This design comes from an exercise in tuning for small area, a short achievable clock period and few clock cycles per item on the open sky130 flow, not from production work.
Only simulation tests tie the RTL to the original design; equivalence was not proved.
Some runs may be left out. An edit can pass the tests and still lose a function that they never use.

==> run_1/worst_path.png <==
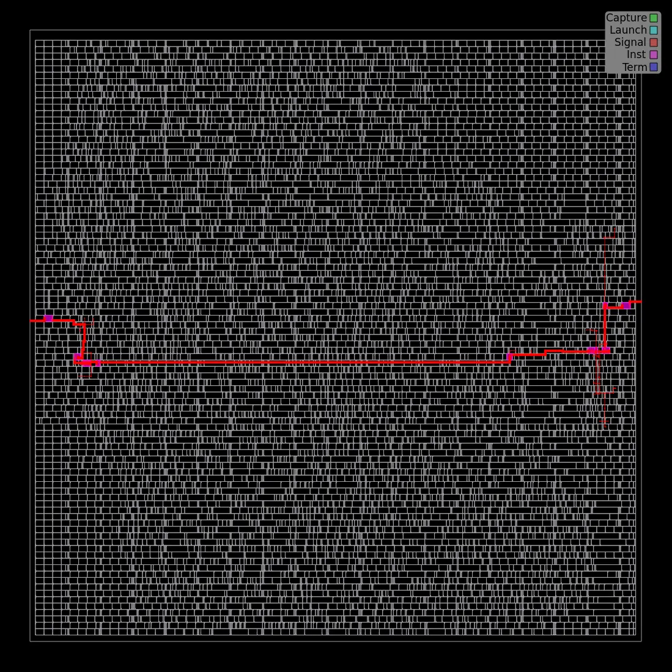
==> run_1/logic_types.png <==
Bar = 100 um.
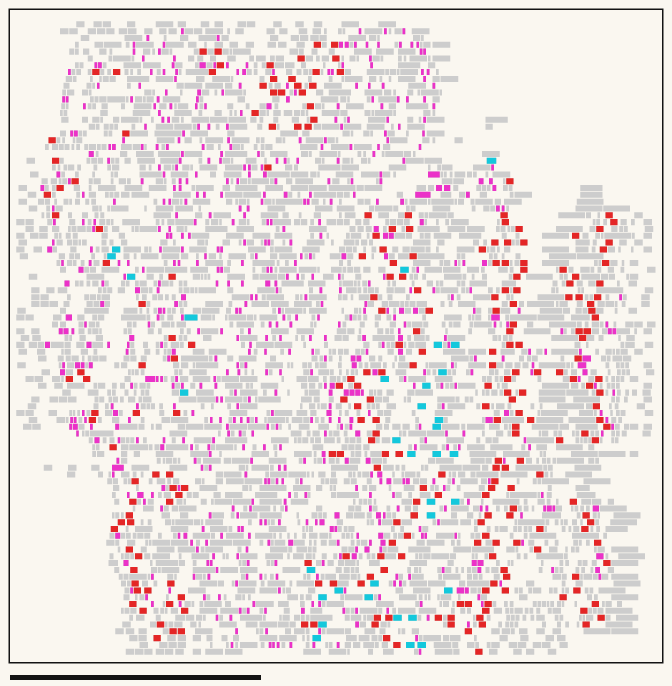
==> run_1/flops_by_reg.png <==
Bar = 100 um. Other sequential cells in the stronger gray, the rest of the logic in the fainter gray.
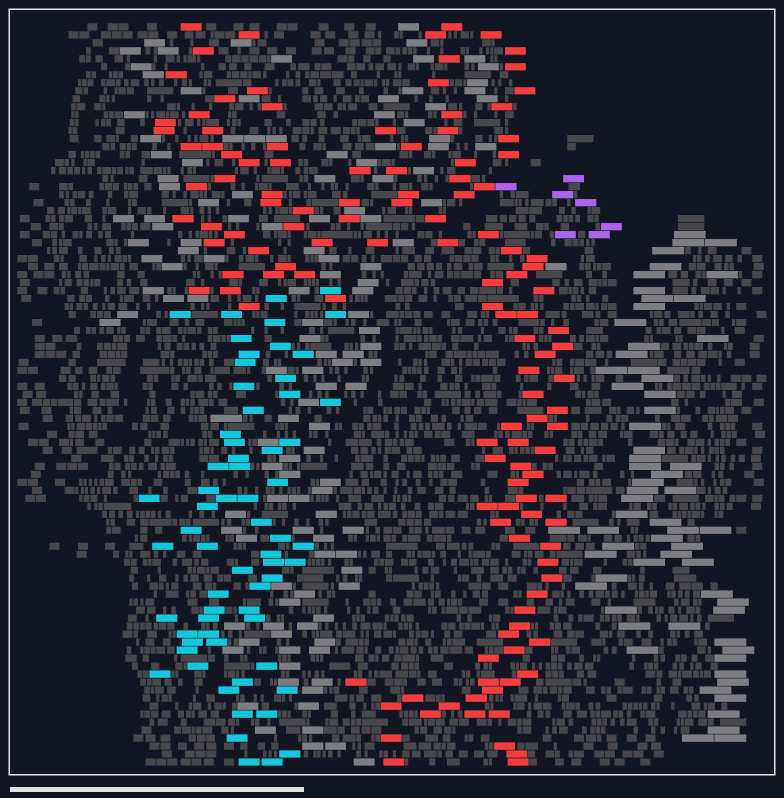
==> run_1/io_placement.png <==
Bar = 100 um. Pins as bars across the die edge, other pins in gray.
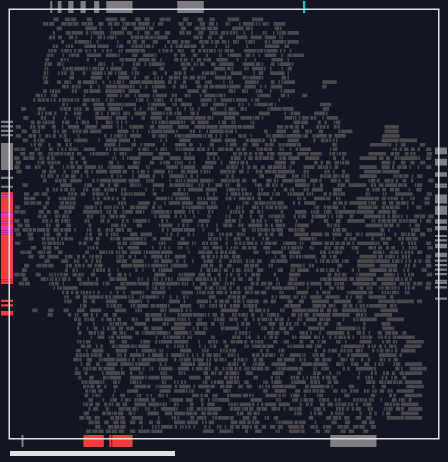
===== flow/constraint.sdc =====
create_clock -name core_clock -period 5.5 [get_ports {clk}]
set_input_delay 1.1000 -clock core_clock [delete_from_list [all_inputs] [get_ports {clk}]]
set_output_delay 1.1000 -clock core_clock [all_outputs]
set_load 0.01 [all_outputs]

===== flow/config.mk =====
export PLATFORM = sky130hd
export DESIGN_NAME = ysyx_22040228divunit
export DESIGN_NICKNAME = ysyx_22040228divunit
export VERILOG_FILES = /design/flow/design.v
export SDC_FILE = /design/flow/constraint.sdc
export NUM_CORES = 4
export LEC_CHECK = 0
export CAP_MARGIN = 20
export CORE_MARGIN = 2
export CORE_UTILIZATION = 40
export PLACE_DENSITY = 0.6
export SLEW_MARGIN = 20

===== flow/run.sh =====
#!/bin/bash
# synth_recipe.tcl (not shown) runs the flow's synth.tcl, then flattens the netlist and writes it again
# the make line also repeats each setting of config.mk as NAME=value (left out here)
make -C /OpenROAD-flow-scripts/flow DESIGN_CONFIG=/design/flow/config.mk WORK_HOME=/design/flow/orfs CLKGATE_MAP_FILE= SYNTH_SCRIPT=/design/flow/synth_recipe.tcl finish

===== flow/design.v =====
module ysyx_22040228divider (
    input        wire                                       clk               ,
    input        wire                                       rst               ,
    input        wire    [63:0]                             diviser           ,
    input        wire    [63:0]                             dividend          ,
    input        wire    [7 :0]                             inst_opcode       ,
    input        wire                                       div_ready         ,
    output       wire    [63:0]                             div_rem_data      ,
    output       wire                                       div_finish                               
);
reg     [6:0]    counter ;
reg              sign    ;
reg              sign_y  ;
reg     [63:0]   dividend_t;
reg     [63:0]   divider_t ;
reg     [127: 0] temp_a   ;
reg     [64:0]   temp_b   ;
reg              finish   ;
wire             sigin_inst ;
reg     [63:0]   shang_temp ;
reg              div_zero   ;
wire    [64:0]   temp_diff  ;
assign temp_diff = temp_a[127:63] - temp_b ;
assign sigin_inst = (inst_opcode == 8'b10000110) || (inst_opcode == 8'b01010001) || (inst_opcode == 8'b11000001) || (inst_opcode == 8'b00010011);
always @(posedge clk ) begin
    if(rst == 1'b1) begin
        counter <= 7'b0     ;
        dividend_t <= 64'h0 ;
        divider_t  <= 64'h0 ;
        temp_a     <= 128'h0 ;
        temp_b     <= 65'h0  ;
        finish     <= 1'b0   ;
        sign       <= 1'b0   ;
        sign_y     <= 1'b0   ;
    end
    else begin
        case (counter)
            0 : begin
                if(div_ready) begin
                    counter <= counter + 1 ;
                    finish  <= 1'b0        ;
                    div_zero <= (diviser == 64'h0000000000000000) ;
                    if((sigin_inst) && (dividend[63]) && (diviser[63])) begin
                        dividend_t <= ~dividend + 1 ;
                        divider_t  <= ~diviser + 1  ;
                        sign       <= 1'b0          ;
                        sign_y     <= 1'b1          ;
                    end 
                    else if((sigin_inst) && dividend[63]) begin
                        dividend_t <= ~dividend + 1 ;
                        divider_t  <= diviser       ;
                        sign       <= 1'b1           ;
                        sign_y     <= 1'b1           ;
                    end 
                    else if((sigin_inst) && diviser[63]) begin
                        divider_t   <= ~diviser + 1    ;
                        dividend_t  <= dividend        ;
                        sign        <= 1'b1            ;
                        sign_y      <= 1'b0            ;
                    end
                    else begin
                        divider_t  <= diviser  ;
                        dividend_t <= dividend ;
                        sign       <= 1'b0     ; 
                        sign_y     <= 1'b0     ;
                    end 
                end
            end
            1 : begin
                temp_a <= {64'b0, dividend_t};
                temp_b <= {1'b0, divider_t} ;
                counter <= counter + 1 ;
            end  
            66 : begin
                finish <= 1'b1 ;
                counter <= counter + 1 ;
            end 
            67 : begin
                 counter <= 7'h0 ;
                 finish <= 1'b0  ;
            end 
            default:  begin
                counter <= counter + 1 ;
                if(temp_a[127:63] >= temp_b) begin 
                    temp_a <= {temp_diff[63:0], temp_a[62:0], 1'b0} ;
                    shang_temp <= {shang_temp[62:0], 1'b1};
                end 
                else begin 
                    temp_a <= {temp_a[126:0], 1'b0 };
                    shang_temp <= {shang_temp[62:0], 1'b0};
                end 
            end 
        endcase
    end 
end
reg [63:0] yushu ;
reg [63:0] shang ;
always @(*) begin
    if(rst == 1'b1) begin
        yushu = 64'h0000000000000000 ;
        shang = 64'h0000000000000000 ;
    end 
    else if(finish) begin
        if((sign) && (!sign_y)) begin
            yushu = temp_a[127:64]      ;
            shang = ~shang_temp     + 1 ;
        end 
        else if((sign) && (sign_y)) begin
            yushu = ~temp_a[127:64] + 1 ;
            shang = ~shang_temp     + 1 ;
        end 
        else if((!sign) && (sign_y)) begin
            yushu = ~temp_a[127:64] + 1 ;
            shang = shang_temp          ;
        end 
        else begin
            yushu = temp_a[127:64] ;
            shang = shang_temp     ;
        end 
    end
    else begin
        yushu = temp_a[127:64] ;
        shang = shang_temp     ;
    end 
end
assign div_finish = finish ;
assign div_rem_data = ((inst_opcode == 8'b10000110) || (inst_opcode == 8'b00011010) || (inst_opcode == 8'b00100101) || (inst_opcode == 8'b01010001)) ? (div_zero ? 64'hffffffffffffffff : shang) :
                      ((inst_opcode == 8'b11000001) || (inst_opcode == 8'b10000101) || (inst_opcode == 8'b01000011) || (inst_opcode == 8'b00010011)) ? yushu :
                      64'h0000000000000000 ;
endmodule
module ysyx_22040228divunit (
    input        wire                                       clk               ,
    input        wire                                       rst               ,
    input        wire    [63:0]                             op1_i             ,
    input        wire    [63:0]                             op2_i             ,
    input        wire    [7 :0]                             inst_opcode_i     ,
    input        wire                                       div_ready         ,
    output       wire    [63:0]                             div_rem_data      ,
    output       wire                                       div_finish
);
wire  [63:0]  op1_divdata ;
wire  [63:0]  op2_divdata ;
assign op1_divdata = (inst_opcode_i == 8'b10000110     ) ? op1_i         :
                     (inst_opcode_i == 8'b00011010    ) ? op1_i         :
                     (inst_opcode_i == 8'b00100101   ) ? {32'b0, op1_i[31:0]}   :
                     (inst_opcode_i == 8'b01010001    ) ? (op1_i[31] ? {32'hffffffff, op1_i[31:0]} : {32'b0, op1_i[31:0]})   :
                     (inst_opcode_i == 8'b11000001     ) ? op1_i         :
                     (inst_opcode_i == 8'b10000101    ) ? op1_i         :
                     (inst_opcode_i == 8'b01000011   ) ? {32'b0, op1_i[31:0]}   :
                     (inst_opcode_i == 8'b00010011    ) ? (op1_i[31] ? {32'hffffffff, op1_i[31:0]} : {32'b0, op1_i[31:0]})   :
                                                64'h0000000000000000 ;
assign op2_divdata = (inst_opcode_i == 8'b10000110     ) ? op2_i         :
                     (inst_opcode_i == 8'b00011010    ) ? op2_i         :
                     (inst_opcode_i == 8'b00100101   ) ? {32'b0, op2_i[31:0]}   :
                     (inst_opcode_i == 8'b01010001    ) ? (op2_i[31] ? {32'hffffffff, op2_i[31:0]} : {32'b0, op2_i[31:0]})   :
                     (inst_opcode_i == 8'b11000001     ) ? op2_i         :
                     (inst_opcode_i == 8'b10000101    ) ? op2_i         :
                     (inst_opcode_i == 8'b01000011   ) ? {32'b0, op2_i[31:0]}   :
                     (inst_opcode_i == 8'b00010011    ) ? (op2_i[31] ? {32'hffffffff, op2_i[31:0]} : {32'b0, op2_i[31:0]})   :
                                                64'h0000000000000000 ;
wire  [63:0]  divrem_data ;
ysyx_22040228divider divider2 (
    .clk              (clk            ) ,
    .rst              (rst            ) ,
    .diviser          (op2_divdata    ) ,
    .dividend         (op1_divdata    ) ,
    .inst_opcode      (inst_opcode_i  ) ,
    .div_ready        (div_ready      ) ,
    .div_rem_data     (divrem_data    ) ,
    .div_finish       (div_finish     )
);
wire          word_inst = (inst_opcode_i == 8'b01010001) || (inst_opcode_i == 8'b00100101) ||
                          (inst_opcode_i == 8'b00010011) || (inst_opcode_i == 8'b01000011) ;
assign div_rem_data = word_inst ? {{32{divrem_data[31]}}, divrem_data[31:0]} : divrem_data ;
endmodule

==> parameters.txt, run 1 <==
Parameter                              Value

Final layout
  Multi-input combinational cell count    2752
  Total number of sequential cells    395
  Clk_buf instances    60
  Number of fill cells    6495
  Count of nets after finishing    3798
  Count of non-CTS inverters in the layout    111
  Non-clock buffering overhead in the final layout    8.61%
  Clk cell area share    5.32%
  Layout buffer count excluding clock buffers    281
  Multi-input gate area in the final layout    0.0165 sq mm
  Ant. Diodes    0
  Commonest non-fill, non-tap cells in the layout    sky130_fd_sc_hd__nand2_1 (532), sky130_fd_sc_hd__nor2_1 (356), sky130_fd_sc_hd__a21oi_1 (344)
  Final standard cell area without fillers    0.0309 sq mm
  Flip-flop and latch area    0.00856 sq mm

Timing
  Final setup violating endpoints    0
  Unrepaired setup endpoints after global routing    yes
  Final hold violation count    0
  Final worst-path cycle share    96.3%
  Least-Margin Pin Slew    1070 ps
  Final Max Tran Viols    0
  Upper clock frequency limit    0.189 GHz
  Worst slack on hold paths    449 ps

Synthesis
  Mean instance size in the synthesized netlist    7.48 sq um
  Share of synthesized area occupied by flip-flops and latches    32.6%
  Area contributors post-synth    sky130_fd_sc_hd__dfxtp_1 (25%), sky130_fd_sc_hd__nand2_1 (7.6%), sky130_fd_sc_hd__edfxtp_1 (7.4%), sky130_fd_sc_hd__a21oi_1 (6.6%), sky130_fd_sc_hd__o21ai_0 (5.4%)
  Post-Synthesis Cell Area    0.0262 sq mm
  Most frequently used cell type in the post-synthesis netlist    sky130_fd_sc_hd__nand2_1
  Number of flops mapped to enable cells by yosys    65
  Count of different cell masters after synthesis    99
  Area share of the leading cell type in the synthesized netlist    25.2%
  Post-synthesis cell count    3506
  Cell type contributing the most total cell area after synthesis    sky130_fd_sc_hd__dfxtp_1
  Prevailing post-synth register cell    sky130_fd_sc_hd__dfxtp_1

Detailed routing
  DRT antenna net count    0
  First-pass iteration count of the detailed router    5
  Average via count per standard cell    5.64
  Final wirelength    83100 um
  Avg WL per Cell    18.6 um
  DRC viols    0
  Vias after detailed routing    25245
  Violation count after the first detailed-routing iteration    2081

Clock tree
  CTS H-tree depth    2
  Inserted Clock Buffers    45
  Number of clock sinks seen by CTS    395
  Hold-fix buffer count after cts    0
  Latest clock arrival within the worst-skew pair    590 ps
  TritonCTS clock tree    yes
  Resized cells post-CTS    6
  Cell at the root of the clock tree    sky130_fd_sc_hd__clkbuf_16
  Clk slew on worst S/H paths    60 ps
  Postcts setup bufs    1
  Number of buffers on the longest clock path    3

Worst setup path
  Capture point of the worst path    div_rem_data[50]
  Critical path startpoint    inst_opcode_i[4]
  Data required time at the worst endpoint    4400 ps
  Largest fanout on the critical path    9
  Worst Reg2Reg Path Length in Cells    11
  Arrival time worst endpoint    4190 ps
  Endpoint kind of the worst setup timing path    output pin
  Worst R2R Setup Slack    1330 ps
  Cell count along the critical path    10
  Most prevalent standard cell on the critical path    sky130_fd_sc_hd__clkdlybuf4s50_1
  Worst Path Buf+Inv    4
  Critical path launch point type    primary input
  Kind of cell adding the most delay to the critical path    buffers and inverters
  Series of cell instances along the critical path    clkdlybuf4s50_1, nor3b_1, a31o_2, nand3_1, and2_1, buf_4, clkinv_1, a21oi_2, a21oi_1, clkdlybuf4s50_1
  Max stage delay on crit path    650 ps
  FF-to-FF End    divider2.temp_a[84]
  Type of the worst setup path    primary input to output pin
  CP max stage cell    sky130_fd_sc_hd__clkdlybuf4s50_1

GRT
  Antenna violations before repair    0
  Global-route wire length before repair    132000 um
  Maximum number of pins on one net before global-route repair    197
  Global routing usage summed across all routing layers    23.9%
  GRT overflow    0
  Number of global-route vias before repair    23020

Floorplan
  Core region area    0.0646 sq mm
  Core Rows    93
  Total number of tap cells    855
  Number of placed I/O pins    204
  Initial standard-cell utilization of the core    40.6%
  Area of the die    0.0676 sq mm

Min path
  WHS Path Cells    2
  Hold Crit Endpoint    divider2.divider_t[46]
  Worst hold path class    flop to flop
  Worst Hold Launch    divider2.divider_t[46]

Place
  Worst setup slack before clock tree synthesis    92.7 ps
  Final weighted congestion in routability-driven placement    0.950
  Detailed placer's ending HPWL    61000 um

Flow run
  Max-capacitance violation count    0

Run status
  Outcome    complete, no violations
Testbench counts for the RTL of run 1, summed over its fixed seeds: cycles 217,600, items 3,200.
Back to the opening pictures, worst_path.png:
post-layout minimum cycle time: 5290 ps
count of non-filler cells in the finished layout: 4478
final sum of negative setup slack: 0 ps
Worst Setup Slack, final: 205 ps

Back to the opening pictures, logic_types.png:
legend:
  XOR/XNOR gates:
    color: red
    cells: 257
    where: widely spread
  multiplexers:
    color: cyan
    cells: 34
  NAND gates:
    color: magenta
    cells: 647
multi-input gate share of the layout cell area: 53.6%
leading cell type in the layout, fill and taps excluded: sky130_fd_sc_hd__nand2_1

Back to the opening pictures, flops_by_reg.png:
legend:
  divider2.divider_t:
    color: cyan
    flops: 64
  divider2.temp_a:
    color: red
    flops: 128
  divider2.counter:
    color: purple
    flops: 7
    where: top right
register share of the cell area: 27.7%
core utilization of the finished layout: 47.8%

Back to the opening pictures, io_placement.png:
legend:
  inst_opcode_i:
    color: magenta
    pins: 8
    direction: input
    edge: left
  op2_i:
    color: red
    pins: 64
    direction: input
    edge: 37 left, 27 bottom
  div_ready:
    color: cyan
    pins: 1
    direction: input
    edge: top
Die X-Extent: 260 um
vertical die dimension: 260 um

## run 1: logic make-up after synthesis
group | Yosys count | share of synthesized area (%)
AND/OR/NAND/NOR | 1295 | 22.4
multiplexers | 34 | 1.32
adder cells (fa/ha/maj) | 73 | 3.51
flip-flops | 395 | 32.6
AO/OA/AOI/OAI | 1092 | 26.3
buffers and inverters | 360 | 5.22
XOR/XNOR | 257 | 8.58
## run 1: metal layers
| metal | up-vias | global-route usage [%] | share of wire [%] |
|---|---|---|---|
| li1 | 12701 | - | - |
| met1 | 11698 | 36.2 | 50 |
| met2 | 772 | 34.9 | 42 |
| met3 | 74 | 4.38 | 6.9 |
| met4 | 0 | 5.00 | 1.6 |
| met5 | - | 0 | 0 |
## run 1: registers in the layout (all words and copies together), names as in the netlist
signal and cells:
divider2.temp_a 128, divider2.dividend_t 64, divider2.divider_t 64, divider2.shang_temp 64, divider2.temp_b 64, divider2.counter 7, divider2.div_zero 1, divider2.finish 1
divider2.sign 1, divider2.sign_y 1
## run 1: worst min-delay path, cell delays in order (launching register included)
cell                      delay (ps)
sky130_fd_sc_hd__dfxtp_1         310
sky130_fd_sc_hd__nand2_1          50
sky130_fd_sc_hd__o21ai_1          50
--- run 2 (changed files replaced; the others as in run 1) ---
==> flow/design.v <==
module ysyx_22040228divider (
    input        wire                                       clk               ,
    input        wire                                       rst               ,
    input        wire    [63:0]                             diviser           ,
    input        wire    [63:0]                             dividend          ,
    input        wire    [7 :0]                             inst_opcode       ,
    input        wire                                       div_ready         ,
    output       wire    [63:0]                             div_rem_data      ,
    output       wire                                       div_finish
);
localparam [2:0] S_IDLE = 3'd0,
                 S_CHK  = 3'd1,
                 S_RUN  = 3'd2,
                 S_FIX  = 3'd3,
                 S_DONE = 3'd4;
reg     [2:0]    st       ;
reg              finish   ;
reg     [63:0]   R        ;    
reg     [71:0]   D        ;    
reg     [63:0]   Q        ;    
reg     [6:0]    t        ;    
reg              aln      ;    
reg              wrd      ;    
reg              rem      ;    
reg              aneg     ;    
reg              bneg     ;    
reg              nfin     ;    
wire op_div   = (inst_opcode == 8'b10000110  );
wire op_divu  = (inst_opcode == 8'b00011010 );
wire op_divw  = (inst_opcode == 8'b01010001 );
wire op_divuw = (inst_opcode == 8'b00100101);
wire op_rem   = (inst_opcode == 8'b11000001  );
wire op_remu  = (inst_opcode == 8'b10000101 );
wire op_remw  = (inst_opcode == 8'b00010011 );
wire op_remuw = (inst_opcode == 8'b01000011);
wire i_sgn  = op_div | op_divw | op_rem | op_remw ;
wire i_wrd  = op_divw | op_divuw | op_remw | op_remuw ;
wire i_rem  = op_rem | op_remu | op_remw | op_remuw ;
wire i_aneg = i_sgn & (i_wrd ? dividend[31] : dividend[63]) ;
wire i_bneg = i_sgn & (i_wrd ? diviser[31]  : diviser[63] ) ;
wire [63:0] a_mag = {(i_wrd ? 32'b0 : (dividend[63:32] ^ {32{i_aneg}})), dividend[31:0] ^ {32{i_aneg}}} ;
wire [63:0] b_mag = {(i_wrd ? 32'b0 : (diviser[63:32]  ^ {32{i_bneg}})), diviser[31:0]  ^ {32{i_bneg}}} ;
reg [63:0] H ;
integer k ;
always @(*) begin
    H[63] = R[63] ;
    for (k = 62; k >= 0; k = k - 1)
        H[k] = H[k+1] | R[k] ;
end
wire d_hi  = |D[71:64] ;
wire len_ge = d_hi | (|(D[63:0] & ~{1'b0, H[63:1]})) ;    
wire len_gt = d_hi | (|(D[63:0] & ~H)) ;                  
wire len_g2 = (|D[71:65]) | (|(D[64:1] & ~H)) ;           
wire d_zero = ~(|D) & ~bneg ;                             
wire        force1 = (st == S_FIX) | ((st == S_CHK) & aneg) ;    
wire [63:0] sub_b  = force1 ? 64'b0 : ~D[63:0] ;
wire        sub_ci = force1 | ~bneg ;
wire [64:0] sub    = {1'b0, R} + {1'b0, sub_b} + {64'b0, sub_ci} ;
wire        ge     = sub[64] & ~d_hi ;
wire quick  = d_zero | (aneg ? len_g2 : len_gt) ;
wire run    = (st == S_RUN) | ((st == S_CHK) & ~quick & ~aneg) ;
wire shift8 = run & aln & H[0] & ~len_ge ;                  
wire skip2  = run & ~shift8 & (t != 7'd0) & len_g2 ;        
wire step1  = run & ~shift8 & ~skip2 ;
wire last   = (skip2 & (t == 7'd1)) | (step1 & (t == 7'd0)) ;
wire [63:0] r_step = ge ? sub[63:0] : R ;
wire [63:0] q_next = skip2 ? {Q[61:0], 2'b00} : {Q[62:0], ge} ;
wire [63:0] r_last = (rem ? (skip2 ? R : r_step) : q_next) ^ {64{nfin}} ;
always @(posedge clk) begin
    if (rst == 1'b1) begin
        st     <= S_IDLE ;
        finish <= 1'b0 ;
    end
    else begin
        case (st)
            S_IDLE : begin
                finish <= 1'b0 ;
                if (div_ready) begin
                    st   <= S_CHK ;
                    R    <= a_mag ;
                    D    <= {8'b0, b_mag} ;
                    Q    <= 64'b0 ;
                    t    <= 7'd0 ;
                    aln  <= 1'b1 ;
                    wrd  <= i_wrd ;
                    rem  <= i_rem ;
                    aneg <= i_aneg ;
                    bneg <= i_bneg ;
                    nfin <= i_rem ? i_aneg : (i_aneg ^ i_bneg) ;
                end
            end
            S_FIX : begin
                R      <= sub[63:0] ;
                st     <= S_DONE ;
                finish <= 1'b1 ;
            end
            S_DONE : begin
                st     <= S_IDLE ;
                finish <= 1'b0 ;
            end
            default : begin    
                if ((st == S_CHK) & quick) begin
                    R      <= rem ? dividend : {64{d_zero}} ;
                    st     <= S_DONE ;
                    finish <= 1'b1 ;
                end
                else begin
                    if ((st == S_CHK) & aneg) begin
                        R  <= sub[63:0] ;                   
                        st <= S_RUN ;
                        if (~len_gt) begin                  
                            D <= {D[63:0], {8{bneg}}} ;
                            t <= t + 7'd8 ;
                        end
                    end
                    if (shift8) begin
                        D  <= {D[63:0], {8{bneg}}} ;
                        t  <= t + 7'd8 ;
                        st <= S_RUN ;
                    end
                    if (step1 | skip2) begin
                        aln <= 1'b0 ;
                        Q   <= q_next ;
                        D   <= skip2 ? {2'b0, D[71:2]} : {1'b0, D[71:1]} ;
                        t   <= t - (skip2 ? 7'd2 : 7'd1) ;
                        R   <= last ? r_last : (skip2 ? R : r_step) ;
                        st  <= last ? (nfin ? S_FIX : S_DONE) : S_RUN ;
                        finish <= last & ~nfin ;
                    end
                end
            end
        endcase
    end
end
assign div_finish   = finish ;
assign div_rem_data = wrd ? {{32{R[31]}}, R[31:0]} : R ;
endmodule
module ysyx_22040228divunit (
    input        wire                                       clk               ,
    input        wire                                       rst               ,
    input        wire    [63:0]                             op1_i             ,
    input        wire    [63:0]                             op2_i             ,
    input        wire    [7 :0]                             inst_opcode_i     ,
    input        wire                                       div_ready         ,
    output       wire    [63:0]                             div_rem_data      ,
    output       wire                                       div_finish
);
ysyx_22040228divider divider2 (
    .clk              (clk            ) ,
    .rst              (rst            ) ,
    .dividend         (op1_i          ) ,
    .diviser          (op2_i          ) ,
    .inst_opcode      (inst_opcode_i  ) ,
    .div_ready        (div_ready      ) ,
    .div_rem_data     (div_rem_data   ) ,
    .div_finish       (div_finish     )
);
endmodule
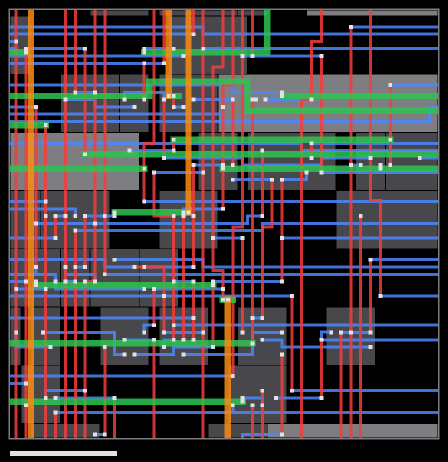
(run_2/detail.png)
Bar = 5 um. Region (51, 51) to (71, 71) um. Cells in gray, sequential cells in the stronger gray; small squares are vias.
legend:
  metal 2:
    color: red
  metal 4:
    color: orange
  metal 3:
    color: green
  metal 1:
    color: blue
sequential cells in the window: 2
most frequent: nand2_1 (3), a21oi_1 (3), buf_4 (3)
cells with their middle in the window: 26
netlist names of flops here include: divider2.R (2)

==> parameters.txt, run 2 <==
Parameter                              Value

Final layout
  Fraction of final layout cells sized beyond drive strength 1    9.22%
  Count of non-filler cells in the finished layout    3770 (-16%)
  Biggest register    divider2.D
  Multi-input gate area in the final layout    0.0149 sq mm (-9.6%)
  Leading cell type in the layout, fill and taps excluded    sky130_fd_sc_hd__nor2_1
  Ant. Diodes    0 (unchanged)
  Largest regs    divider2.D (72), divider2.R (64), divider2.Q (63)
  Number of fill cells    5551 (-15%)
  Count of nets after finishing    3201 (-16%)
  Number of flip-flops in the largest register    72 (-44%)
  Commonest non-fill, non-tap cells in the layout    sky130_fd_sc_hd__nor2_1 (317), sky130_fd_sc_hd__nand2_1 (282), sky130_fd_sc_hd__a21oi_1 (263)
  Relative area change from synthesis to final layout    19.1%
  Final standard cell area without fillers    0.0271 sq mm (-12%)

Clock tree
  TritonCTS clock tree    yes
  Cell at the root of the clock tree    sky130_fd_sc_hd__clkbuf_16
  CTS H-tree depth    1 (-1)
  Postcts setup bufs    0 (-1)
  Number of buffers on the longest clock path    3 (unchanged)
  Inserted Clock Buffers    28 (-38%)
  Resized cells post-CTS    0 (-6)
  Latest clock arrival within the worst-skew pair    620 ps (+30 ps)
  Number of clock sinks seen by CTS    216 (-45%)
  Hold-fix buffer count after cts    0 (unchanged)
  Clk slew on worst S/H paths    70 ps (about the same)

Synthesis
  Share of synthesized cell area in and, or, nand and nor gates    18.5% (-3.9 points)
  Synthesized Nets    3047
  Post-synthesis cell count    2838 (-19%)
  Synth top cells by count    sky130_fd_sc_hd__nor2_1 (323), sky130_fd_sc_hd__nand2_1 (286), sky130_fd_sc_hd__a21oi_1 (267), sky130_fd_sc_hd__edfxtp_1 (212), sky130_fd_sc_hd__mux2i_1 (183)
  Total of flip-flops plus latches after synthesis    216
  Area share of the leading cell type in the synthesized netlist    28.0% (+2.8 points)
  Mux share of post-synthesis cell area    8.61% (+7.3 points)
  Count of different cell masters after synthesis    91 (-8.1%)
  Share of synthesized area occupied by flip-flops and latches    28.4% (-4.3 points)
  Area contributors post-synth    sky130_fd_sc_hd__edfxtp_1 (28%), sky130_fd_sc_hd__mux2i_1 (8.1%), sky130_fd_sc_hd__a21oi_1 (5.9%), sky130_fd_sc_hd__nor2_1 (5.3%), sky130_fd_sc_hd__xnor2_1 (5.3%)
  Prevailing post-synth register cell    sky130_fd_sc_hd__edfxtp_1
  Warnings from Yosys    1
  Most frequently used cell type in the post-synthesis netlist    sky130_fd_sc_hd__nor2_1
  Share of synthesized cell area in full adder, half adder and majority cells    3.95% (+0.44 points)
  Largest family of logic cells by synthesized area    compound AO/OA/AOI/OAI gates
  Fraction of synthesized cell area in xor and xnor cells    7.44% (-1.1 points)
  Mean instance size in the synthesized netlist    8.01 sq um (+7.0%)
  Post-Synthesis Cell Area    0.0227 sq mm (-13%)
  Complex-gate fraction of the synthesized area    26.5% (+0.15 points)
  Proportion of synthesized flip-flops having asynchronous set or reset    0%
  Number of flops mapped to enable cells by yosys    212 (+230%)
  Cell type contributing the most total cell area after synthesis    sky130_fd_sc_hd__edfxtp_1

Place
  I/O Buffers    203
  Final weighted congestion in routability-driven placement    0.982 (+3.3%)
  Worst setup slack before clock tree synthesis    77.8 ps (-14.9 ps)
  Detailed placer's ending HPWL    77100 um (+26%)
  Placed Instance Area    0.0260 sq mm
  DP Cell Count    3710

Timing
  Worst slack on hold paths    624 ps (+175 ps)
  Final hold violation count    0 (unchanged)
  Final worst-path cycle share    97.1% (+0.82 points)
  Upper clock frequency limit    0.187 GHz (-0.84%)
  Post-layout minimum cycle time    5340 ps (+45.0 ps)
  Least-Margin Pin Slew    1140 ps (+67.2 ps)
  Final Max Tran Viols    0 (unchanged)
  Worst slew margin    23.7%
  Final setup violating endpoints    0 (unchanged)
  Worst Setup Slack, final    160 ps (-45.0 ps)
  Setup clock skew after layout    43.0 ps
  Final sum of negative setup slack    0 ps (unchanged)
  Unrepaired setup endpoints after global routing    no

Floorplan
  Initial standard-cell utilization of the core    40.4% (-0.23 points)
  Vertical die dimension    242 um (-6.8%)
  Die X-Extent    242 um (-6.8%)
  Core Rows    87 (-6.5%)
  Number of placed I/O pins    204 (unchanged)
  Core region area    0.0563 sq mm (-13%)
  Area of the die    0.0587 sq mm (-13%)

Detailed routing
  Violation count after the first detailed-routing iteration    3484 (+67%)
  First-pass iteration count of the detailed router    6 (+1)
  DRT antenna net count    0 (unchanged)
  Vias after detailed routing    24382 (-3.4%)
  DRC viols    0 (unchanged)
  Average via count per standard cell    6.47 (+15%)
  Final wirelength    102000 um (+23%)
  Avg WL per Cell    27.0 um (+46%)

Worst setup path
  Worst R2R Start    divider2.aneg
  CP max stage cell    sky130_fd_sc_hd__or4_1
  Worst Path Buf+Inv    1 (-3)
  Arrival time worst endpoint    5710 ps (+1520 ps)
  Worst Reg2Reg Path Length in Cells    18 (+7)
  Data required time at the worst endpoint    5870 ps (+1470 ps)
  Kind of cell adding the most delay to the critical path    compound AO/OA/AOI/OAI gates
  Series of cell instances along the critical path    nor2_1, nor2_4, buf_4, nor2_1, ha_1, a21o_1, a31o_2, or4_1, a21oi_1, or2_2, o31a_1, o21ai_1, a211oi_1, xnor2_1, mux2i_1, o221ai_1, or3_1, o311a_1
  Cell count along the critical path    18 (+8)
  FF-to-FF End    divider2.R[43]
  Largest fanout on the critical path    17 (+8)
  Critical path launch point type    flop
  Max stage delay on crit path    520 ps (-130 ps)
  Critical path startpoint    divider2.aneg
  Endpoint kind of the worst setup timing path    flop
  Worst R2R Setup Slack    160 ps (-1170 ps)
  Capture point of the worst path    divider2.R[43]
  Type of the worst setup path    flop to flop
  Most prevalent standard cell on the critical path    sky130_fd_sc_hd__nor2_1

Min path
  WHS Path Cells    2 (unchanged)
  Worst Hold Launch    divider2.finish
  Hold Crit Endpoint    divider2.finish
  Worst hold path class    flop to flop

GRT
  Global routing usage summed across all routing layers    33.1% (+9.1 points)
  Number of global-route vias before repair    22542 (-2.1%)
  Antenna violations before repair    0 (unchanged)
  GRT overflow    0 (unchanged)
  Maximum number of pins on one net before global-route repair    90 (-54%)
  Global-route wire length before repair    148000 um (+13%)

Flow run
  Max-capacitance violation count    0 (unchanged)

Run status
  Outcome    complete, no violations
Testbench counts for the RTL of run 2, summed over its fixed seeds: cycles 39,535, items 3,200.
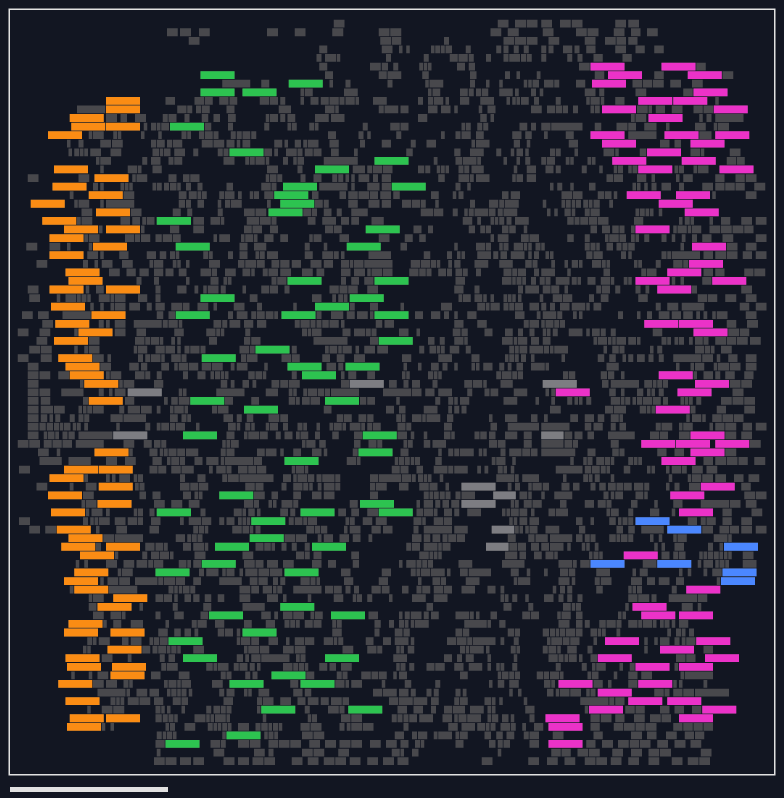
(run_2/flops_by_reg.png)
Bar = 50 um. Other sequential cells in the stronger gray, the rest of the logic in the fainter gray.
legend:
  divider2.Q:
    color: orange
    flops: 63
    where: a vertical strip on the left
  divider2.D:
    color: magenta
    flops: 72
    where: a vertical strip on the right
  divider2.R:
    color: green
    flops: 64
  divider2.t:
    color: blue
    flops: 7
    where: bottom right
not colored: 10
register share of the cell area: 23.8%
flip-flop and latch area: 0.00645 sq mm
core utilization of the finished layout: 48.1%

-- run 2: changes by cell type in the layout (fill, tap and decap cells not counted), sizes merged, moves of 46 or more --
cell,before,now
buf,79,145
a311oi,73,7
nor3,96,40
dfxtp,330,4
o21ai,290,171
xor2,126,55
a21oi,348,269
mux2i,32,183
edfxtp,65,212
or3,58,12
nand2,534,287
o221ai,3,84
-- run 2: per-layer routing --
metal | wire length [um] | up-vias | track usage, %
met2 | 41700 | 1637 | 47.1
met3 | 11500 | 201 | 5.99
li1 | - | 10846 | -
met5 | 0 | - | 0
met1 | 44700 | 11698 | 49.3
met4 | 4050 | 0 | 11.9
-- run 2: final cells by class --
class                           instances  share of cell area, %
Clock inverter                         23                   1.04
Inverter                              121                   1.69
Sequential cell                       216                   23.8
Timing Repair Buffer                  348                   12.1
Tap cell                              756                   3.49
Clock buffer                           29                   2.60
Multi-Input combinational cell       2277                   55.2
-- run 2: cells by family after synthesis --
logic type,after synthesis
adder cells (fa/ha/maj),70
AO/OA/AOI/OAI,905
buffers and inverters,346
AND/OR/NAND/NOR,914
flip-flops,216
XOR/XNOR,193
multiplexers,194
==> run 3: changes to the inputs <==
--- a/flow/config.mk
+++ b/flow/config.mk
@@ -9,4 +9,5 @@
 export CORE_MARGIN = 2
 export CORE_UTILIZATION = 40
 export PLACE_DENSITY = 0.6
+export SETUP_SLACK_MARGIN = 2.8
 export SLEW_MARGIN = 20
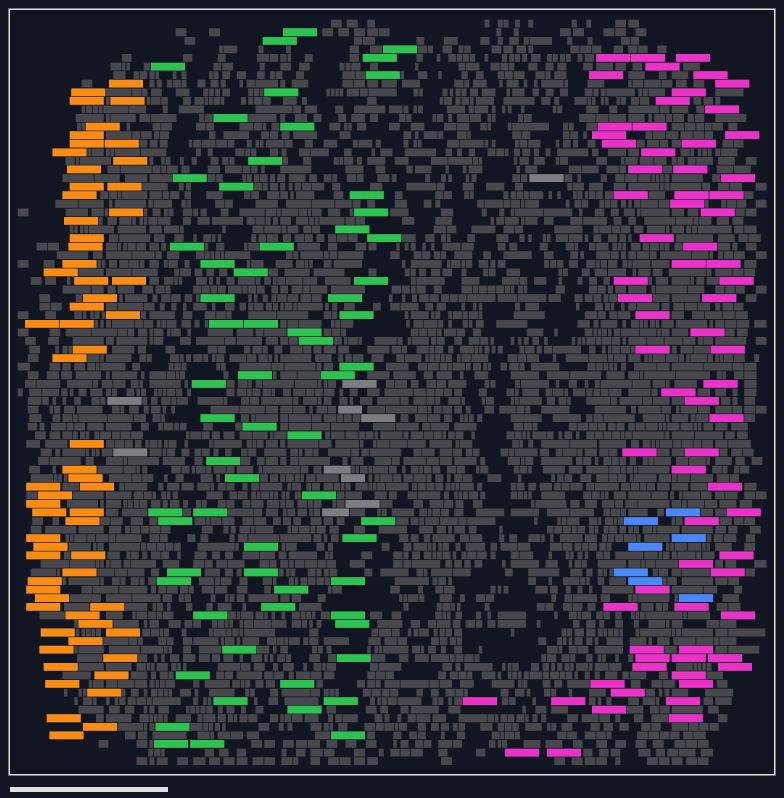
(run_3/flops_by_reg.png)
Bar = 50 um. Other sequential cells in the stronger gray, the rest of the logic in the fainter gray.
legend:
  divider2.t:
    color: blue
    flops: 7
  divider2.R:
    color: green
    flops: 64
  divider2.Q:
    color: orange
    flops: 63
    where: a vertical strip on the left
  divider2.D:
    color: magenta
    flops: 72
    where: a vertical strip on the right
not colored: 10
core utilization of the finished layout: 66.6%
register share of the cell area: 17.2%
flip-flop and latch area: 0.00646 sq mm

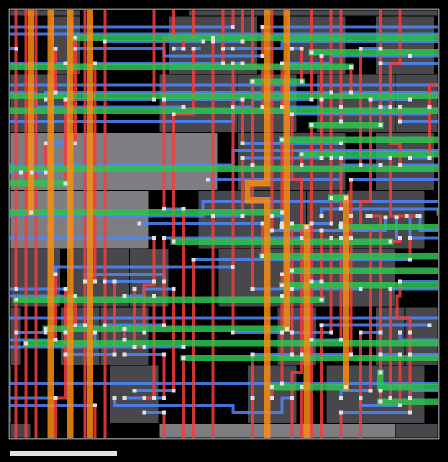
(run_3/detail.png)
Bar = 5 um. Region (51, 51) to (71, 71) um. Cells in gray, sequential cells in the stronger gray; small squares are vias.
legend:
  metal 1:
    color: blue
  metal 3:
    color: green
  metal 4:
    color: orange
  metal 2:
    color: red
netlist names of flops here include: divider2.R (2)
most frequent: buf_4 (4), mux2i_1 (3)
cells with their middle in the window: 28
sequential cells in the window: 2

==> parameters.txt, run 3 <==
Parameter                              Value

GRT
  Antenna violations before repair    3 (+3)
  Number of global-route vias before repair    27039 (+20%)
  GRT overflow    0 (unchanged)
  Global-route wire length before repair    185000 um (+25%)
  Maximum number of pins on one net before global-route repair    66 (-27%)

Floorplan
  Number of placed I/O pins    204 (unchanged)
  Core Rows    87 (unchanged)
  Area of the die    0.0587 sq mm (unchanged)
  Die X-Extent    242 um (unchanged)
  Initial standard-cell utilization of the core    40.4% (unchanged)
  Total number of tap cells    756 (unchanged)
  Core region area    0.0563 sq mm (unchanged)

Clock tree
  Resized cells post-CTS    993 (+993)
  Number of buffers on the longest clock path    3 (unchanged)
  Latest clock arrival within the worst-skew pair    630 ps (about the same)
  Hold-fix buffer count after cts    0 (unchanged)
  Cell at the root of the clock tree    sky130_fd_sc_hd__clkbuf_16
  TritonCTS clock tree    yes
  Postcts setup bufs    359 (+359)
  Clk slew on worst S/H paths    70 ps (about the same)
  Number of clock sinks seen by CTS    216 (unchanged)
  Inserted Clock Buffers    29 (+3.6%)
  CTS H-tree depth    1 (unchanged)

Worst setup path
  Type of the worst setup path    flop to flop
  Worst Reg2Reg Path Length in Cells    20 (+2)
  Endpoint kind of the worst setup timing path    flop
  Worst R2R Start    divider2.st[2]
  Worst R2R Setup Slack    660 ps (+500 ps)
  Largest fanout on the critical path    7 (-10)
  Critical path launch point type    flop
  CP max stage cell    sky130_fd_sc_hd__o211ai_1
  Arrival time worst endpoint    5210 ps (-500 ps)
  Data required time at the worst endpoint    5870 ps (about the same)
  FF-to-FF End    divider2.R[1]
  Series of cell instances along the critical path    nand2b_4, nor2_4, buf_12, buf_12, nor2_1, ha_1, a21o_1, a41oi_2, nand3_1, o211ai_1, nand3_2, and3_4, o2111ai_4, a21oi_2, buf_4, o211ai_1, o211ai_1, mux2_2, o21ai_1, a221o_1
  Max stage delay on crit path    470 ps (-50 ps)
  Critical path startpoint    divider2.st[2]
  Most prevalent standard cell on the critical path    sky130_fd_sc_hd__o211ai_1
  Worst Path Buf+Inv    3 (+2)

Final layout
  Clk_buf instances    33 (+14%)
  Largest area class, layout    multi-input combinational cells
  Relative area change from synthesis to final layout    65.1%
  Fraction of final layout cells sized beyond drive strength 1    37.5% (+28 points)
  Commonest non-fill, non-tap cells in the layout    sky130_fd_sc_hd__buf_4 (356), sky130_fd_sc_hd__nor2_1 (282), sky130_fd_sc_hd__a21oi_1 (241)
  Largest regs    divider2.D (72), divider2.R (64), divider2.Q (63)
  Final standard cell area without fillers    0.0375 sq mm (+39%)
  Multi-input combinational cell count    2282 (+0.22%)
  Count of non-filler cells in the finished layout    4288 (+14%)
  Non-clock buffering overhead in the final layout    26.4% (+14 points)
  Total number of sequential cells    216 (unchanged)
  Layout buffer count excluding clock buffers    858 (+150%)
  Multi-input gate area in the final layout    0.0187 sq mm (+25%)
  Count of nets after finishing    3717 (+16%)
  Leading cell type in the layout, fill and taps excluded    sky130_fd_sc_hd__buf_4
  Multi-input gate share of the layout cell area    49.9% (-5.4 points)
  Clk cell area share    2.69% (-0.95 points)
  Number of fill cells    4292 (-23%)
  Ant. Diodes    2 (+2)
  Biggest register    divider2.D
  Number of flip-flops in the largest register    72 (unchanged)

Synthesis
  Number of flops mapped to enable cells by yosys    212 (unchanged)
  Warnings from Yosys    1 (unchanged)
  Cell type contributing the most total cell area after synthesis    sky130_fd_sc_hd__edfxtp_1
  Proportion of synthesized flip-flops having asynchronous set or reset    0% (unchanged)
  Prevailing post-synth register cell    sky130_fd_sc_hd__edfxtp_1
  Count of different cell masters after synthesis    91 (unchanged)
  Area contributors post-synth    sky130_fd_sc_hd__edfxtp_1 (28%), sky130_fd_sc_hd__mux2i_1 (8.1%), sky130_fd_sc_hd__a21oi_1 (5.9%), sky130_fd_sc_hd__nor2_1 (5.3%), sky130_fd_sc_hd__xnor2_1 (5.3%)
  Area share of the leading cell type in the synthesized netlist    28.0% (unchanged)
  Mean instance size in the synthesized netlist    8.01 sq um (unchanged)
  Total of flip-flops plus latches after synthesis    216 (unchanged)
  Most frequently used cell type in the post-synthesis netlist    sky130_fd_sc_hd__nor2_1
  Synthesized Nets    3047 (unchanged)
  Post-synthesis cell count    2838 (unchanged)
  Share of synthesized area occupied by flip-flops and latches    28.4% (unchanged)
  Synth top cells by count    sky130_fd_sc_hd__nor2_1 (323), sky130_fd_sc_hd__nand2_1 (286), sky130_fd_sc_hd__a21oi_1 (267), sky130_fd_sc_hd__edfxtp_1 (212), sky130_fd_sc_hd__mux2i_1 (183)

Timing
  Worst slack on hold paths    588 ps (-36.0 ps)
  Least-Margin Pin Slew    1260 ps (+118 ps)
  Upper clock frequency limit    0.207 GHz (+10%)
  Unrepaired setup endpoints after global routing    yes
  Setup clock skew after layout    26.9 ps (-16.1 ps)
  Worst slew margin    15.8% (-7.9 points)
  Final worst-path cycle share    88.0% (-9.1 points)
  Post-layout minimum cycle time    4840 ps (-501 ps)
  Final hold violation count    0 (unchanged)
  Final Max Tran Viols    0 (unchanged)
  Final sum of negative setup slack    0 ps (unchanged)
  Worst Setup Slack, final    662 ps (+501 ps)
  Final setup violating endpoints    0 (unchanged)

Place
  Placed Instance Area    0.0260 sq mm (+0.14%)
  I/O Buffers    203 (unchanged)
  Worst setup slack before clock tree synthesis    254 ps (+176 ps)
  DP Cell Count    3708 (-0.054%)
  Final weighted congestion in routability-driven placement    0.993 (+1.2%)

Detailed routing
  Vias after detailed routing    28827 (+18%)
  Average via count per standard cell    6.72 (+3.9%)
  Avg WL per Cell    31.2 um (+15%)
  Violation count after the first detailed-routing iteration    5053 (+45%)
  First-pass iteration count of the detailed router    8 (+2)
  Final wirelength    134000 um (+31%)
  DRC viols    0 (unchanged)

Min path
  Hold Crit Endpoint    divider2.finish
  Worst Hold Launch    divider2.finish
  WHS Path Cells    2 (unchanged)

Flow run
  Max-capacitance violation count    0 (unchanged)

Run status
  Outcome    complete, no violations
-- run 3: cell families (layout without fill, tap and decap cells) --
family | Yosys count | after routing | share of synthesized area (%)
AOI/OAI and AO/OA | 905 | 907 | 26.5
xor gates and xnor gates | 193 | 193 | 7.44
adders and majority gates | 70 | 70 | 3.95
buffers and inverters | 346 | 1032 | 6.61
DFF | 216 | 216 | 28.4
muxes | 194 | 194 | 8.61
other | 0 | 2 | 0
and+or+nand+nor | 914 | 918 | 18.5
-- run 3: per-layer routing --
layer	up-vias	track usage, %	wire length [um]
met4	2	22.4	10600
met1	13723	55.6	50200
met5	-	0	16
met2	2529	61.8	54700
li1	11916	-	-
met3	657	12.1	18100
-- run 3: how the worst max path moves through the flow --
stage,end,slack (ps),depth (start not counted)
finish,divider2.R[1],660,20
global route,divider2.R[20],660,22
CTS,divider2.R[20],890,21
detailed placement,divider2.R[43],250,16
global placement,divider2.R[43],220,17
floorplan,divider2.D[0],-310,10
==> run 4: a larger rewrite; changed files in full <==
==> flow/design.v <==
module ysyx_22040228divider (
    input        wire                                       clk               ,
    input        wire                                       rst               ,
    input        wire    [63:0]                             diviser           ,
    input        wire    [63:0]                             dividend          ,
    input        wire    [7 :0]                             inst_opcode       ,
    input        wire                                       div_ready         ,
    output       wire    [63:0]                             div_rem_data      ,
    output       wire                                       div_finish
);
localparam [2:0] S_IDLE = 3'd0,
                 S_CHK  = 3'd1,
                 S_RUN  = 3'd2,
                 S_FIX  = 3'd3,
                 S_DONE = 3'd4;
reg     [2:0]    st       ;
reg              finish   ;
reg     [63:0]   R        ;    
reg     [71:0]   D        ;    
reg     [63:0]   Q        ;    
reg     [6:0]    t        ;    
reg              aln      ;    
reg              wrd      ;    
reg              rem      ;    
reg              aneg     ;    
reg              bneg     ;    
reg              nfin     ;    
wire op_div   = (inst_opcode == 8'b10000110  );
wire op_divu  = (inst_opcode == 8'b00011010 );
wire op_divw  = (inst_opcode == 8'b01010001 );
wire op_divuw = (inst_opcode == 8'b00100101);
wire op_rem   = (inst_opcode == 8'b11000001  );
wire op_remu  = (inst_opcode == 8'b10000101 );
wire op_remw  = (inst_opcode == 8'b00010011 );
wire op_remuw = (inst_opcode == 8'b01000011);
wire i_sgn  = op_div | op_divw | op_rem | op_remw ;
wire i_wrd  = op_divw | op_divuw | op_remw | op_remuw ;
wire i_rem  = op_rem | op_remu | op_remw | op_remuw ;
wire i_aneg = i_sgn & (i_wrd ? dividend[31] : dividend[63]) ;
wire i_bneg = i_sgn & (i_wrd ? diviser[31]  : diviser[63] ) ;
wire [63:0] a_mag = {(i_wrd ? 32'b0 : (dividend[63:32] ^ {32{i_aneg}})), dividend[31:0] ^ {32{i_aneg}}} ;
wire [63:0] b_mag = {(i_wrd ? 32'b0 : (diviser[63:32]  ^ {32{i_bneg}})), diviser[31:0]  ^ {32{i_bneg}}} ;
reg [63:0] H ;
reg [63:0] hl ;
integer k, l ;
always @(*) begin
    H = R ;
    for (l = 0; l < 6; l = l + 1) begin
        hl = H ;
        for (k = 0; k < 64; k = k + 1)
            if (((k >> l) & 1) == 0)
                H[k] = hl[k] | hl[(k | (1 << l)) & ~((1 << l) - 1)] ;
    end
end
wire d_hi  = |D[71:64] ;
wire len_ge = d_hi | (|(D[63:0] & ~{1'b0, H[63:1]})) ;    
wire len_gt = d_hi | (|(D[63:0] & ~H)) ;                  
wire len_g2 = (|D[71:65]) | (|(D[64:1] & ~H)) ;           
wire d_zero = ~(|D) & ~bneg ;                             
wire        force1 = (st == S_FIX) | ((st == S_CHK) & aneg) ;    
wire [63:0] sub_b  = force1 ? 64'b0 : ~D[63:0] ;
wire        sub_ci = force1 | ~bneg ;
wire [65:0] sum    = {1'b0, R, 1'b1} + {1'b0, sub_b, sub_ci} ;    
wire [64:0] sub    = sum[65:1] ;
wire        ge     = sub[64] & ~d_hi ;
wire quick  = d_zero | (aneg ? len_g2 : len_gt) ;
wire run    = (st == S_RUN) | ((st == S_CHK) & ~quick & ~aneg) ;
wire shift8 = run & aln & H[0] & ~len_ge ;                  
wire skip2  = run & ~shift8 & (t != 7'd0) & len_g2 ;        
wire step1  = run & ~shift8 & ~skip2 ;
wire last   = (skip2 & (t == 7'd1)) | (step1 & (t == 7'd0)) ;
wire [63:0] r_step = ge ? sub[63:0] : R ;
wire [63:0] q_next = skip2 ? {Q[61:0], 2'b00} : {Q[62:0], ge} ;
wire [63:0] r_last = (rem ? (skip2 ? R : r_step) : q_next) ^ {64{nfin}} ;
wire idle   = (st == S_IDLE) ;
wire chk_q  = (st == S_CHK) & quick ;
wire chk_n  = (st == S_CHK) & ~quick & aneg ;              
wire grow   = shift8 | (chk_n & ~len_gt) ;                 
wire iter   = step1 | skip2 ;
always @(posedge clk) begin
    if (idle | (chk_n & len_gt))
        D <= {8'b0, b_mag} ;
    else if (grow)
        D <= {D[63:0], {8{bneg}}} ;
    else if (skip2)
        D <= {2'b0, D[71:2]} ;
    else
        D <= {1'b0, D[71:1]} ;
    Q <= iter ? q_next : 64'b0 ;
    if (idle)
        t <= 7'd0 ;
    else if (grow)
        t <= t + 7'd8 ;
    else if (iter)
        t <= t - (skip2 ? 7'd2 : 7'd1) ;
    if (idle) begin
        R    <= a_mag ;
        aln  <= 1'b1 ;
        wrd  <= i_wrd ;
        rem  <= i_rem ;
        aneg <= i_aneg ;
        bneg <= i_bneg ;
        nfin <= i_rem ? i_aneg : (i_aneg ^ i_bneg) ;
    end
    else if (chk_q)
        R <= rem ? dividend : {64{d_zero}} ;
    else if (chk_n | (st == S_FIX))
        R <= sub[63:0] ;
    else if (iter) begin
        R   <= last ? r_last : (skip2 ? R : r_step) ;
        aln <= 1'b0 ;
    end
end
always @(posedge clk) begin
    if (rst == 1'b1) begin
        st     <= S_IDLE ;
        finish <= 1'b0 ;
    end
    else begin
        case (st)
            S_IDLE : begin
                finish <= 1'b0 ;
                if (div_ready)
                    st <= S_CHK ;
            end
            S_FIX : begin
                st     <= S_DONE ;
                finish <= 1'b1 ;
            end
            S_DONE : begin
                st     <= S_IDLE ;
                finish <= 1'b0 ;
            end
            default : begin    
                if (chk_q) begin
                    st     <= S_DONE ;
                    finish <= 1'b1 ;
                end
                else if (iter & last) begin
                    st     <= nfin ? S_FIX : S_DONE ;
                    finish <= ~nfin ;
                end
                else
                    st <= S_RUN ;
            end
        endcase
    end
end
assign div_finish   = finish ;
assign div_rem_data = wrd ? {{32{R[31]}}, R[31:0]} : R ;
endmodule
module ysyx_22040228divunit (
    input        wire                                       clk               ,
    input        wire                                       rst               ,
    input        wire    [63:0]                             op1_i             ,
    input        wire    [63:0]                             op2_i             ,
    input        wire    [7 :0]                             inst_opcode_i     ,
    input        wire                                       div_ready         ,
    output       wire    [63:0]                             div_rem_data      ,
    output       wire                                       div_finish
);
ysyx_22040228divider divider2 (
    .clk              (clk            ) ,
    .rst              (rst            ) ,
    .dividend         (op1_i          ) ,
    .diviser          (op2_i          ) ,
    .inst_opcode      (inst_opcode_i  ) ,
    .div_ready        (div_ready      ) ,
    .div_rem_data     (div_rem_data   ) ,
    .div_finish       (div_finish     )
);
endmodule
==> flow/config.mk <==
export PLATFORM = sky130hd
export DESIGN_NAME = ysyx_22040228divunit
export DESIGN_NICKNAME = ysyx_22040228divunit
export VERILOG_FILES = /design/flow/design.v
export SDC_FILE = /design/flow/constraint.sdc
export NUM_CORES = 4
export LEC_CHECK = 0
export CAP_MARGIN = 20
export CORE_MARGIN = 2
export CORE_UTILIZATION = 40
export PLACE_DENSITY = 0.6
export SLEW_MARGIN = 20
==> parameters.txt, run 4 <==
Parameter                              Value

Worst setup path
  Series of cell instances along the critical path    nor4_1, nand4_1, buf_4, nor2_1, a211o_1, or3_1, or3b_4, a2111oi_4, buf_4, buf_4, nand2_2, nor3_2, buf_4, mux2_2, a211oi_1, o32ai_1, buf_4
  Worst Reg2Reg Path Length in Cells    17 (-15%)
  Most prevalent standard cell on the critical path    sky130_fd_sc_hd__buf_4
  Worst Path Buf+Inv    5 (+2)
  CP max stage cell    sky130_fd_sc_hd__edfxtp_1
  Max stage delay on crit path    690 ps (+220 ps)
  Critical path launch point type    flop
  Type of the worst setup path    flop to flop
  Data required time at the worst endpoint    5940 ps (+70 ps)
  Cell count along the critical path    17 (-15%)

Synthesis
  Mux share of post-synthesis cell area    6.19% (-2.4 points)
  Mean instance size in the synthesized netlist    7.17 sq um (-10%)
  Share of synthesized cell area in full adder, half adder and majority cells    4.18% (+0.22 points)
  Synthesized Nets    3183 (+4.5%)
  Area share of the leading cell type in the synthesized netlist    13.8% (-14 points)
  Number of flops mapped to enable cells by yosys    69 (-67%)
  Largest family of logic cells by synthesized area    compound AO/OA/AOI/OAI gates
  Complex-gate fraction of the synthesized area    29.6% (+3.1 points)
  Area contributors post-synth    sky130_fd_sc_hd__dfxtp_1 (14%), sky130_fd_sc_hd__edfxtp_1 (9.7%), sky130_fd_sc_hd__a21oi_1 (8.4%), sky130_fd_sc_hd__nand2_1 (6.4%), sky130_fd_sc_hd__nor2_1 (5.5%)
  Count of different cell masters after synthesis    93 (+2.2%)
  Most frequently used cell type in the post-synthesis netlist    sky130_fd_sc_hd__nand2_1
  Synth top cells by count    sky130_fd_sc_hd__nand2_1 (363), sky130_fd_sc_hd__a21oi_1 (360), sky130_fd_sc_hd__nor2_1 (310), sky130_fd_sc_hd__o21ai_0 (198), sky130_fd_sc_hd__clkbuf_1 (191)
  Total of flip-flops plus latches after synthesis    216 (unchanged)
  Proportion of synthesized flip-flops having asynchronous set or reset    0% (unchanged)
  Share of synthesized area occupied by flip-flops and latches    23.5% (-4.9 points)
  Post-synthesis cell count    2974 (+4.8%)
  Prevailing post-synth register cell    sky130_fd_sc_hd__dfxtp_1
  Warnings from Yosys    1 (unchanged)
  Fraction of synthesized cell area in xor and xnor cells    7.23% (-0.21 points)
  Share of synthesized cell area in and, or, nand and nor gates    21.9% (+3.3 points)

Timing
  Setup clock skew after layout    54.2 ps (+27.3 ps)
  Final worst-path cycle share    101% (+13 points)
  Final Max Tran Viols    0 (unchanged)
  Worst Setup Slack, final    -47.2 ps (-709 ps)
  Upper clock frequency limit    0.180 GHz (-13%)
  Unrepaired setup endpoints after global routing    yes
  Final setup violating endpoints    1 (+1)
  Worst slew margin    31.5% (+16 points)

GRT
  Maximum number of pins on one net before global-route repair    136 (+110%)
  Number of global-route vias before repair    22438 (-17%)
  Met1 Track Usage GR    50.4% (-5.2 points)
  Met2 Usage GRT    48.6% (-13 points)
  Busiest metal layer after global routing    met1
  Global-route wire length before repair    146000 um (-21%)
  GRT overflow    0 (unchanged)

Detailed routing
  DRC viols    0 (unchanged)
  Sum of met3 wire segment lengths after detailed routing    10600 um (-42%)
  Vias after detailed routing    24075 (-16%)
  First-pass iteration count of the detailed router    8 (unchanged)
  Avg WL per Cell    26.0 um (-16%)
  Violation count after the first detailed-routing iteration    3013 (-40%)
  Routed wire length on met2    40200 um (-27%)
  Final wirelength    99300 um (-26%)
  Met1 WL    44800 um (-11%)

Place
  DP Cell Count    3758 (+1.3%)
  Worst setup slack before clock tree synthesis    -124 ps (-378 ps)
  I/O Buffers    203 (unchanged)
  Final weighted congestion in routability-driven placement    1.00 (+1.0%)

Final layout
  Leading cell type in the layout, fill and taps excluded    sky130_fd_sc_hd__nand2_1
  Number of flip-flops in the largest register    72 (unchanged)
  Flip-flop and latch area    0.00501 sq mm (-22%)
  Multi-input gate area in the final layout    0.0149 sq mm (-21%)
  Fraction of final layout cells sized beyond drive strength 1    9.06% (-28 points)
  Biggest register    divider2.D
  Largest regs    divider2.D (72), divider2.R (64), divider2.Q (63)
  Commonest non-fill, non-tap cells in the layout    sky130_fd_sc_hd__nand2_1 (362), sky130_fd_sc_hd__a21oi_1 (358), sky130_fd_sc_hd__nor2_1 (307)
  Number of fill cells    5305 (+24%)

Floorplan
  Die X-Extent    235 um (-3.1%)
  Initial standard-cell utilization of the core    40.5% (+0.13 points)
  Core Rows    84 (-3.4%)

Clock tree
  Latest clock arrival within the worst-skew pair    610 ps (-20 ps)
  Inserted Clock Buffers    28 (-3.4%)
  Number of buffers on the longest clock path    3 (unchanged)
  Hold-fix buffer count after cts    0 (unchanged)
  Cell at the root of the clock tree    sky130_fd_sc_hd__clkbuf_16
  Postcts setup bufs    0 (-100%)
  CTS H-tree depth    1 (unchanged)
  Resized cells post-CTS    3 (-99.7%)
  Clk slew on worst S/H paths    70 ps (about the same)

Flow run
  Max-capacitance violation count    0 (unchanged)

Run status
  Outcome    failed layout checks
  Layout violations      setup timing
Testbench counts for the RTL of run 4, summed over its fixed seeds: cycles 39,535, items 3,200.
run 4: worst paths after layout:
| check | start | to | slack (ps) |
|---|---|---|---|
| worst max-delay path | divider2.R[49] | divider2.R[37] | -50 |
| worst min-delay path | divider2.Q[32] | divider2.Q[34] | 460 |
| worst max register to register | divider2.R[49] | divider2.R[37] | -50 |
| worst min register to register | divider2.Q[32] | divider2.Q[34] | 460 |
run 4: area by class of cell:
class / count / area share [%]
clock buffers: 37 / 3.17
clock inverters: 14 / 0.511
inverters: 92 / 1.36
multi-input cells: 2390 / 58.3
flip-flops and latches: 216 / 19.7
well taps: 688 / 3.38
repair buffers: 374 / 13.6
run 4: per-stage QoR:
stage	hold slack [ps]	cell area, sq um	setup TNS (ps)
final	457	25500	-47.2
after global placement	452	24500	-90.3
after detailed placement	452	24500	-194
after floorplan	432	21300	0
after global routing	479	25500	-53.9
after CTS	460	25400	0
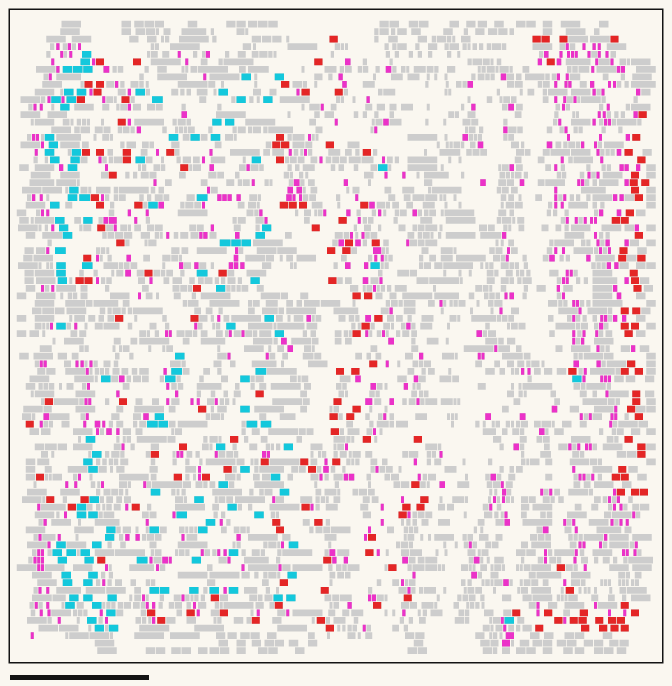
(run_4/logic_types.png)
Bar = 50 um.
legend:
  NAND gates:
    color: magenta
    cells: 498
    where: widely spread
  multiplexers:
    color: cyan
    cells: 130
  XOR/XNOR gates:
    color: red
    cells: 176
    where: widely spread
count of non-filler cells in the finished layout: 3811
multi-input gate share of the layout cell area: 58.3%

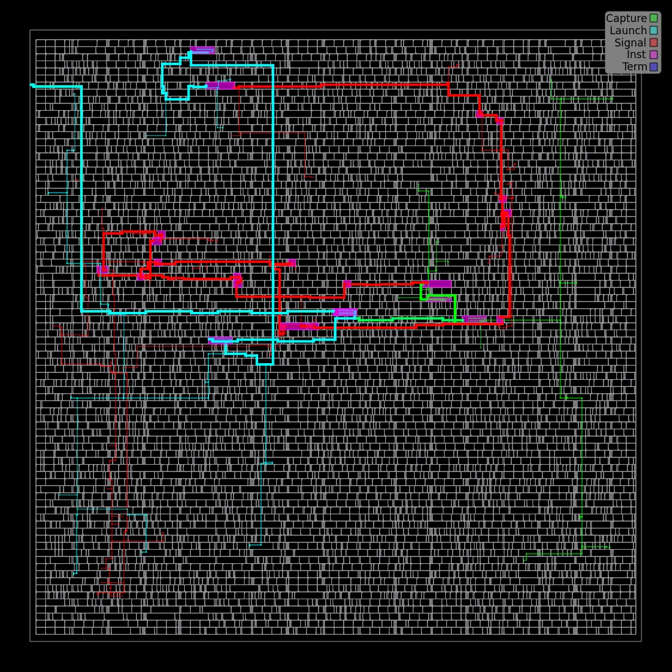
(run_4/worst_path.png)
post-layout minimum cycle time: 5550 ps
Worst Setup Slack, final: -47.2 ps
core utilization of the finished layout: 48.4%

==> run 5: changes to the inputs <==
--- a/flow/design.v
+++ b/flow/design.v
@@ -60,8 +60,25 @@
 wire        force1 = (st == S_FIX) | ((st == S_CHK) & aneg) ;    
 wire [63:0] sub_b  = force1 ? 64'b0 : ~D[63:0] ;
 wire        sub_ci = force1 | ~bneg ;
-wire [65:0] sum    = {1'b0, R, 1'b1} + {1'b0, sub_b, sub_ci} ;    
-wire [64:0] sub    = sum[65:1] ;
+reg [63:0] ag, ap, AG, AP, agl, apl ;
+integer m, n ;
+always @(*) begin
+    ag = R & sub_b ;
+    ap = R ^ sub_b ;
+    AG = ag ;
+    AP = ap ;
+    for (n = 0; n < 6; n = n + 1) begin
+        agl = AG ;
+        apl = AP ;
+        for (m = 0; m < 64; m = m + 1)
+            if (((m >> n) & 1) == 1) begin
+                AG[m] = agl[m] | (apl[m] & agl[((m >> n) << n) - 1]) ;
+                AP[m] = apl[m] & apl[((m >> n) << n) - 1] ;
+            end
+    end
+end
+wire [64:0] cy  = {AG | (AP & {64{sub_ci}}), sub_ci} ;    
+wire [64:0] sub = {cy[64], ap ^ cy[63:0]} ;
 wire        ge     = sub[64] & ~d_hi ;
 wire quick  = d_zero | (aneg ? len_g2 : len_gt) ;
 wire run    = (st == S_RUN) | ((st == S_CHK) & ~quick & ~aneg) ;
@@ -69,14 +86,16 @@
 wire skip2  = run & ~shift8 & (t != 7'd0) & len_g2 ;        
 wire step1  = run & ~shift8 & ~skip2 ;
 wire last   = (skip2 & (t == 7'd1)) | (step1 & (t == 7'd0)) ;
-wire [63:0] r_step = ge ? sub[63:0] : R ;
-wire [63:0] q_next = skip2 ? {Q[61:0], 2'b00} : {Q[62:0], ge} ;
-wire [63:0] r_last = (rem ? (skip2 ? R : r_step) : q_next) ^ {64{nfin}} ;
 wire idle   = (st == S_IDLE) ;
 wire chk_q  = (st == S_CHK) & quick ;
 wire chk_n  = (st == S_CHK) & ~quick & aneg ;              
 wire grow   = shift8 | (chk_n & ~len_gt) ;                 
 wire iter   = step1 | skip2 ;
+wire [63:0] q_next = (skip2 | chk_q) ? {Q[61:0], 2'b00} : {Q[62:0], ge} ;
+wire        fin     = chk_q | (iter & last) ;               
+wire        nf      = chk_q ? (rem ? aneg : d_zero) : nfin ;
+wire        use_sub = chk_n | (st == S_FIX) | (ge & iter & ~(last & ~rem)) ;
+wire [63:0] r_oth   = idle ? a_mag : (fin ? ((rem ? R : q_next) ^ {64{nf}}) : R) ;
 always @(posedge clk) begin
     if (idle | (chk_n & len_gt))
         D <= {8'b0, b_mag} ;
@@ -94,7 +113,6 @@
     else if (iter)
         t <= t - (skip2 ? 7'd2 : 7'd1) ;
     if (idle) begin
-        R    <= a_mag ;
         aln  <= 1'b1 ;
         wrd  <= i_wrd ;
         rem  <= i_rem ;
@@ -102,14 +120,9 @@
         bneg <= i_bneg ;
         nfin <= i_rem ? i_aneg : (i_aneg ^ i_bneg) ;
     end
-    else if (chk_q)
-        R <= rem ? dividend : {64{d_zero}} ;
-    else if (chk_n | (st == S_FIX))
-        R <= sub[63:0] ;
-    else if (iter) begin
-        R   <= last ? r_last : (skip2 ? R : r_step) ;
+    else if (iter)
         aln <= 1'b0 ;
-    end
+    R <= use_sub ? (sub[63:0] ^ {64{fin & rem & nf}}) : r_oth ;
 end
 always @(posedge clk) begin
     if (rst == 1'b1) begin
--- a/flow/config.mk
+++ b/flow/config.mk
@@ -9,4 +9,5 @@
 export CORE_MARGIN = 2
 export CORE_UTILIZATION = 40
 export PLACE_DENSITY = 0.6
+export SETUP_SLACK_MARGIN = 1.5
 export SLEW_MARGIN = 20
==> parameters.txt, run 5 <==
Parameter                              Value

Clock tree
  Inserted Clock Buffers    27 (-3.6%)
  Resized cells post-CTS    193 (+190)
  Hold-fix buffer count after cts    0 (unchanged)
  Clk slew on worst S/H paths    70 ps (about the same)
  Latest clock arrival within the worst-skew pair    580 ps (-30 ps)
  Number of buffers on the longest clock path    3 (unchanged)
  Cell at the root of the clock tree    sky130_fd_sc_hd__clkbuf_16

Run status
  Outcome    complete, no violations

Final layout
  Commonest non-fill, non-tap cells in the layout    sky130_fd_sc_hd__clkdlybuf4s50_1 (203), sky130_fd_sc_hd__nor2_1 (184), sky130_fd_sc_hd__nand2_1 (183)
  Clk cell area share    3.53% (-0.15 points)
  Number of flip-flops in the largest register    72 (unchanged)
  Final standard cell area without fillers    0.0250 sq mm (-1.9%)
  Core utilization of the finished layout    56.1% (+7.8 points)
  Count of non-CTS inverters in the layout    97 (+5.4%)
  Count of non-filler cells in the finished layout    3169 (-17%)
  Layout buffer count excluding clock buffers    439 (+17%)
  Multi-input combinational cell count    1775 (-26%)
  Non-clock buffering overhead in the final layout    18.3% (+4.7 points)
  Number of fill cells    3993 (-25%)
  Register share of the cell area    20.1% (+0.42 points)
  Multi-input gate share of the layout cell area    53.6% (-4.7 points)
  Multi-input gate area in the final layout    0.0134 sq mm (-9.8%)
  Fraction of final layout cells sized beyond drive strength 1    20.0% (+11 points)
  Leading cell type in the layout, fill and taps excluded    sky130_fd_sc_hd__clkdlybuf4s50_1
  Biggest register    divider2.D
  Clk_buf instances    39 (+5.4%)
  Largest area class, layout    multi-input combinational cells

Synthesis
  Synthesized Nets    2497 (-22%)
  Area contributors post-synth    sky130_fd_sc_hd__dfxtp_1 (16%), sky130_fd_sc_hd__edfxtp_1 (11%), sky130_fd_sc_hd__xnor2_1 (8.4%), sky130_fd_sc_hd__mux2i_1 (6.6%), sky130_fd_sc_hd__ha_1 (4.7%)
  Most frequently used cell type in the post-synthesis netlist    sky130_fd_sc_hd__nor2_1
  Synth top cells by count    sky130_fd_sc_hd__nor2_1 (213), sky130_fd_sc_hd__nand2_1 (190), sky130_fd_sc_hd__xnor2_1 (173), sky130_fd_sc_hd__o21ai_0 (157), sky130_fd_sc_hd__a21oi_1 (153)
  Count of different cell masters after synthesis    81 (-13%)
  Mean instance size in the synthesized netlist    7.92 sq um (+10%)
  Proportion of synthesized flip-flops having asynchronous set or reset    0% (unchanged)
  Number of flops mapped to enable cells by yosys    69 (unchanged)
  Total of flip-flops plus latches after synthesis    216 (unchanged)
  Share of synthesized area occupied by flip-flops and latches    27.7% (+4.2 points)
  Area share of the leading cell type in the synthesized netlist    16.2% (+2.4 points)
  Prevailing post-synth register cell    sky130_fd_sc_hd__dfxtp_1
  Post-synthesis cell count    2288 (-23%)

Worst setup path
  Worst R2R Setup Slack    1240 ps (+1290 ps)
  Data required time at the worst endpoint    5880 ps (-60 ps)
  Series of cell instances along the critical path    nor2_4, nor2_4, buf_6, buf_12, nor2_4, ha_4, and4_1, nand4_1, buf_4, nor3_4, nor2_2, o31a_1, a31oi_4, a41oi_4, buf_6, o32a_1, buf_6, nand2_8, buf_12, mux2i_1, a221oi_1
  Critical path launch point type    flop
  Worst Reg2Reg Path Length in Cells    21 (+4)
  Worst R2R Start    divider2.aneg
  FF-to-FF End    divider2.R[14]
  Type of the worst setup path    flop to flop
  CP max stage cell    sky130_fd_sc_hd__edfxtp_1
  Max stage delay on crit path    410 ps (-280 ps)

Place
  DP Cell Count    2945 (-22%)
  Placed Instance Area    0.0208 sq mm (-15%)
  Final weighted congestion in routability-driven placement    0.957 (-4.6%)
  Worst setup slack before clock tree synthesis    269 ps (+393 ps)

Timing
  Unrepaired setup endpoints after global routing    yes
  Final worst-path cycle share    77.4% (-23 points)
  Worst slew margin    37.3% (+5.8 points)
  Setup clock skew after layout    39.2 ps (-15.0 ps)
  Post-layout minimum cycle time    4260 ps (-1290 ps)
  Final Max Tran Viols    0 (unchanged)
  Worst Setup Slack, final    1240 ps (+1290 ps)
  Upper clock frequency limit    0.235 GHz (+30%)
  Worst slack on hold paths    468 ps (+10.7 ps)
  Final sum of negative setup slack    0 ps (+47.2 ps)
  Final setup violating endpoints    0 (-1)

GRT
  GRT overflow    0 (unchanged)
  Global routing usage summed across all routing layers    31.3%
  Number of global-route vias before repair    17968 (-20%)
  Global-route wire length before repair    113000 um (-22%)
  Maximum number of pins on one net before global-route repair    101 (-26%)

Detailed routing
  Vias after detailed routing    19189 (-20%)
  Violation count after the first detailed-routing iteration    2420 (-20%)
  DRC viols    0 (unchanged)
  Avg WL per Cell    24.5 um (-5.9%)
  DRT antenna net count    0
  Final wirelength    77600 um (-22%)

Floorplan
  Core Rows    77 (-8.3%)
  Initial standard-cell utilization of the core    40.7% (+0.20 points)

Min path
  Hold Crit Endpoint    divider2.aln
  Worst Hold Launch    divider2.aln
Testbench counts for the RTL of run 5, summed over its fixed seeds: cycles 39,535, items 3,200.
==> run 5: worst max-delay path by stage <==
stage               depth (start not counted)  slack, ps             end      startpoint
global route                               15       1170  divider2.R[44]  divider2.R[17]
detailed placement                         16        270  divider2.R[40]  divider2.st[1]
CTS                                        21       1370  divider2.R[14]   divider2.aneg
global placement                           13        430  divider2.R[63]  divider2.R[25]
finish                                     21       1240  divider2.R[14]   divider2.aneg
floorplan                                  16       1400   divider2.R[0]  divider2.st[2]
==> run 5: kinds of logic after synthesis <==
| logic type | Yosys count | synth area share, % |
|---|---|---|
| compound gates | 673 | 24.1 |
| mux | 125 | 6.95 |
| fa+ha+maj | 70 | 4.92 |
| buf+inv | 303 | 7.23 |
| xor+xnor | 257 | 12.7 |
| simple gates | 644 | 16.4 |
| flops | 216 | 27.7 |
==> run 5: per-layer routing <==
metal	GRT usage (%)	up-vias	share of wire [%]
li1	-	8795	-
met1	46.5	9214	45
met2	45.8	1026	42
met3	5.28	152	9.2
met4	9.75	2	3.5
met5	0	-	0.017
==> run 5: tightest hold or removal path: stages (launching register included) <==
cell and delay [ps]:
sky130_fd_sc_hd__dfxtp_1 320, sky130_fd_sc_hd__nand2_1 60, sky130_fd_sc_hd__nand2_1 50
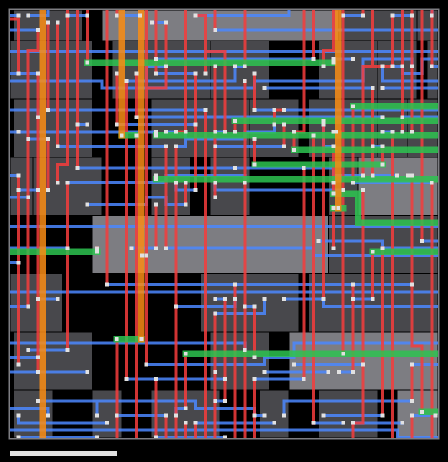
(run_5/detail.png)
Bar = 5 um. Region (44, 44) to (64, 64) um. Cells in gray, sequential cells in the stronger gray; small squares are vias.
legend:
  metal 2:
    color: red
  metal 1:
    color: blue
  metal 4:
    color: orange
  metal 3:
    color: green
netlist names of flops here include: divider2.R (3)
sequential cells in the window: 3
most frequent: mux2i_1 (4), nor2_1 (4), a21oi_1 (4)
cells with their middle in the window: 31

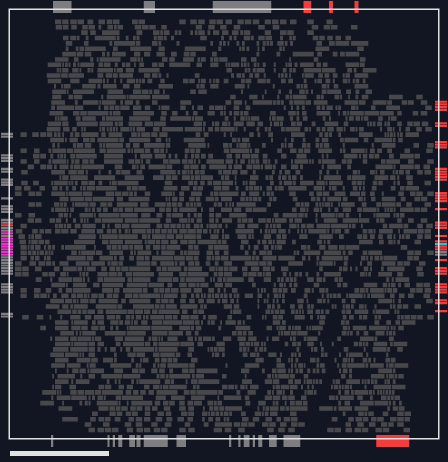
(run_5/io_placement.png)
Bar = 50 um. Pins as bars across the die edge, other pins in gray.
legend:
  op2_i:
    color: red
    pins: 64
    direction: input
    edge: 37 right, 18 bottom, 8 top, 1 left
  inst_opcode_i:
    color: magenta
    pins: 8
    direction: input
    edge: left
  div_ready:
    color: cyan
    pins: 1
    direction: input
    edge: right
all pins by edge: 67 bottom, 56 top, 41 left, 40 right
I/O Buffers: 203
Die X-Extent: 217 um
vertical die dimension: 217 um

--- run 6 (changed files replaced; the others as in run 5) ---
==> flow/design.v <==
module ysyx_22040228divider (
    input        wire                                       clk               ,
    input        wire                                       rst               ,
    input        wire    [63:0]                             diviser           ,
    input        wire    [63:0]                             dividend          ,
    input        wire    [7 :0]                             inst_opcode       ,
    input        wire                                       div_ready         ,
    output       wire    [63:0]                             div_rem_data      ,
    output       wire                                       div_finish
);
localparam [2:0] S_IDLE = 3'd0,
                 S_PREP = 3'd1,
                 S_CHK  = 3'd2,
                 S_RUN  = 3'd3,
                 S_FIX1 = 3'd4,
                 S_FIX2 = 3'd5,
                 S_DONE = 3'd6;
reg     [2:0]    st       ;
reg              finish   ;
reg     [63:0]   R        ;    
reg     [71:0]   D        ;    
reg     [63:0]   Q        ;    
reg     [6:0]    t        ;    
reg              ci       ;    
reg              aln      ;    
reg              wrd      ;    
reg              rem      ;    
reg              aneg     ;    
reg              bneg     ;    
reg              nfin     ;    
wire op_div   = (inst_opcode == 8'b10000110  );
wire op_divw  = (inst_opcode == 8'b01010001 );
wire op_divuw = (inst_opcode == 8'b00100101);
wire op_rem   = (inst_opcode == 8'b11000001  );
wire op_remu  = (inst_opcode == 8'b10000101 );
wire op_remw  = (inst_opcode == 8'b00010011 );
wire op_remuw = (inst_opcode == 8'b01000011);
wire i_sgn  = op_div | op_divw | op_rem | op_remw ;
wire i_wrd  = op_divw | op_divuw | op_remw | op_remuw ;
wire i_rem  = op_rem | op_remu | op_remw | op_remuw ;
wire i_aneg = i_sgn & (i_wrd ? dividend[31] : dividend[63]) ;
wire i_bneg = i_sgn & (i_wrd ? diviser[31]  : diviser[63] ) ;
wire [63:0] a_mag = {(i_wrd ? 32'b0 : (dividend[63:32] ^ {32{i_aneg}})), dividend[31:0] ^ {32{i_aneg}}} ;
wire [63:0] b_mag = {(i_wrd ? 32'b0 : (diviser[63:32]  ^ {32{i_bneg}})), diviser[31:0]  ^ {32{i_bneg}}} ;
reg [63:0] H ;
reg [63:0] hl ;
integer k, l ;
always @(*) begin
    H = R ;
    for (l = 0; l < 6; l = l + 1) begin
        hl = H ;
        for (k = 0; k < 64; k = k + 1)
            if (((k >> l) & 1) == 0)
                H[k] = hl[k] | hl[(k | (1 << l)) & ~((1 << l) - 1)] ;
    end
end
wire d_hi   = |D[71:64] ;
wire len_ge = d_hi | (|(D[63:0] & ~{1'b0, H[63:1]})) ;    
wire len_gt = d_hi | (|(D[63:0] & ~H)) ;                  
wire len_g2 = (|D[71:65]) | (|(D[64:1] & ~H)) ;           
wire d_zero = ~(|D) & ~bneg ;                             
wire [63:0] sub_b = ~D[63:0] ;
reg  [63:0] ag, ap, cg, cp, cgl, cpl ;
integer m, n ;
always @(*) begin
    ag = R & sub_b ;
    ap = R ^ sub_b ;
    cg = ag ;
    cp = ap ;
    for (n = 0; n < 6; n = n + 1) begin
        cgl = cg ;
        cpl = cp ;
        for (m = 0; m < 64; m = m + 1)
            if (((m >> n) & 1) == 1) begin
                cg[m] = cgl[m] | (cpl[m] & cgl[((m >> n) << n) - 1]) ;
                cp[m] = cpl[m] & cpl[((m >> n) << n) - 1] ;
            end
    end
end
wire [64:0] cy  = {cg | (cp & {64{ci}}), ci} ;    
wire [64:0] sub = {cy[64], ap ^ cy[63:0]} ;
wire        ge  = sub[64] & ~d_hi ;
wire idle   = (st == S_IDLE) ;
wire prep   = (st == S_PREP) ;
wire quick  = d_zero | len_gt ;                             
wire chk_q  = (st == S_CHK) & quick ;
wire run    = (st == S_RUN) | ((st == S_CHK) & ~quick) ;
wire shift8 = run & aln & H[0] & ~len_ge ;                  
wire skip2  = run & ~shift8 & (t != 7'd0) & len_g2 ;        
wire step1  = run & ~shift8 & ~skip2 ;
wire iter   = step1 | skip2 ;
wire last   = (skip2 & (t == 7'd1)) | (step1 & (t == 7'd0)) ;
wire fin    = chk_q | (iter & last) ;                       
wire nf     = chk_q ? (rem ? aneg : d_zero) : nfin ;        
wire tofix  = chk_q ? (rem & aneg) : nfin ;                 
wire [63:0] q_next = (skip2 | chk_q) ? {Q[61:0], 2'b00} : {Q[62:0], ge} ;
wire        use_sub = prep | (st == S_FIX2) | (ge & step1 & ~(last & ~rem)) ;
wire [63:0] r_oth   = idle ? a_mag : (fin ? ((rem ? R : q_next) ^ {64{nf}}) : R) ;
always @(posedge clk) begin
    if (idle | prep | (st == S_FIX1))
        D <= {8'b0, b_mag | {64{(idle & i_aneg) | (st == S_FIX1)}}} ;
    else if (shift8)
        D <= {D[63:0], {8{bneg}}} ;
    else if (skip2)
        D <= {2'b0, D[71:2]} ;
    else
        D <= {1'b0, D[71:1]} ;
    Q <= iter ? q_next : 64'b0 ;
    if (idle)
        t <= 7'd0 ;
    else if (shift8)
        t <= t + 7'd8 ;
    else if (iter)
        t <= t - (skip2 ? 7'd2 : 7'd1) ;
    if (idle)
        ci <= i_aneg | ~i_bneg ;
    else if (prep)
        ci <= ~bneg ;
    else if (st == S_FIX1)
        ci <= 1'b1 ;
    if (idle) begin
        aln  <= 1'b1 ;
        wrd  <= i_wrd ;
        rem  <= i_rem ;
        aneg <= i_aneg ;
        bneg <= i_bneg ;
        nfin <= i_rem ? i_aneg : (i_aneg ^ i_bneg) ;
    end
    else if (iter)
        aln <= 1'b0 ;
    R <= use_sub ? (sub[63:0] ^ {64{fin & rem & nf}}) : r_oth ;
end
always @(posedge clk) begin
    if (rst == 1'b1) begin
        st     <= S_IDLE ;
        finish <= 1'b0 ;
    end
    else begin
        case (st)
            S_IDLE : begin
                finish <= 1'b0 ;
                if (div_ready)
                    st <= i_aneg ? S_PREP : S_CHK ;
            end
            S_PREP :
                st <= S_CHK ;
            S_FIX1 :
                st <= S_FIX2 ;
            S_FIX2 : begin
                st     <= S_DONE ;
                finish <= 1'b1 ;
            end
            S_DONE : begin
                st     <= S_IDLE ;
                finish <= 1'b0 ;
            end
            default : begin    
                if (fin) begin
                    st     <= tofix ? S_FIX1 : S_DONE ;
                    finish <= ~tofix ;
                end
                else
                    st <= S_RUN ;
            end
        endcase
    end
end
assign div_finish   = finish ;
assign div_rem_data = wrd ? {{32{R[31]}}, R[31:0]} : R ;
endmodule
module ysyx_22040228divunit (
    input        wire                                       clk               ,
    input        wire                                       rst               ,
    input        wire    [63:0]                             op1_i             ,
    input        wire    [63:0]                             op2_i             ,
    input        wire    [7 :0]                             inst_opcode_i     ,
    input        wire                                       div_ready         ,
    output       wire    [63:0]                             div_rem_data      ,
    output       wire                                       div_finish
);
ysyx_22040228divider divider2 (
    .clk              (clk            ) ,
    .rst              (rst            ) ,
    .dividend         (op1_i          ) ,
    .diviser          (op2_i          ) ,
    .inst_opcode      (inst_opcode_i  ) ,
    .div_ready        (div_ready      ) ,
    .div_rem_data     (div_rem_data   ) ,
    .div_finish       (div_finish     )
);
endmodule
==> parameters.txt, run 6 <==
Parameter                              Value

Run status
  Outcome    complete, no violations

Synthesis
  Mean instance size in the synthesized netlist    7.72 sq um (-2.5%)
  Count of different cell masters after synthesis    87 (+7.4%)
  Post-Synthesis Cell Area    0.0188 sq mm
  Most frequently used cell type in the post-synthesis netlist    sky130_fd_sc_hd__nor2_1
  Synthesized Nets    2652 (+6.2%)
  Synth top cells by count    sky130_fd_sc_hd__nor2_1 (255), sky130_fd_sc_hd__o21ai_0 (249), sky130_fd_sc_hd__nand2_1 (210), sky130_fd_sc_hd__a21oi_1 (187), sky130_fd_sc_hd__xnor2_1 (181)
  Proportion of synthesized flip-flops having asynchronous set or reset    0% (unchanged)
  Prevailing post-synth register cell    sky130_fd_sc_hd__dfxtp_1
  Area contributors post-synth    sky130_fd_sc_hd__dfxtp_1 (16%), sky130_fd_sc_hd__edfxtp_1 (11%), sky130_fd_sc_hd__xnor2_1 (8.4%), sky130_fd_sc_hd__mux2i_1 (7.1%), sky130_fd_sc_hd__o21ai_0 (6.6%)
  Warnings from Yosys    1
  Area share of the leading cell type in the synthesized netlist    15.6% (-0.62 points)
  Post-synthesis cell count    2441 (+6.7%)
  Share of synthesized area occupied by flip-flops and latches    26.8% (-0.90 points)
  Cell type contributing the most total cell area after synthesis    sky130_fd_sc_hd__dfxtp_1
  Number of flops mapped to enable cells by yosys    70 (+1.4%)
  Total of flip-flops plus latches after synthesis    217 (+0.46%)

Floorplan
  Die X-Extent    221 um (+1.9%)
  Number of placed I/O pins    204
  Initial standard-cell utilization of the core    40.5% (-0.24 points)
  Area of the die    0.0488 sq mm
  Vertical die dimension    221 um (+1.9%)
  Core Rows    79 (+2.6%)
  Core region area    0.0466 sq mm
  Total number of tap cells    607

Clock tree
  Latest clock arrival within the worst-skew pair    580 ps (about the same)
  CTS H-tree depth    1
  Number of buffers on the longest clock path    3 (unchanged)
  Cell at the root of the clock tree    sky130_fd_sc_hd__clkbuf_16
  Hold-fix buffer count after cts    0 (unchanged)
  Inserted Clock Buffers    27 (unchanged)
  TritonCTS clock tree    yes
  Clk slew on worst S/H paths    60 ps (about the same)
  Number of clock sinks seen by CTS    217

Timing
  Final sum of negative setup slack    0 ps (unchanged)
  Final worst-path cycle share    74.0% (-3.4 points)
  Unrepaired setup endpoints after global routing    yes
  Upper clock frequency limit    0.246 GHz (+4.6%)
  Worst slack on hold paths    503 ps (+35.5 ps)
  Least-Margin Pin Slew    1030 ps
  Worst slew margin    31.5% (-5.8 points)
  Final setup violating endpoints    0 (unchanged)
  Post-layout minimum cycle time    4070 ps (-189 ps)
  Worst Setup Slack, final    1430 ps (+189 ps)
  Setup clock skew after layout    30.7 ps (-8.48 ps)
  Final Max Tran Viols    0 (unchanged)
  Final hold violation count    0

Min path
  WHS Path Cells    2
  Worst Hold Launch    divider2.aln
  Worst hold path class    flop to flop
  Hold Crit Endpoint    divider2.aln

Final layout
  Commonest non-fill, non-tap cells in the layout    sky130_fd_sc_hd__nor2_1 (252), sky130_fd_sc_hd__o21ai_0 (232), sky130_fd_sc_hd__nand2_1 (206)
  Total number of sequential cells    217
  Non-clock buffering overhead in the final layout    14.5% (-3.7 points)
  Ant. Diodes    0
  Final standard cell area without fillers    0.0240 sq mm (-4.0%)
  Number of fill cells    4467 (+12%)
  Multi-input gate area in the final layout    0.0133 sq mm (-0.77%)
  Fraction of final layout cells sized beyond drive strength 1    12.4% (-7.6 points)
  Count of non-CTS inverters in the layout    134 (+38%)
  Number of flip-flops in the largest register    72 (unchanged)
  Largest area class, layout    multi-input combinational cells
  Flip-flop and latch area    0.00505 sq mm
  Multi-input combinational cell count    1912 (+7.7%)
  Clk_buf instances    37 (-5.1%)
  Relative area change from synthesis to final layout    27.4%
  Layout buffer count excluding clock buffers    343 (-22%)
  Clk cell area share    3.78% (+0.25 points)
  Register share of the cell area    21.0% (+0.93 points)
  Biggest register    divider2.D
  Largest regs    divider2.D (72), divider2.R (64), divider2.Q (63)
  Count of nets after finishing    2846

Detailed routing
  Sum of met3 wire segment lengths after detailed routing    6780 um (-5.6%)
  Met1 WL    35700 um (+1.8%)
  Avg WL per Cell    23.4 um (-4.3%)
  Top routing layer used    met4
  DRC viols    0 (unchanged)
  Violation count after the first detailed-routing iteration    2549 (+5.3%)
  First-pass iteration count of the detailed router    6
  Average via count per standard cell    5.86
  Routed wire length on met2    31800 um (-2.6%)
  Final wirelength    76500 um (-1.5%)
  DRT antenna net count    0 (unchanged)
  Vias after detailed routing    19125 (-0.33%)

GRT
  Fraction of met3 tracks used by global routing    4.57% (-0.72 points)
  Number of global-route vias before repair    18023 (+0.31%)
  Antenna violations before repair    0
  Busiest metal layer after global routing    met1
  GRT overflow    0 (unchanged)
  Met2 Usage GRT    42.8% (-3.0 points)
  Global-route wire length before repair    113000 um (-0.29%)
  Met1 Track Usage GR    45.2% (-1.3 points)
  Global routing usage summed across all routing layers    29.6% (-1.7 points)
  Maximum number of pins on one net before global-route repair    97 (-4.0%)

Worst setup path
  Cell count along the critical path    17 (-19%)
  CP max stage cell    sky130_fd_sc_hd__edfxtp_1
  Capture point of the worst path    divider2.t[5]
  Worst Reg2Reg Path Length in Cells    17 (-19%)
  Series of cell instances along the critical path    nor4_4, nand4_1, buf_6, buf_4, nor4_2, a2111oi_2, o2111ai_2, o31ai_4, buf_6, nor4_4, inv_2, buf_4, ha_1, a211oi_2, o21ai_1, or3_1, a21oi_1
  Worst Path Buf+Inv    5
  Kind of cell adding the most delay to the critical path    simple AND/OR/NAND/NOR gates
  Endpoint kind of the worst setup timing path    flop
  Worst R2R Setup Slack    1430 ps (+190 ps)
  Critical path launch point type    flop
  Type of the worst setup path    flop to flop
  Arrival time worst endpoint    4550 ps
  Max stage delay on crit path    550 ps (+140 ps)
  Largest fanout on the critical path    4
  Worst R2R Start    divider2.R[40]
  FF-to-FF End    divider2.t[5]
  Critical path startpoint    divider2.R[40]
  Data required time at the worst endpoint    5980 ps (+100 ps)

Place
  I/O Buffers    203 (unchanged)
  Detailed placer's ending HPWL    56300 um
  Placed Instance Area    0.0215 sq mm (+3.3%)
  Final weighted congestion in routability-driven placement    1.03 (+8.0%)
  DP Cell Count    3127 (+6.2%)
  Worst setup slack before clock tree synthesis    794 ps (+525 ps)

Flow run
  Max-capacitance violation count    0
Testbench counts for the RTL of run 6, summed over its fixed seeds: cycles 41,001, items 3,200.
==> run 6: worst register-to-register path: cells and delay by family, from the launching register on <==
family | cells | cell delay (ps)
AOI/OAI and AO/OA | 6 | 910
and+or+nand+nor | 5 | 1540
adders and majority gates | 1 | 270
buffers and inverters | 5 | 720
DFF | 1 | 550
==> run 6: repair_timing <==
item	CTS	global route
pin swaps	23	25
setup endpoints to repair	275	190
hold endpoints to repair	0	0
resized for setup	54	118
cloned	6	3
buffers inserted	57	20
==> run 6: cells by family (layout without fill, tap and decap cells) <==
group	Yosys count	in the layout	synth area share [%]
muxes	141	141	7.62
and+or+nand+nor	722	722	18.1
other	1	1	0.0199
DFF	217	217	26.8
adders and majority gates	72	72	4.86
buffers and inverters	314	527	7.35
AOI/OAI and AO/OA	718	720	23.2
xor gates and xnor gates	256	256	12.1
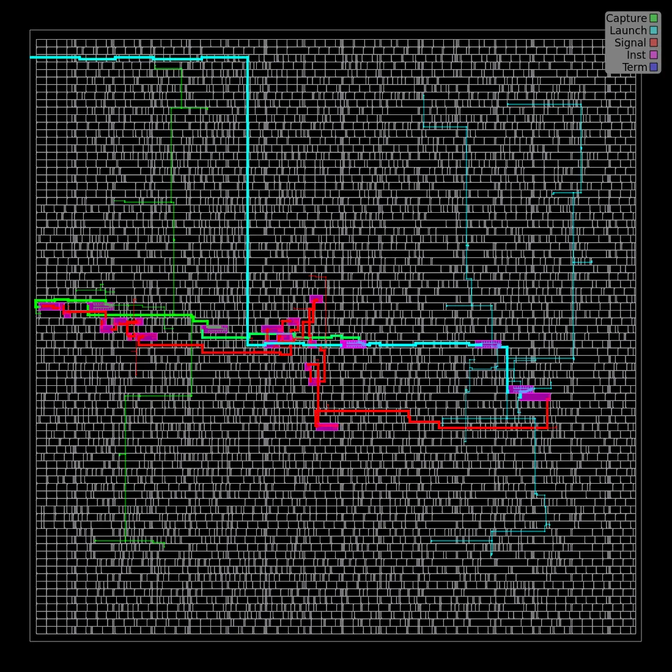
(run_6/worst_path.png)
count of non-filler cells in the finished layout: 3263
core utilization of the finished layout: 51.5%

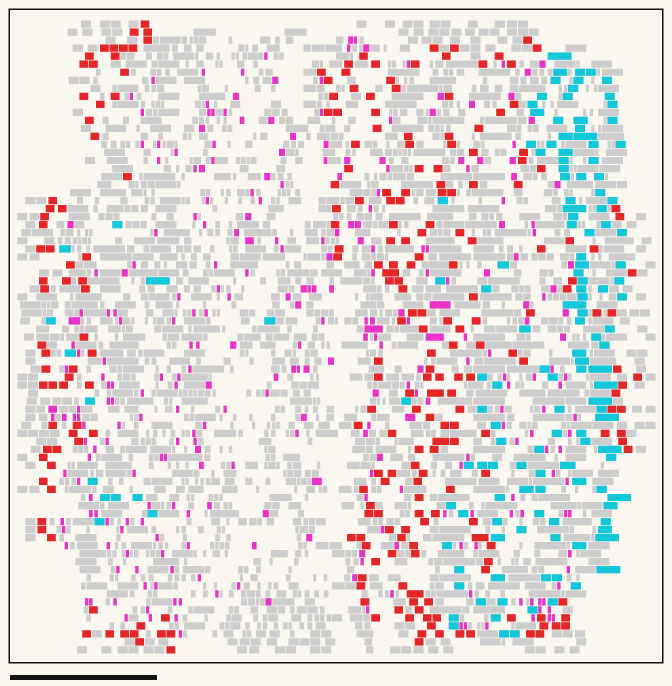
(run_6/logic_types.png)
Bar = 50 um.
legend:
  multiplexers:
    color: cyan
    cells: 141
  NAND gates:
    color: magenta
    cells: 290
    where: widely spread
  XOR/XNOR gates:
    color: red
    cells: 256
    where: widely spread
leading cell type in the layout, fill and taps excluded: sky130_fd_sc_hd__nor2_1
multi-input gate share of the layout cell area: 55.4%

==> run 7: changes to the inputs <==
--- a/flow/design.v
+++ b/flow/design.v
@@ -56,7 +56,6 @@
 end
 wire d_hi   = |D[71:64] ;
 wire len_ge = d_hi | (|(D[63:0] & ~{1'b0, H[63:1]})) ;    
-wire len_gt = d_hi | (|(D[63:0] & ~H)) ;                  
 wire len_g2 = (|D[71:65]) | (|(D[64:1] & ~H)) ;           
 wire d_zero = ~(|D) & ~bneg ;                             
 wire [63:0] sub_b = ~D[63:0] ;
@@ -82,7 +81,7 @@
 wire        ge  = sub[64] & ~d_hi ;
 wire idle   = (st == S_IDLE) ;
 wire prep   = (st == S_PREP) ;
-wire quick  = d_zero | len_gt ;                             
+wire quick  = d_zero ;
 wire chk_q  = (st == S_CHK) & quick ;
 wire run    = (st == S_RUN) | ((st == S_CHK) & ~quick) ;
 wire shift8 = run & aln & H[0] & ~len_ge ;                  
@@ -91,14 +90,16 @@
 wire iter   = step1 | skip2 ;
 wire last   = (skip2 & (t == 7'd1)) | (step1 & (t == 7'd0)) ;
 wire fin    = chk_q | (iter & last) ;                       
-wire nf     = chk_q ? (rem ? aneg : d_zero) : nfin ;        
-wire tofix  = chk_q ? (rem & aneg) : nfin ;                 
-wire [63:0] q_next = (skip2 | chk_q) ? {Q[61:0], 2'b00} : {Q[62:0], ge} ;
+wire q_zero = ~(|Q[62:0]) & ~ge ;                          
+wire tofix  = chk_q ? (rem ? aneg : 1'b1) : (nfin & (rem | ~q_zero)) ;    
+wire [63:0] q_next = (skip2 | chk_q) ? {Q[61:0], 1'b0, chk_q & d_zero} : {Q[62:0], ge} ;
 wire        use_sub = prep | (st == S_FIX2) | (ge & step1 & ~(last & ~rem)) ;
-wire [63:0] r_oth   = idle ? a_mag : (fin ? ((rem ? R : q_next) ^ {64{nf}}) : R) ;
+wire [63:0] r_oth   = idle ? a_mag : ((st == S_FIX1) ? 64'b0 : ((fin & ~rem) ? q_next : R)) ;
 always @(posedge clk) begin
-    if (idle | prep | (st == S_FIX1))
-        D <= {8'b0, b_mag | {64{(idle & i_aneg) | (st == S_FIX1)}}} ;
+    if (idle | prep)
+        D <= {8'b0, b_mag | {64{idle & i_aneg}}} ;
+    else if (st == S_FIX1)
+        D <= {8'b0, R} ;
     else if (shift8)
         D <= {D[63:0], {8{bneg}}} ;
     else if (skip2)
@@ -128,7 +129,7 @@
     end
     else if (iter)
         aln <= 1'b0 ;
-    R <= use_sub ? (sub[63:0] ^ {64{fin & rem & nf}}) : r_oth ;
+    R <= use_sub ? sub[63:0] : r_oth ;
 end
 always @(posedge clk) begin
     if (rst == 1'b1) begin
==> parameters.txt, run 7 <==
Parameter                              Value

Run status
  Outcome    complete, no violations

Floorplan
  Initial standard-cell utilization of the core    40.6% (+0.16 points)
  Die X-Extent    205 um (-7.2%)
  Area of the die    0.0421 sq mm (-14%)
  Core region area    0.0398 sq mm (-14%)
  Vertical die dimension    205 um (-7.2%)
  Number of placed I/O pins    204 (unchanged)
  Core Rows    73 (-7.6%)

Synthesis
  Prevailing post-synth register cell    sky130_fd_sc_hd__dfxtp_1
  Share of synthesized cell area in and, or, nand and nor gates    14.7% (-3.4 points)
  Mean instance size in the synthesized netlist    8.37 sq um (+8.4%)
  Number of flops mapped to enable cells by yosys    70 (unchanged)
  Mux share of post-synthesis cell area    8.45% (+0.84 points)
  Warnings from Yosys    1 (unchanged)
  Share of synthesized area occupied by flip-flops and latches    31.2% (+4.4 points)
  Post-Synthesis Cell Area    0.0162 sq mm (-14%)
  Synthesized Nets    2143 (-19%)
  Total of flip-flops plus latches after synthesis    217 (unchanged)
  Most frequently used cell type in the post-synthesis netlist    sky130_fd_sc_hd__o21ai_0
  Area contributors post-synth    sky130_fd_sc_hd__dfxtp_1 (18%), sky130_fd_sc_hd__edfxtp_1 (13%), sky130_fd_sc_hd__xnor2_1 (8.0%), sky130_fd_sc_hd__ha_1 (5.3%), sky130_fd_sc_hd__o21ai_0 (5.3%)
  Synth top cells by count    sky130_fd_sc_hd__o21ai_0 (170), sky130_fd_sc_hd__nand2_1 (154), sky130_fd_sc_hd__dfxtp_1 (147), sky130_fd_sc_hd__xnor2_1 (147), sky130_fd_sc_hd__a21oi_1 (143)
  Complex-gate fraction of the synthesized area    22.5% (-0.70 points)
  Area share of the leading cell type in the synthesized netlist    18.2% (+2.6 points)
  Proportion of synthesized flip-flops having asynchronous set or reset    0% (unchanged)
  Fraction of synthesized cell area in xor and xnor cells    9.96% (-2.1 points)
  Share of synthesized cell area in full adder, half adder and majority cells    5.58% (+0.72 points)
  Largest family of logic cells by synthesized area    compound AO/OA/AOI/OAI gates
  Count of different cell masters after synthesis    86 (-1.1%)
  Post-synthesis cell count    1933 (-21%)
  Cell type contributing the most total cell area after synthesis    sky130_fd_sc_hd__dfxtp_1

Detailed routing
  DRT antenna net count    0 (unchanged)
  Vias after detailed routing    16499 (-14%)
  Average via count per standard cell    6.08 (+3.8%)
  Final wirelength    65600 um (-14%)
  DRC viols    0 (unchanged)
  Avg WL per Cell    24.2 um (+3.3%)
  Violation count after the first detailed-routing iteration    2250 (-12%)
  First-pass iteration count of the detailed router    6 (unchanged)

Final layout
  Largest regs    divider2.D (72), divider2.R (64), divider2.Q (63)
  Leading cell type in the layout, fill and taps excluded    sky130_fd_sc_hd__clkdlybuf4s50_1
  Biggest register    divider2.D
  Ant. Diodes    0 (unchanged)
  Relative area change from synthesis to final layout    34.3%
  Count of nets after finishing    2377 (-16%)
  Count of non-filler cells in the finished layout    2712 (-17%)
  Final standard cell area without fillers    0.0217 sq mm (-9.5%)
  Commonest non-fill, non-tap cells in the layout    sky130_fd_sc_hd__clkdlybuf4s50_1 (203), sky130_fd_sc_hd__o21ai_0 (166), sky130_fd_sc_hd__nand2_1 (151)
  Number of flip-flops in the largest register    72 (unchanged)
  Fraction of final layout cells sized beyond drive strength 1    17.1% (+4.7 points)

Place
  I/O Buffers    203 (unchanged)
  Placed Instance Area    0.0185 sq mm (-14%)
  Detailed placer's ending HPWL    46400 um (-18%)
  DP Cell Count    2553 (-18%)
  Final weighted congestion in routability-driven placement    0.941 (-8.9%)
  Worst setup slack before clock tree synthesis    632 ps (-162 ps)

Clock tree
  Inserted Clock Buffers    26 (-3.7%)
  Clk slew on worst S/H paths    60 ps (about the same)
  Latest clock arrival within the worst-skew pair    560 ps (-20 ps)
  Resized cells post-CTS    132 (+140%)
  CTS H-tree depth    1 (unchanged)
  Hold-fix buffer count after cts    0 (unchanged)
  Number of clock sinks seen by CTS    217 (unchanged)
  Number of buffers on the longest clock path    3 (unchanged)
  TritonCTS clock tree    yes
  Postcts setup bufs    66 (+16%)
  Cell at the root of the clock tree    sky130_fd_sc_hd__clkbuf_16

Worst setup path
  Critical path launch point type    flop
  CP max stage cell    sky130_fd_sc_hd__or4b_4
  Worst R2R Setup Slack    1220 ps (-210 ps)
  Endpoint kind of the worst setup timing path    flop
  Arrival time worst endpoint    4560 ps (about the same)
  Series of cell instances along the critical path    buf_4, nor3_2, nand4_1, or4b_4, a31o_2, a31oi_4, nor4_4, buf_6, o31ai_4, buf_4, clkbuf_16, clkbuf_16, mux2i_4, o22ai_2, mux2_1
  Type of the worst setup path    flop to flop
  Largest fanout on the critical path    10 (+6)
  Max stage delay on crit path    580 ps (+30 ps)
  Data required time at the worst endpoint    5790 ps (-190 ps)

Timing
  Unrepaired setup endpoints after global routing    yes
  Final Max Tran Viols    0 (unchanged)
  Post-layout minimum cycle time    4280 ps (+206 ps)
  Worst Setup Slack, final    1220 ps (-206 ps)
  Least-Margin Pin Slew    974 ps (-53.9 ps)
  Final hold violation count    0 (unchanged)
  Worst slew margin    34.8% (+3.4 points)
  Final worst-path cycle share    77.7% (+3.7 points)
  Upper clock frequency limit    0.234 GHz (-4.8%)
  Final setup violating endpoints    0 (unchanged)
  Final sum of negative setup slack    0 ps (unchanged)
  Worst slack on hold paths    485 ps (-17.6 ps)
  Setup clock skew after layout    25.8 ps (-4.96 ps)

Flow run
  Max-capacitance violation count    0 (unchanged)

GRT
  Global routing usage summed across all routing layers    29.9% (+0.26 points)
  Maximum number of pins on one net before global-route repair    125 (+29%)
  Global-route wire length before repair    96100 um (-15%)
  Number of global-route vias before repair    15615 (-13%)
  Antenna violations before repair    0 (unchanged)
  GRT overflow    0 (unchanged)

Min path
  Worst hold path class    flop to flop
Testbench counts for the RTL of run 7, summed over its fixed seeds: cycles 40,989, items 3,200.
run 7: path summary, 6_finish.rpt:
check	from	end	cells after the start
hold / removal	divider2.aln	divider2.aln	2
hold reg to reg	divider2.aln	divider2.aln	2
setup / recovery	divider2.R[18]	divider2.R[22]	15
setup reg to reg	divider2.R[18]	divider2.R[22]	15
run 7: routing by layer:
layer	vias up	routed length (um)	global-route usage [%]
met5	-	0	0
met4	0	1840	7.12
met3	105	5940	4.12
met2	917	29100	46.6
met1	8001	28800	43.4
li1	7476	-	-
run 7: layout make-up:
type,count,area (sq um)
multi-input combinational,1453,11200
timing repair inverter,1,3.75
timing repair buffer,343,3440
tap,525,657
sequential,217,5060
clock inverter,8,72.6
clock buffer,40,774
inverter,125,474
fill,3610,18100
run 7: critical path, delay by kind of cell, from the launching register on:
kind | cells | cell delay, ps
simple gates | 4 | 1090
compound gates | 4 | 900
buf+inv | 5 | 870
flops | 1 | 530
mux | 2 | 590
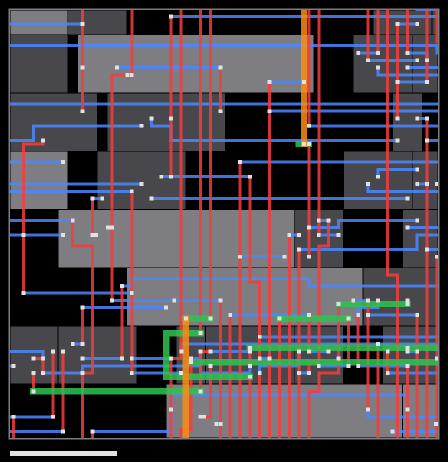
(run_7/detail.png)
Bar = 5 um. Region (41, 41) to (61, 61) um. Cells in gray, sequential cells in the stronger gray; small squares are vias.
legend:
  metal 2:
    color: red
  metal 4:
    color: orange
  metal 3:
    color: green
  metal 1:
    color: blue
cells with their middle in the window: 19
most frequent: edfxtp_1 (4), nor2_1 (3)
sequential cells in the window: 4
netlist names of flops here include: divider2.R (4)

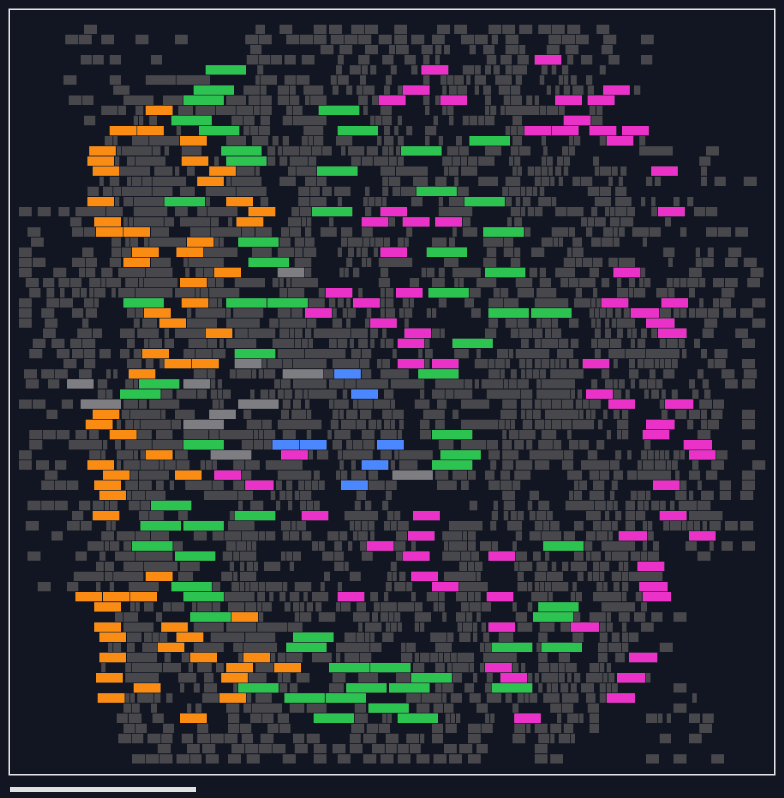
(run_7/flops_by_reg.png)
Bar = 50 um. Other sequential cells in the stronger gray, the rest of the logic in the fainter gray.
legend:
  divider2.Q:
    color: orange
    flops: 63
    where: a vertical strip on the left
  divider2.D:
    color: magenta
    flops: 72
  divider2.t:
    color: blue
    flops: 7
    where: middle
  divider2.R:
    color: green
    flops: 64
core utilization of the finished layout: 54.5%
register share of the cell area: 23.3%

==> run 8: changes to the inputs <==
--- a/flow/config.mk
+++ b/flow/config.mk
@@ -11,3 +11,4 @@
 export PLACE_DENSITY = 0.6
 export SETUP_SLACK_MARGIN = 1.5
 export SLEW_MARGIN = 20
+export TNS_END_PERCENT = 5
==> parameters.txt, run 8 <==
Parameter                              Value

Detailed routing
  Average via count per standard cell    6.07 (-0.27%)
  Avg WL per Cell    24.0 um (-0.97%)
  First-pass iteration count of the detailed router    6 (unchanged)
  Sum of met3 wire segment lengths after detailed routing    5570 um (-6.1%)
  DRC viols    0 (unchanged)
  Met1 WL    28200 um (-2.0%)
  Top routing layer used    met5
  Routed wire length on met2    28100 um (-3.5%)
  DRT antenna net count    0 (unchanged)

GRT
  GRT overflow    0 (unchanged)
  Busiest metal layer after global routing    met2
  Maximum number of pins on one net before global-route repair    125 (unchanged)
  Global-route wire length before repair    93800 um (-2.4%)
  Number of global-route vias before repair    15292 (-2.1%)

Timing
  Worst slack on hold paths    479 ps (-6.82 ps)
  Final sum of negative setup slack    0 ps (unchanged)
  Upper clock frequency limit    0.233 GHz (-0.22%)
  Final setup violating endpoints    0 (unchanged)
  Least-Margin Pin Slew    1110 ps (+140 ps)
  Setup clock skew after layout    11.7 ps (-14.0 ps)
  Final hold violation count    0 (unchanged)
  Final worst-path cycle share    77.9% (+0.17 points)
  Final Max Tran Viols    0 (unchanged)

Floorplan
  Core region area    0.0398 sq mm (unchanged)
  Initial standard-cell utilization of the core    40.6% (unchanged)
  Area of the die    0.0421 sq mm (unchanged)
  Core Rows    73 (unchanged)

Worst setup path
  Data required time at the worst endpoint    5770 ps (-20 ps)
  Max stage delay on crit path    580 ps (about the same)
  Critical path startpoint    divider2.R[58]
  Critical path launch point type    flop
  Capture point of the worst path    divider2.R[45]
  Worst R2R Setup Slack    1210 ps (about the same)
  Worst R2R Start    divider2.R[58]
  Type of the worst setup path    flop to flop

Final layout
  Commonest non-fill, non-tap cells in the layout    sky130_fd_sc_hd__clkdlybuf4s50_1 (203), sky130_fd_sc_hd__o21ai_0 (164), sky130_fd_sc_hd__nand2_1 (153)
  Fraction of final layout cells sized beyond drive strength 1    13.3% (-3.8 points)
  Relative area change from synthesis to final layout    29.5%
  Leading cell type in the layout, fill and taps excluded    sky130_fd_sc_hd__clkdlybuf4s50_1
  Multi-input gate area in the final layout    0.0109 sq mm (-3.3%)
  Number of fill cells    3794 (+5.1%)

Clock tree
  Number of buffers on the longest clock path    3 (unchanged)
  Latest clock arrival within the worst-skew pair    560 ps (about the same)
  Cell at the root of the clock tree    sky130_fd_sc_hd__clkbuf_16
  Inserted Clock Buffers    26 (unchanged)

Synthesis
  Area share of the leading cell type in the synthesized netlist    18.2% (unchanged)
  Proportion of synthesized flip-flops having asynchronous set or reset    0% (unchanged)
  Share of synthesized area occupied by flip-flops and latches    31.2% (unchanged)
  Count of different cell masters after synthesis    86 (unchanged)
  Prevailing post-synth register cell    sky130_fd_sc_hd__dfxtp_1
  Total of flip-flops plus latches after synthesis    217 (unchanged)
  Cell type contributing the most total cell area after synthesis    sky130_fd_sc_hd__dfxtp_1
  Warnings from Yosys    1 (unchanged)
  Post-Synthesis Cell Area    0.0162 sq mm (unchanged)
  Synthesized Nets    2143 (unchanged)
  Synth top cells by count    sky130_fd_sc_hd__o21ai_0 (170), sky130_fd_sc_hd__nand2_1 (154), sky130_fd_sc_hd__dfxtp_1 (147), sky130_fd_sc_hd__xnor2_1 (147), sky130_fd_sc_hd__a21oi_1 (143)

Place
  DP Cell Count    2557 (+0.16%)
  I/O Buffers    203 (unchanged)
  Worst setup slack before clock tree synthesis    675 ps (+43.1 ps)
  Detailed placer's ending HPWL    45500 um (-2.0%)

Min path
  Hold Crit Endpoint    divider2.aln
  WHS Path Cells    2 (unchanged)

Run status
  Outcome    complete, no violations

Flow run
  Max-capacitance violation count    0 (unchanged)
-- run 8: what timing repair did --
item / 4_1_cts / 5_1_grt
cloned: 6 / 2
buffers inserted: 36 / 14
resized for setup: 101 / 80
endpoints found under the hold margin: 0 / 0
endpoints found under the setup margin: 265 / 234
pin swaps: 14 / 12
-- run 8: critical path, delay by kind of cell, from the launching register on --
family	cells	cell delay [ps]
and+or+nand+nor	5	1650
AOI/OAI and AO/OA	3	1060
buffers and inverters	3	480
DFF	1	430
muxes	2	390
-- run 8: cells by family after synthesis --
| kind of cell | synth area share (%) |
|---|---|
| adder cells (fa/ha/maj) | 5.58 |
| multiplexers | 8.45 |
| flip-flops | 31.2 |
| AND/OR/NAND/NOR | 14.7 |
| buffers and inverters | 7.56 |
| AO/OA/AOI/OAI | 22.5 |
| XOR/XNOR | 9.96 |
| other | 0.0232 |
-- run 8: cell type report --
type,instances,area share [%]
clock buffer,42,4.14
multi-input combinational,1453,51.9
timing repair buffer,294,14.3
clock inverter,6,0.149
sequential,217,24.1
antenna,1,0.0119
inverter,125,2.26
timing repair inverter,1,0.0179
tap,525,3.14
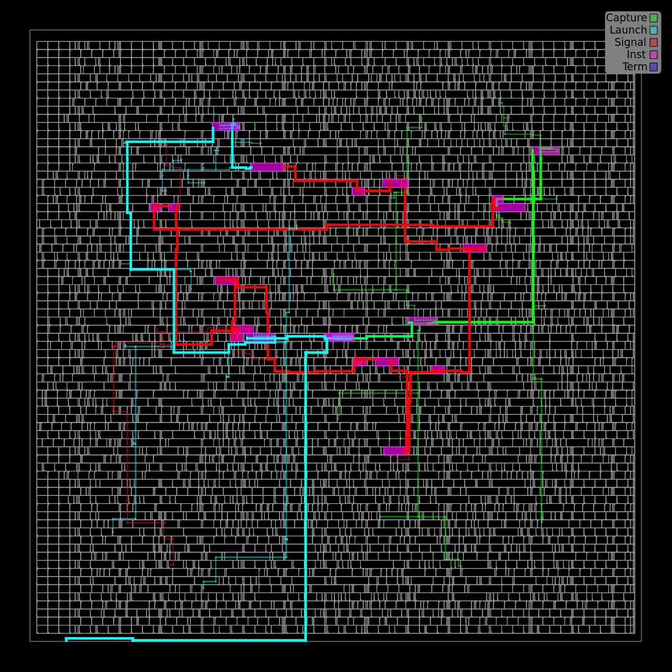
(run_8/worst_path.png)
core utilization of the finished layout: 52.6%
Worst Setup Slack, final: 1210 ps
post-layout minimum cycle time: 4290 ps
count of non-filler cells in the finished layout: 2664

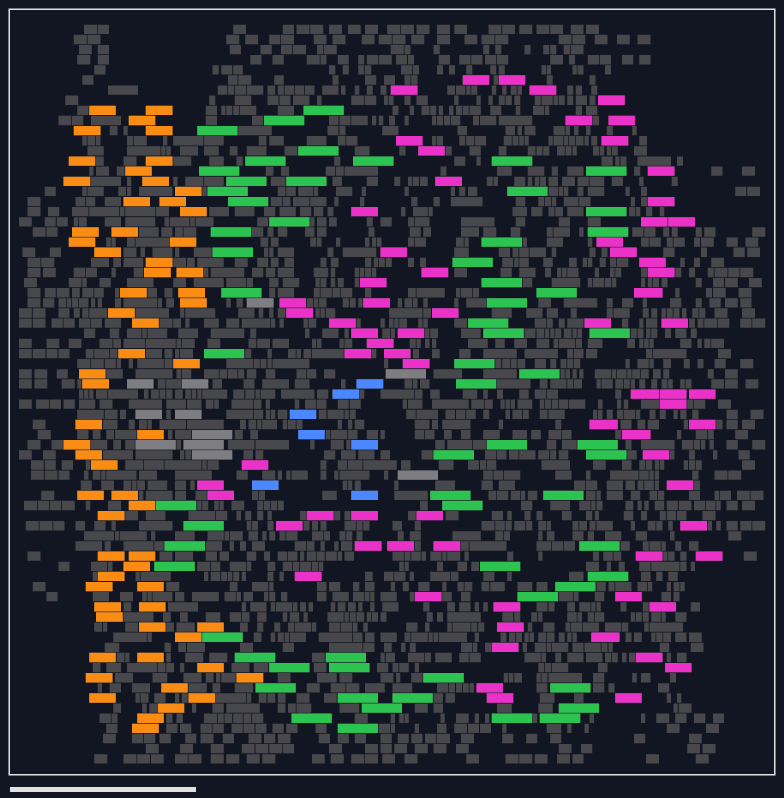
(run_8/flops_by_reg.png)
Bar = 50 um. Other sequential cells in the stronger gray, the rest of the logic in the fainter gray.
legend:
  divider2.t:
    color: blue
    flops: 7
    where: middle
  divider2.R:
    color: green
    flops: 64
  divider2.D:
    color: magenta
    flops: 72
  divider2.Q:
    color: orange
    flops: 63
    where: a vertical strip on the left
not colored: 11
flip-flop and latch area: 0.00505 sq mm
register share of the cell area: 24.1%


==> gallery <==
Path with the least slack.
panel A
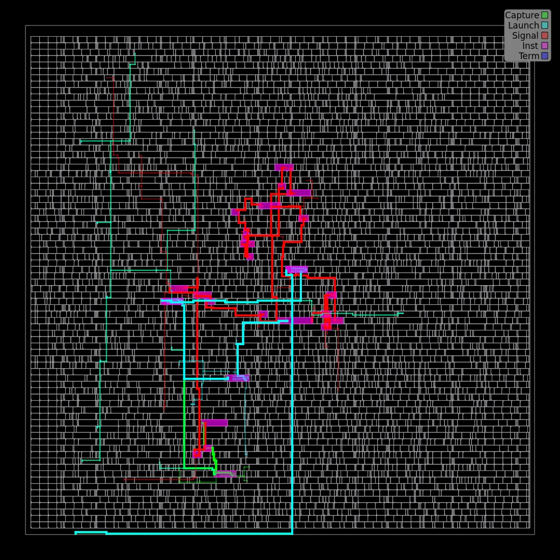
panel B
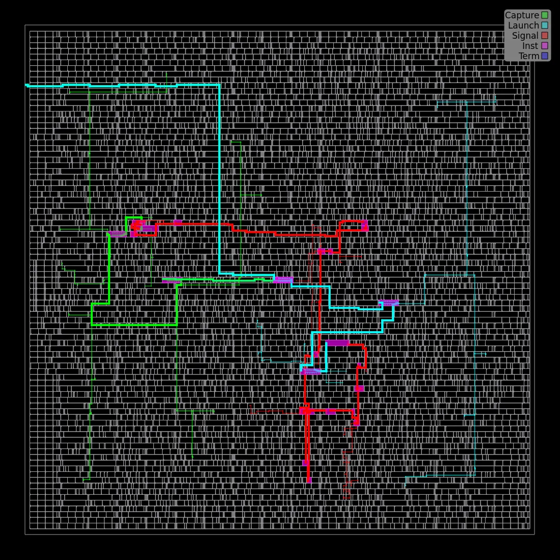
Of these, highest utilization: panel A
Of these, most cells: panel B
Run 5 is panel A.
Run 2 is panel B.


==> gallery <==
I/O pins on the die edge.
Bar = 50 um. Pins as bars across the die edge, other pins in gray.
picture 1
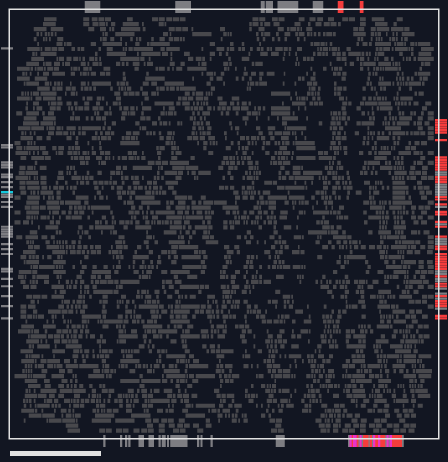
picture 2
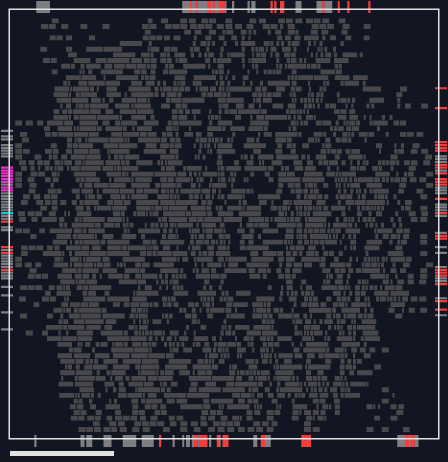
picture 3
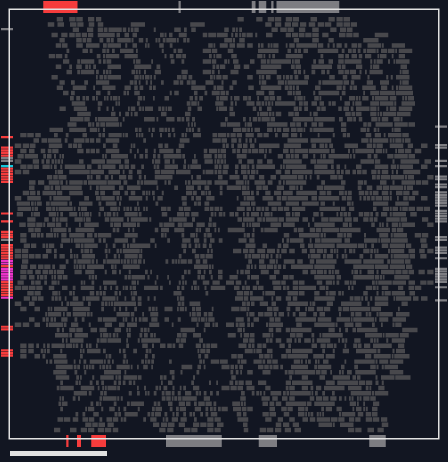
picture 4
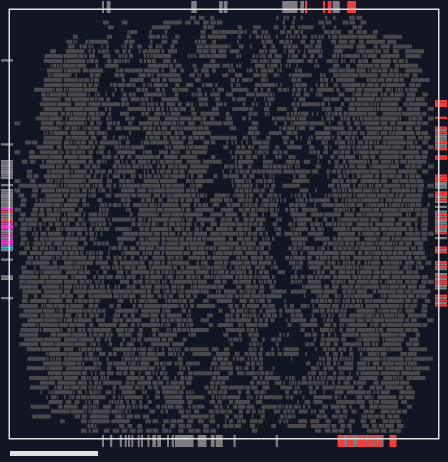
Run 4 is picture 1.
Run 6 is picture 3.
Run 3 is picture 4.
Run 7 is picture 2.
- smallest die: picture 2

Key to picture 4:
legend:
  div_ready:
    color: cyan
    pins: 1
    direction: input
    edge: left
  op2_i:
    color: red
    pins: 64
    direction: input
    edge: 30 right, 23 bottom, 9 top, 2 left
  inst_opcode_i:
    color: magenta
    pins: 8
    direction: input
    edge: left
all pins by edge: 71 bottom, 58 right, 41 left, 34 top

==> port drivers added, routing unchanged <==
The results above use ideal ports. As a check the final layouts listed here were re-extracted and re-timed, cells and wires unchanged.
Step 1 assumes that a clkbuf_16 drives the clock port and a buf_2 every other input.
Step 2 moves the port delays by t, midway between the first and last clock arrival at a register: inputs arrive t later, outputs are due t later. That takes back most of the time a late clock gives input paths.
Slacks: ideal ports / drivers / drivers and shift; pairs: ideal ports / drivers.
run | shift t [ns] | setup slack, ns | slew at the worst register clock pin (ns) | pins driven straight from the clock port
run 1 | 0.641 | 0.205 / 0.145 / 0.181 | 0.06 / 0.06 | 1
run 2 | 0.655 | 0.160 / 0.160 / 0.160 | 0.07 / 0.07 | 1
run 3 | 0.675 | 0.662 / 0.662 / 0.662 | 0.07 / 0.07 | 1
run 4 | 0.649 | -0.047 / -0.047 / -0.047 | 0.07 / 0.07 | 1
run 5 | 0.619 | 1.241 / 1.241 / 1.167 | 0.07 / 0.07 | 1
run 6 | 0.624 | 1.430 / 1.430 / 1.144 | 0.07 / 0.07 | 1
run 7 | 0.599 | 1.224 / 1.224 / 1.116 | 0.07 / 0.07 | 1
run 8 | 0.600 | 1.215 / 1.215 / 0.788 | 0.07 / 0.07 | 1
For run 8, which loses most, drivers alone change the setup slack by 0.000 ns; drivers and shift together by -0.427 ns.
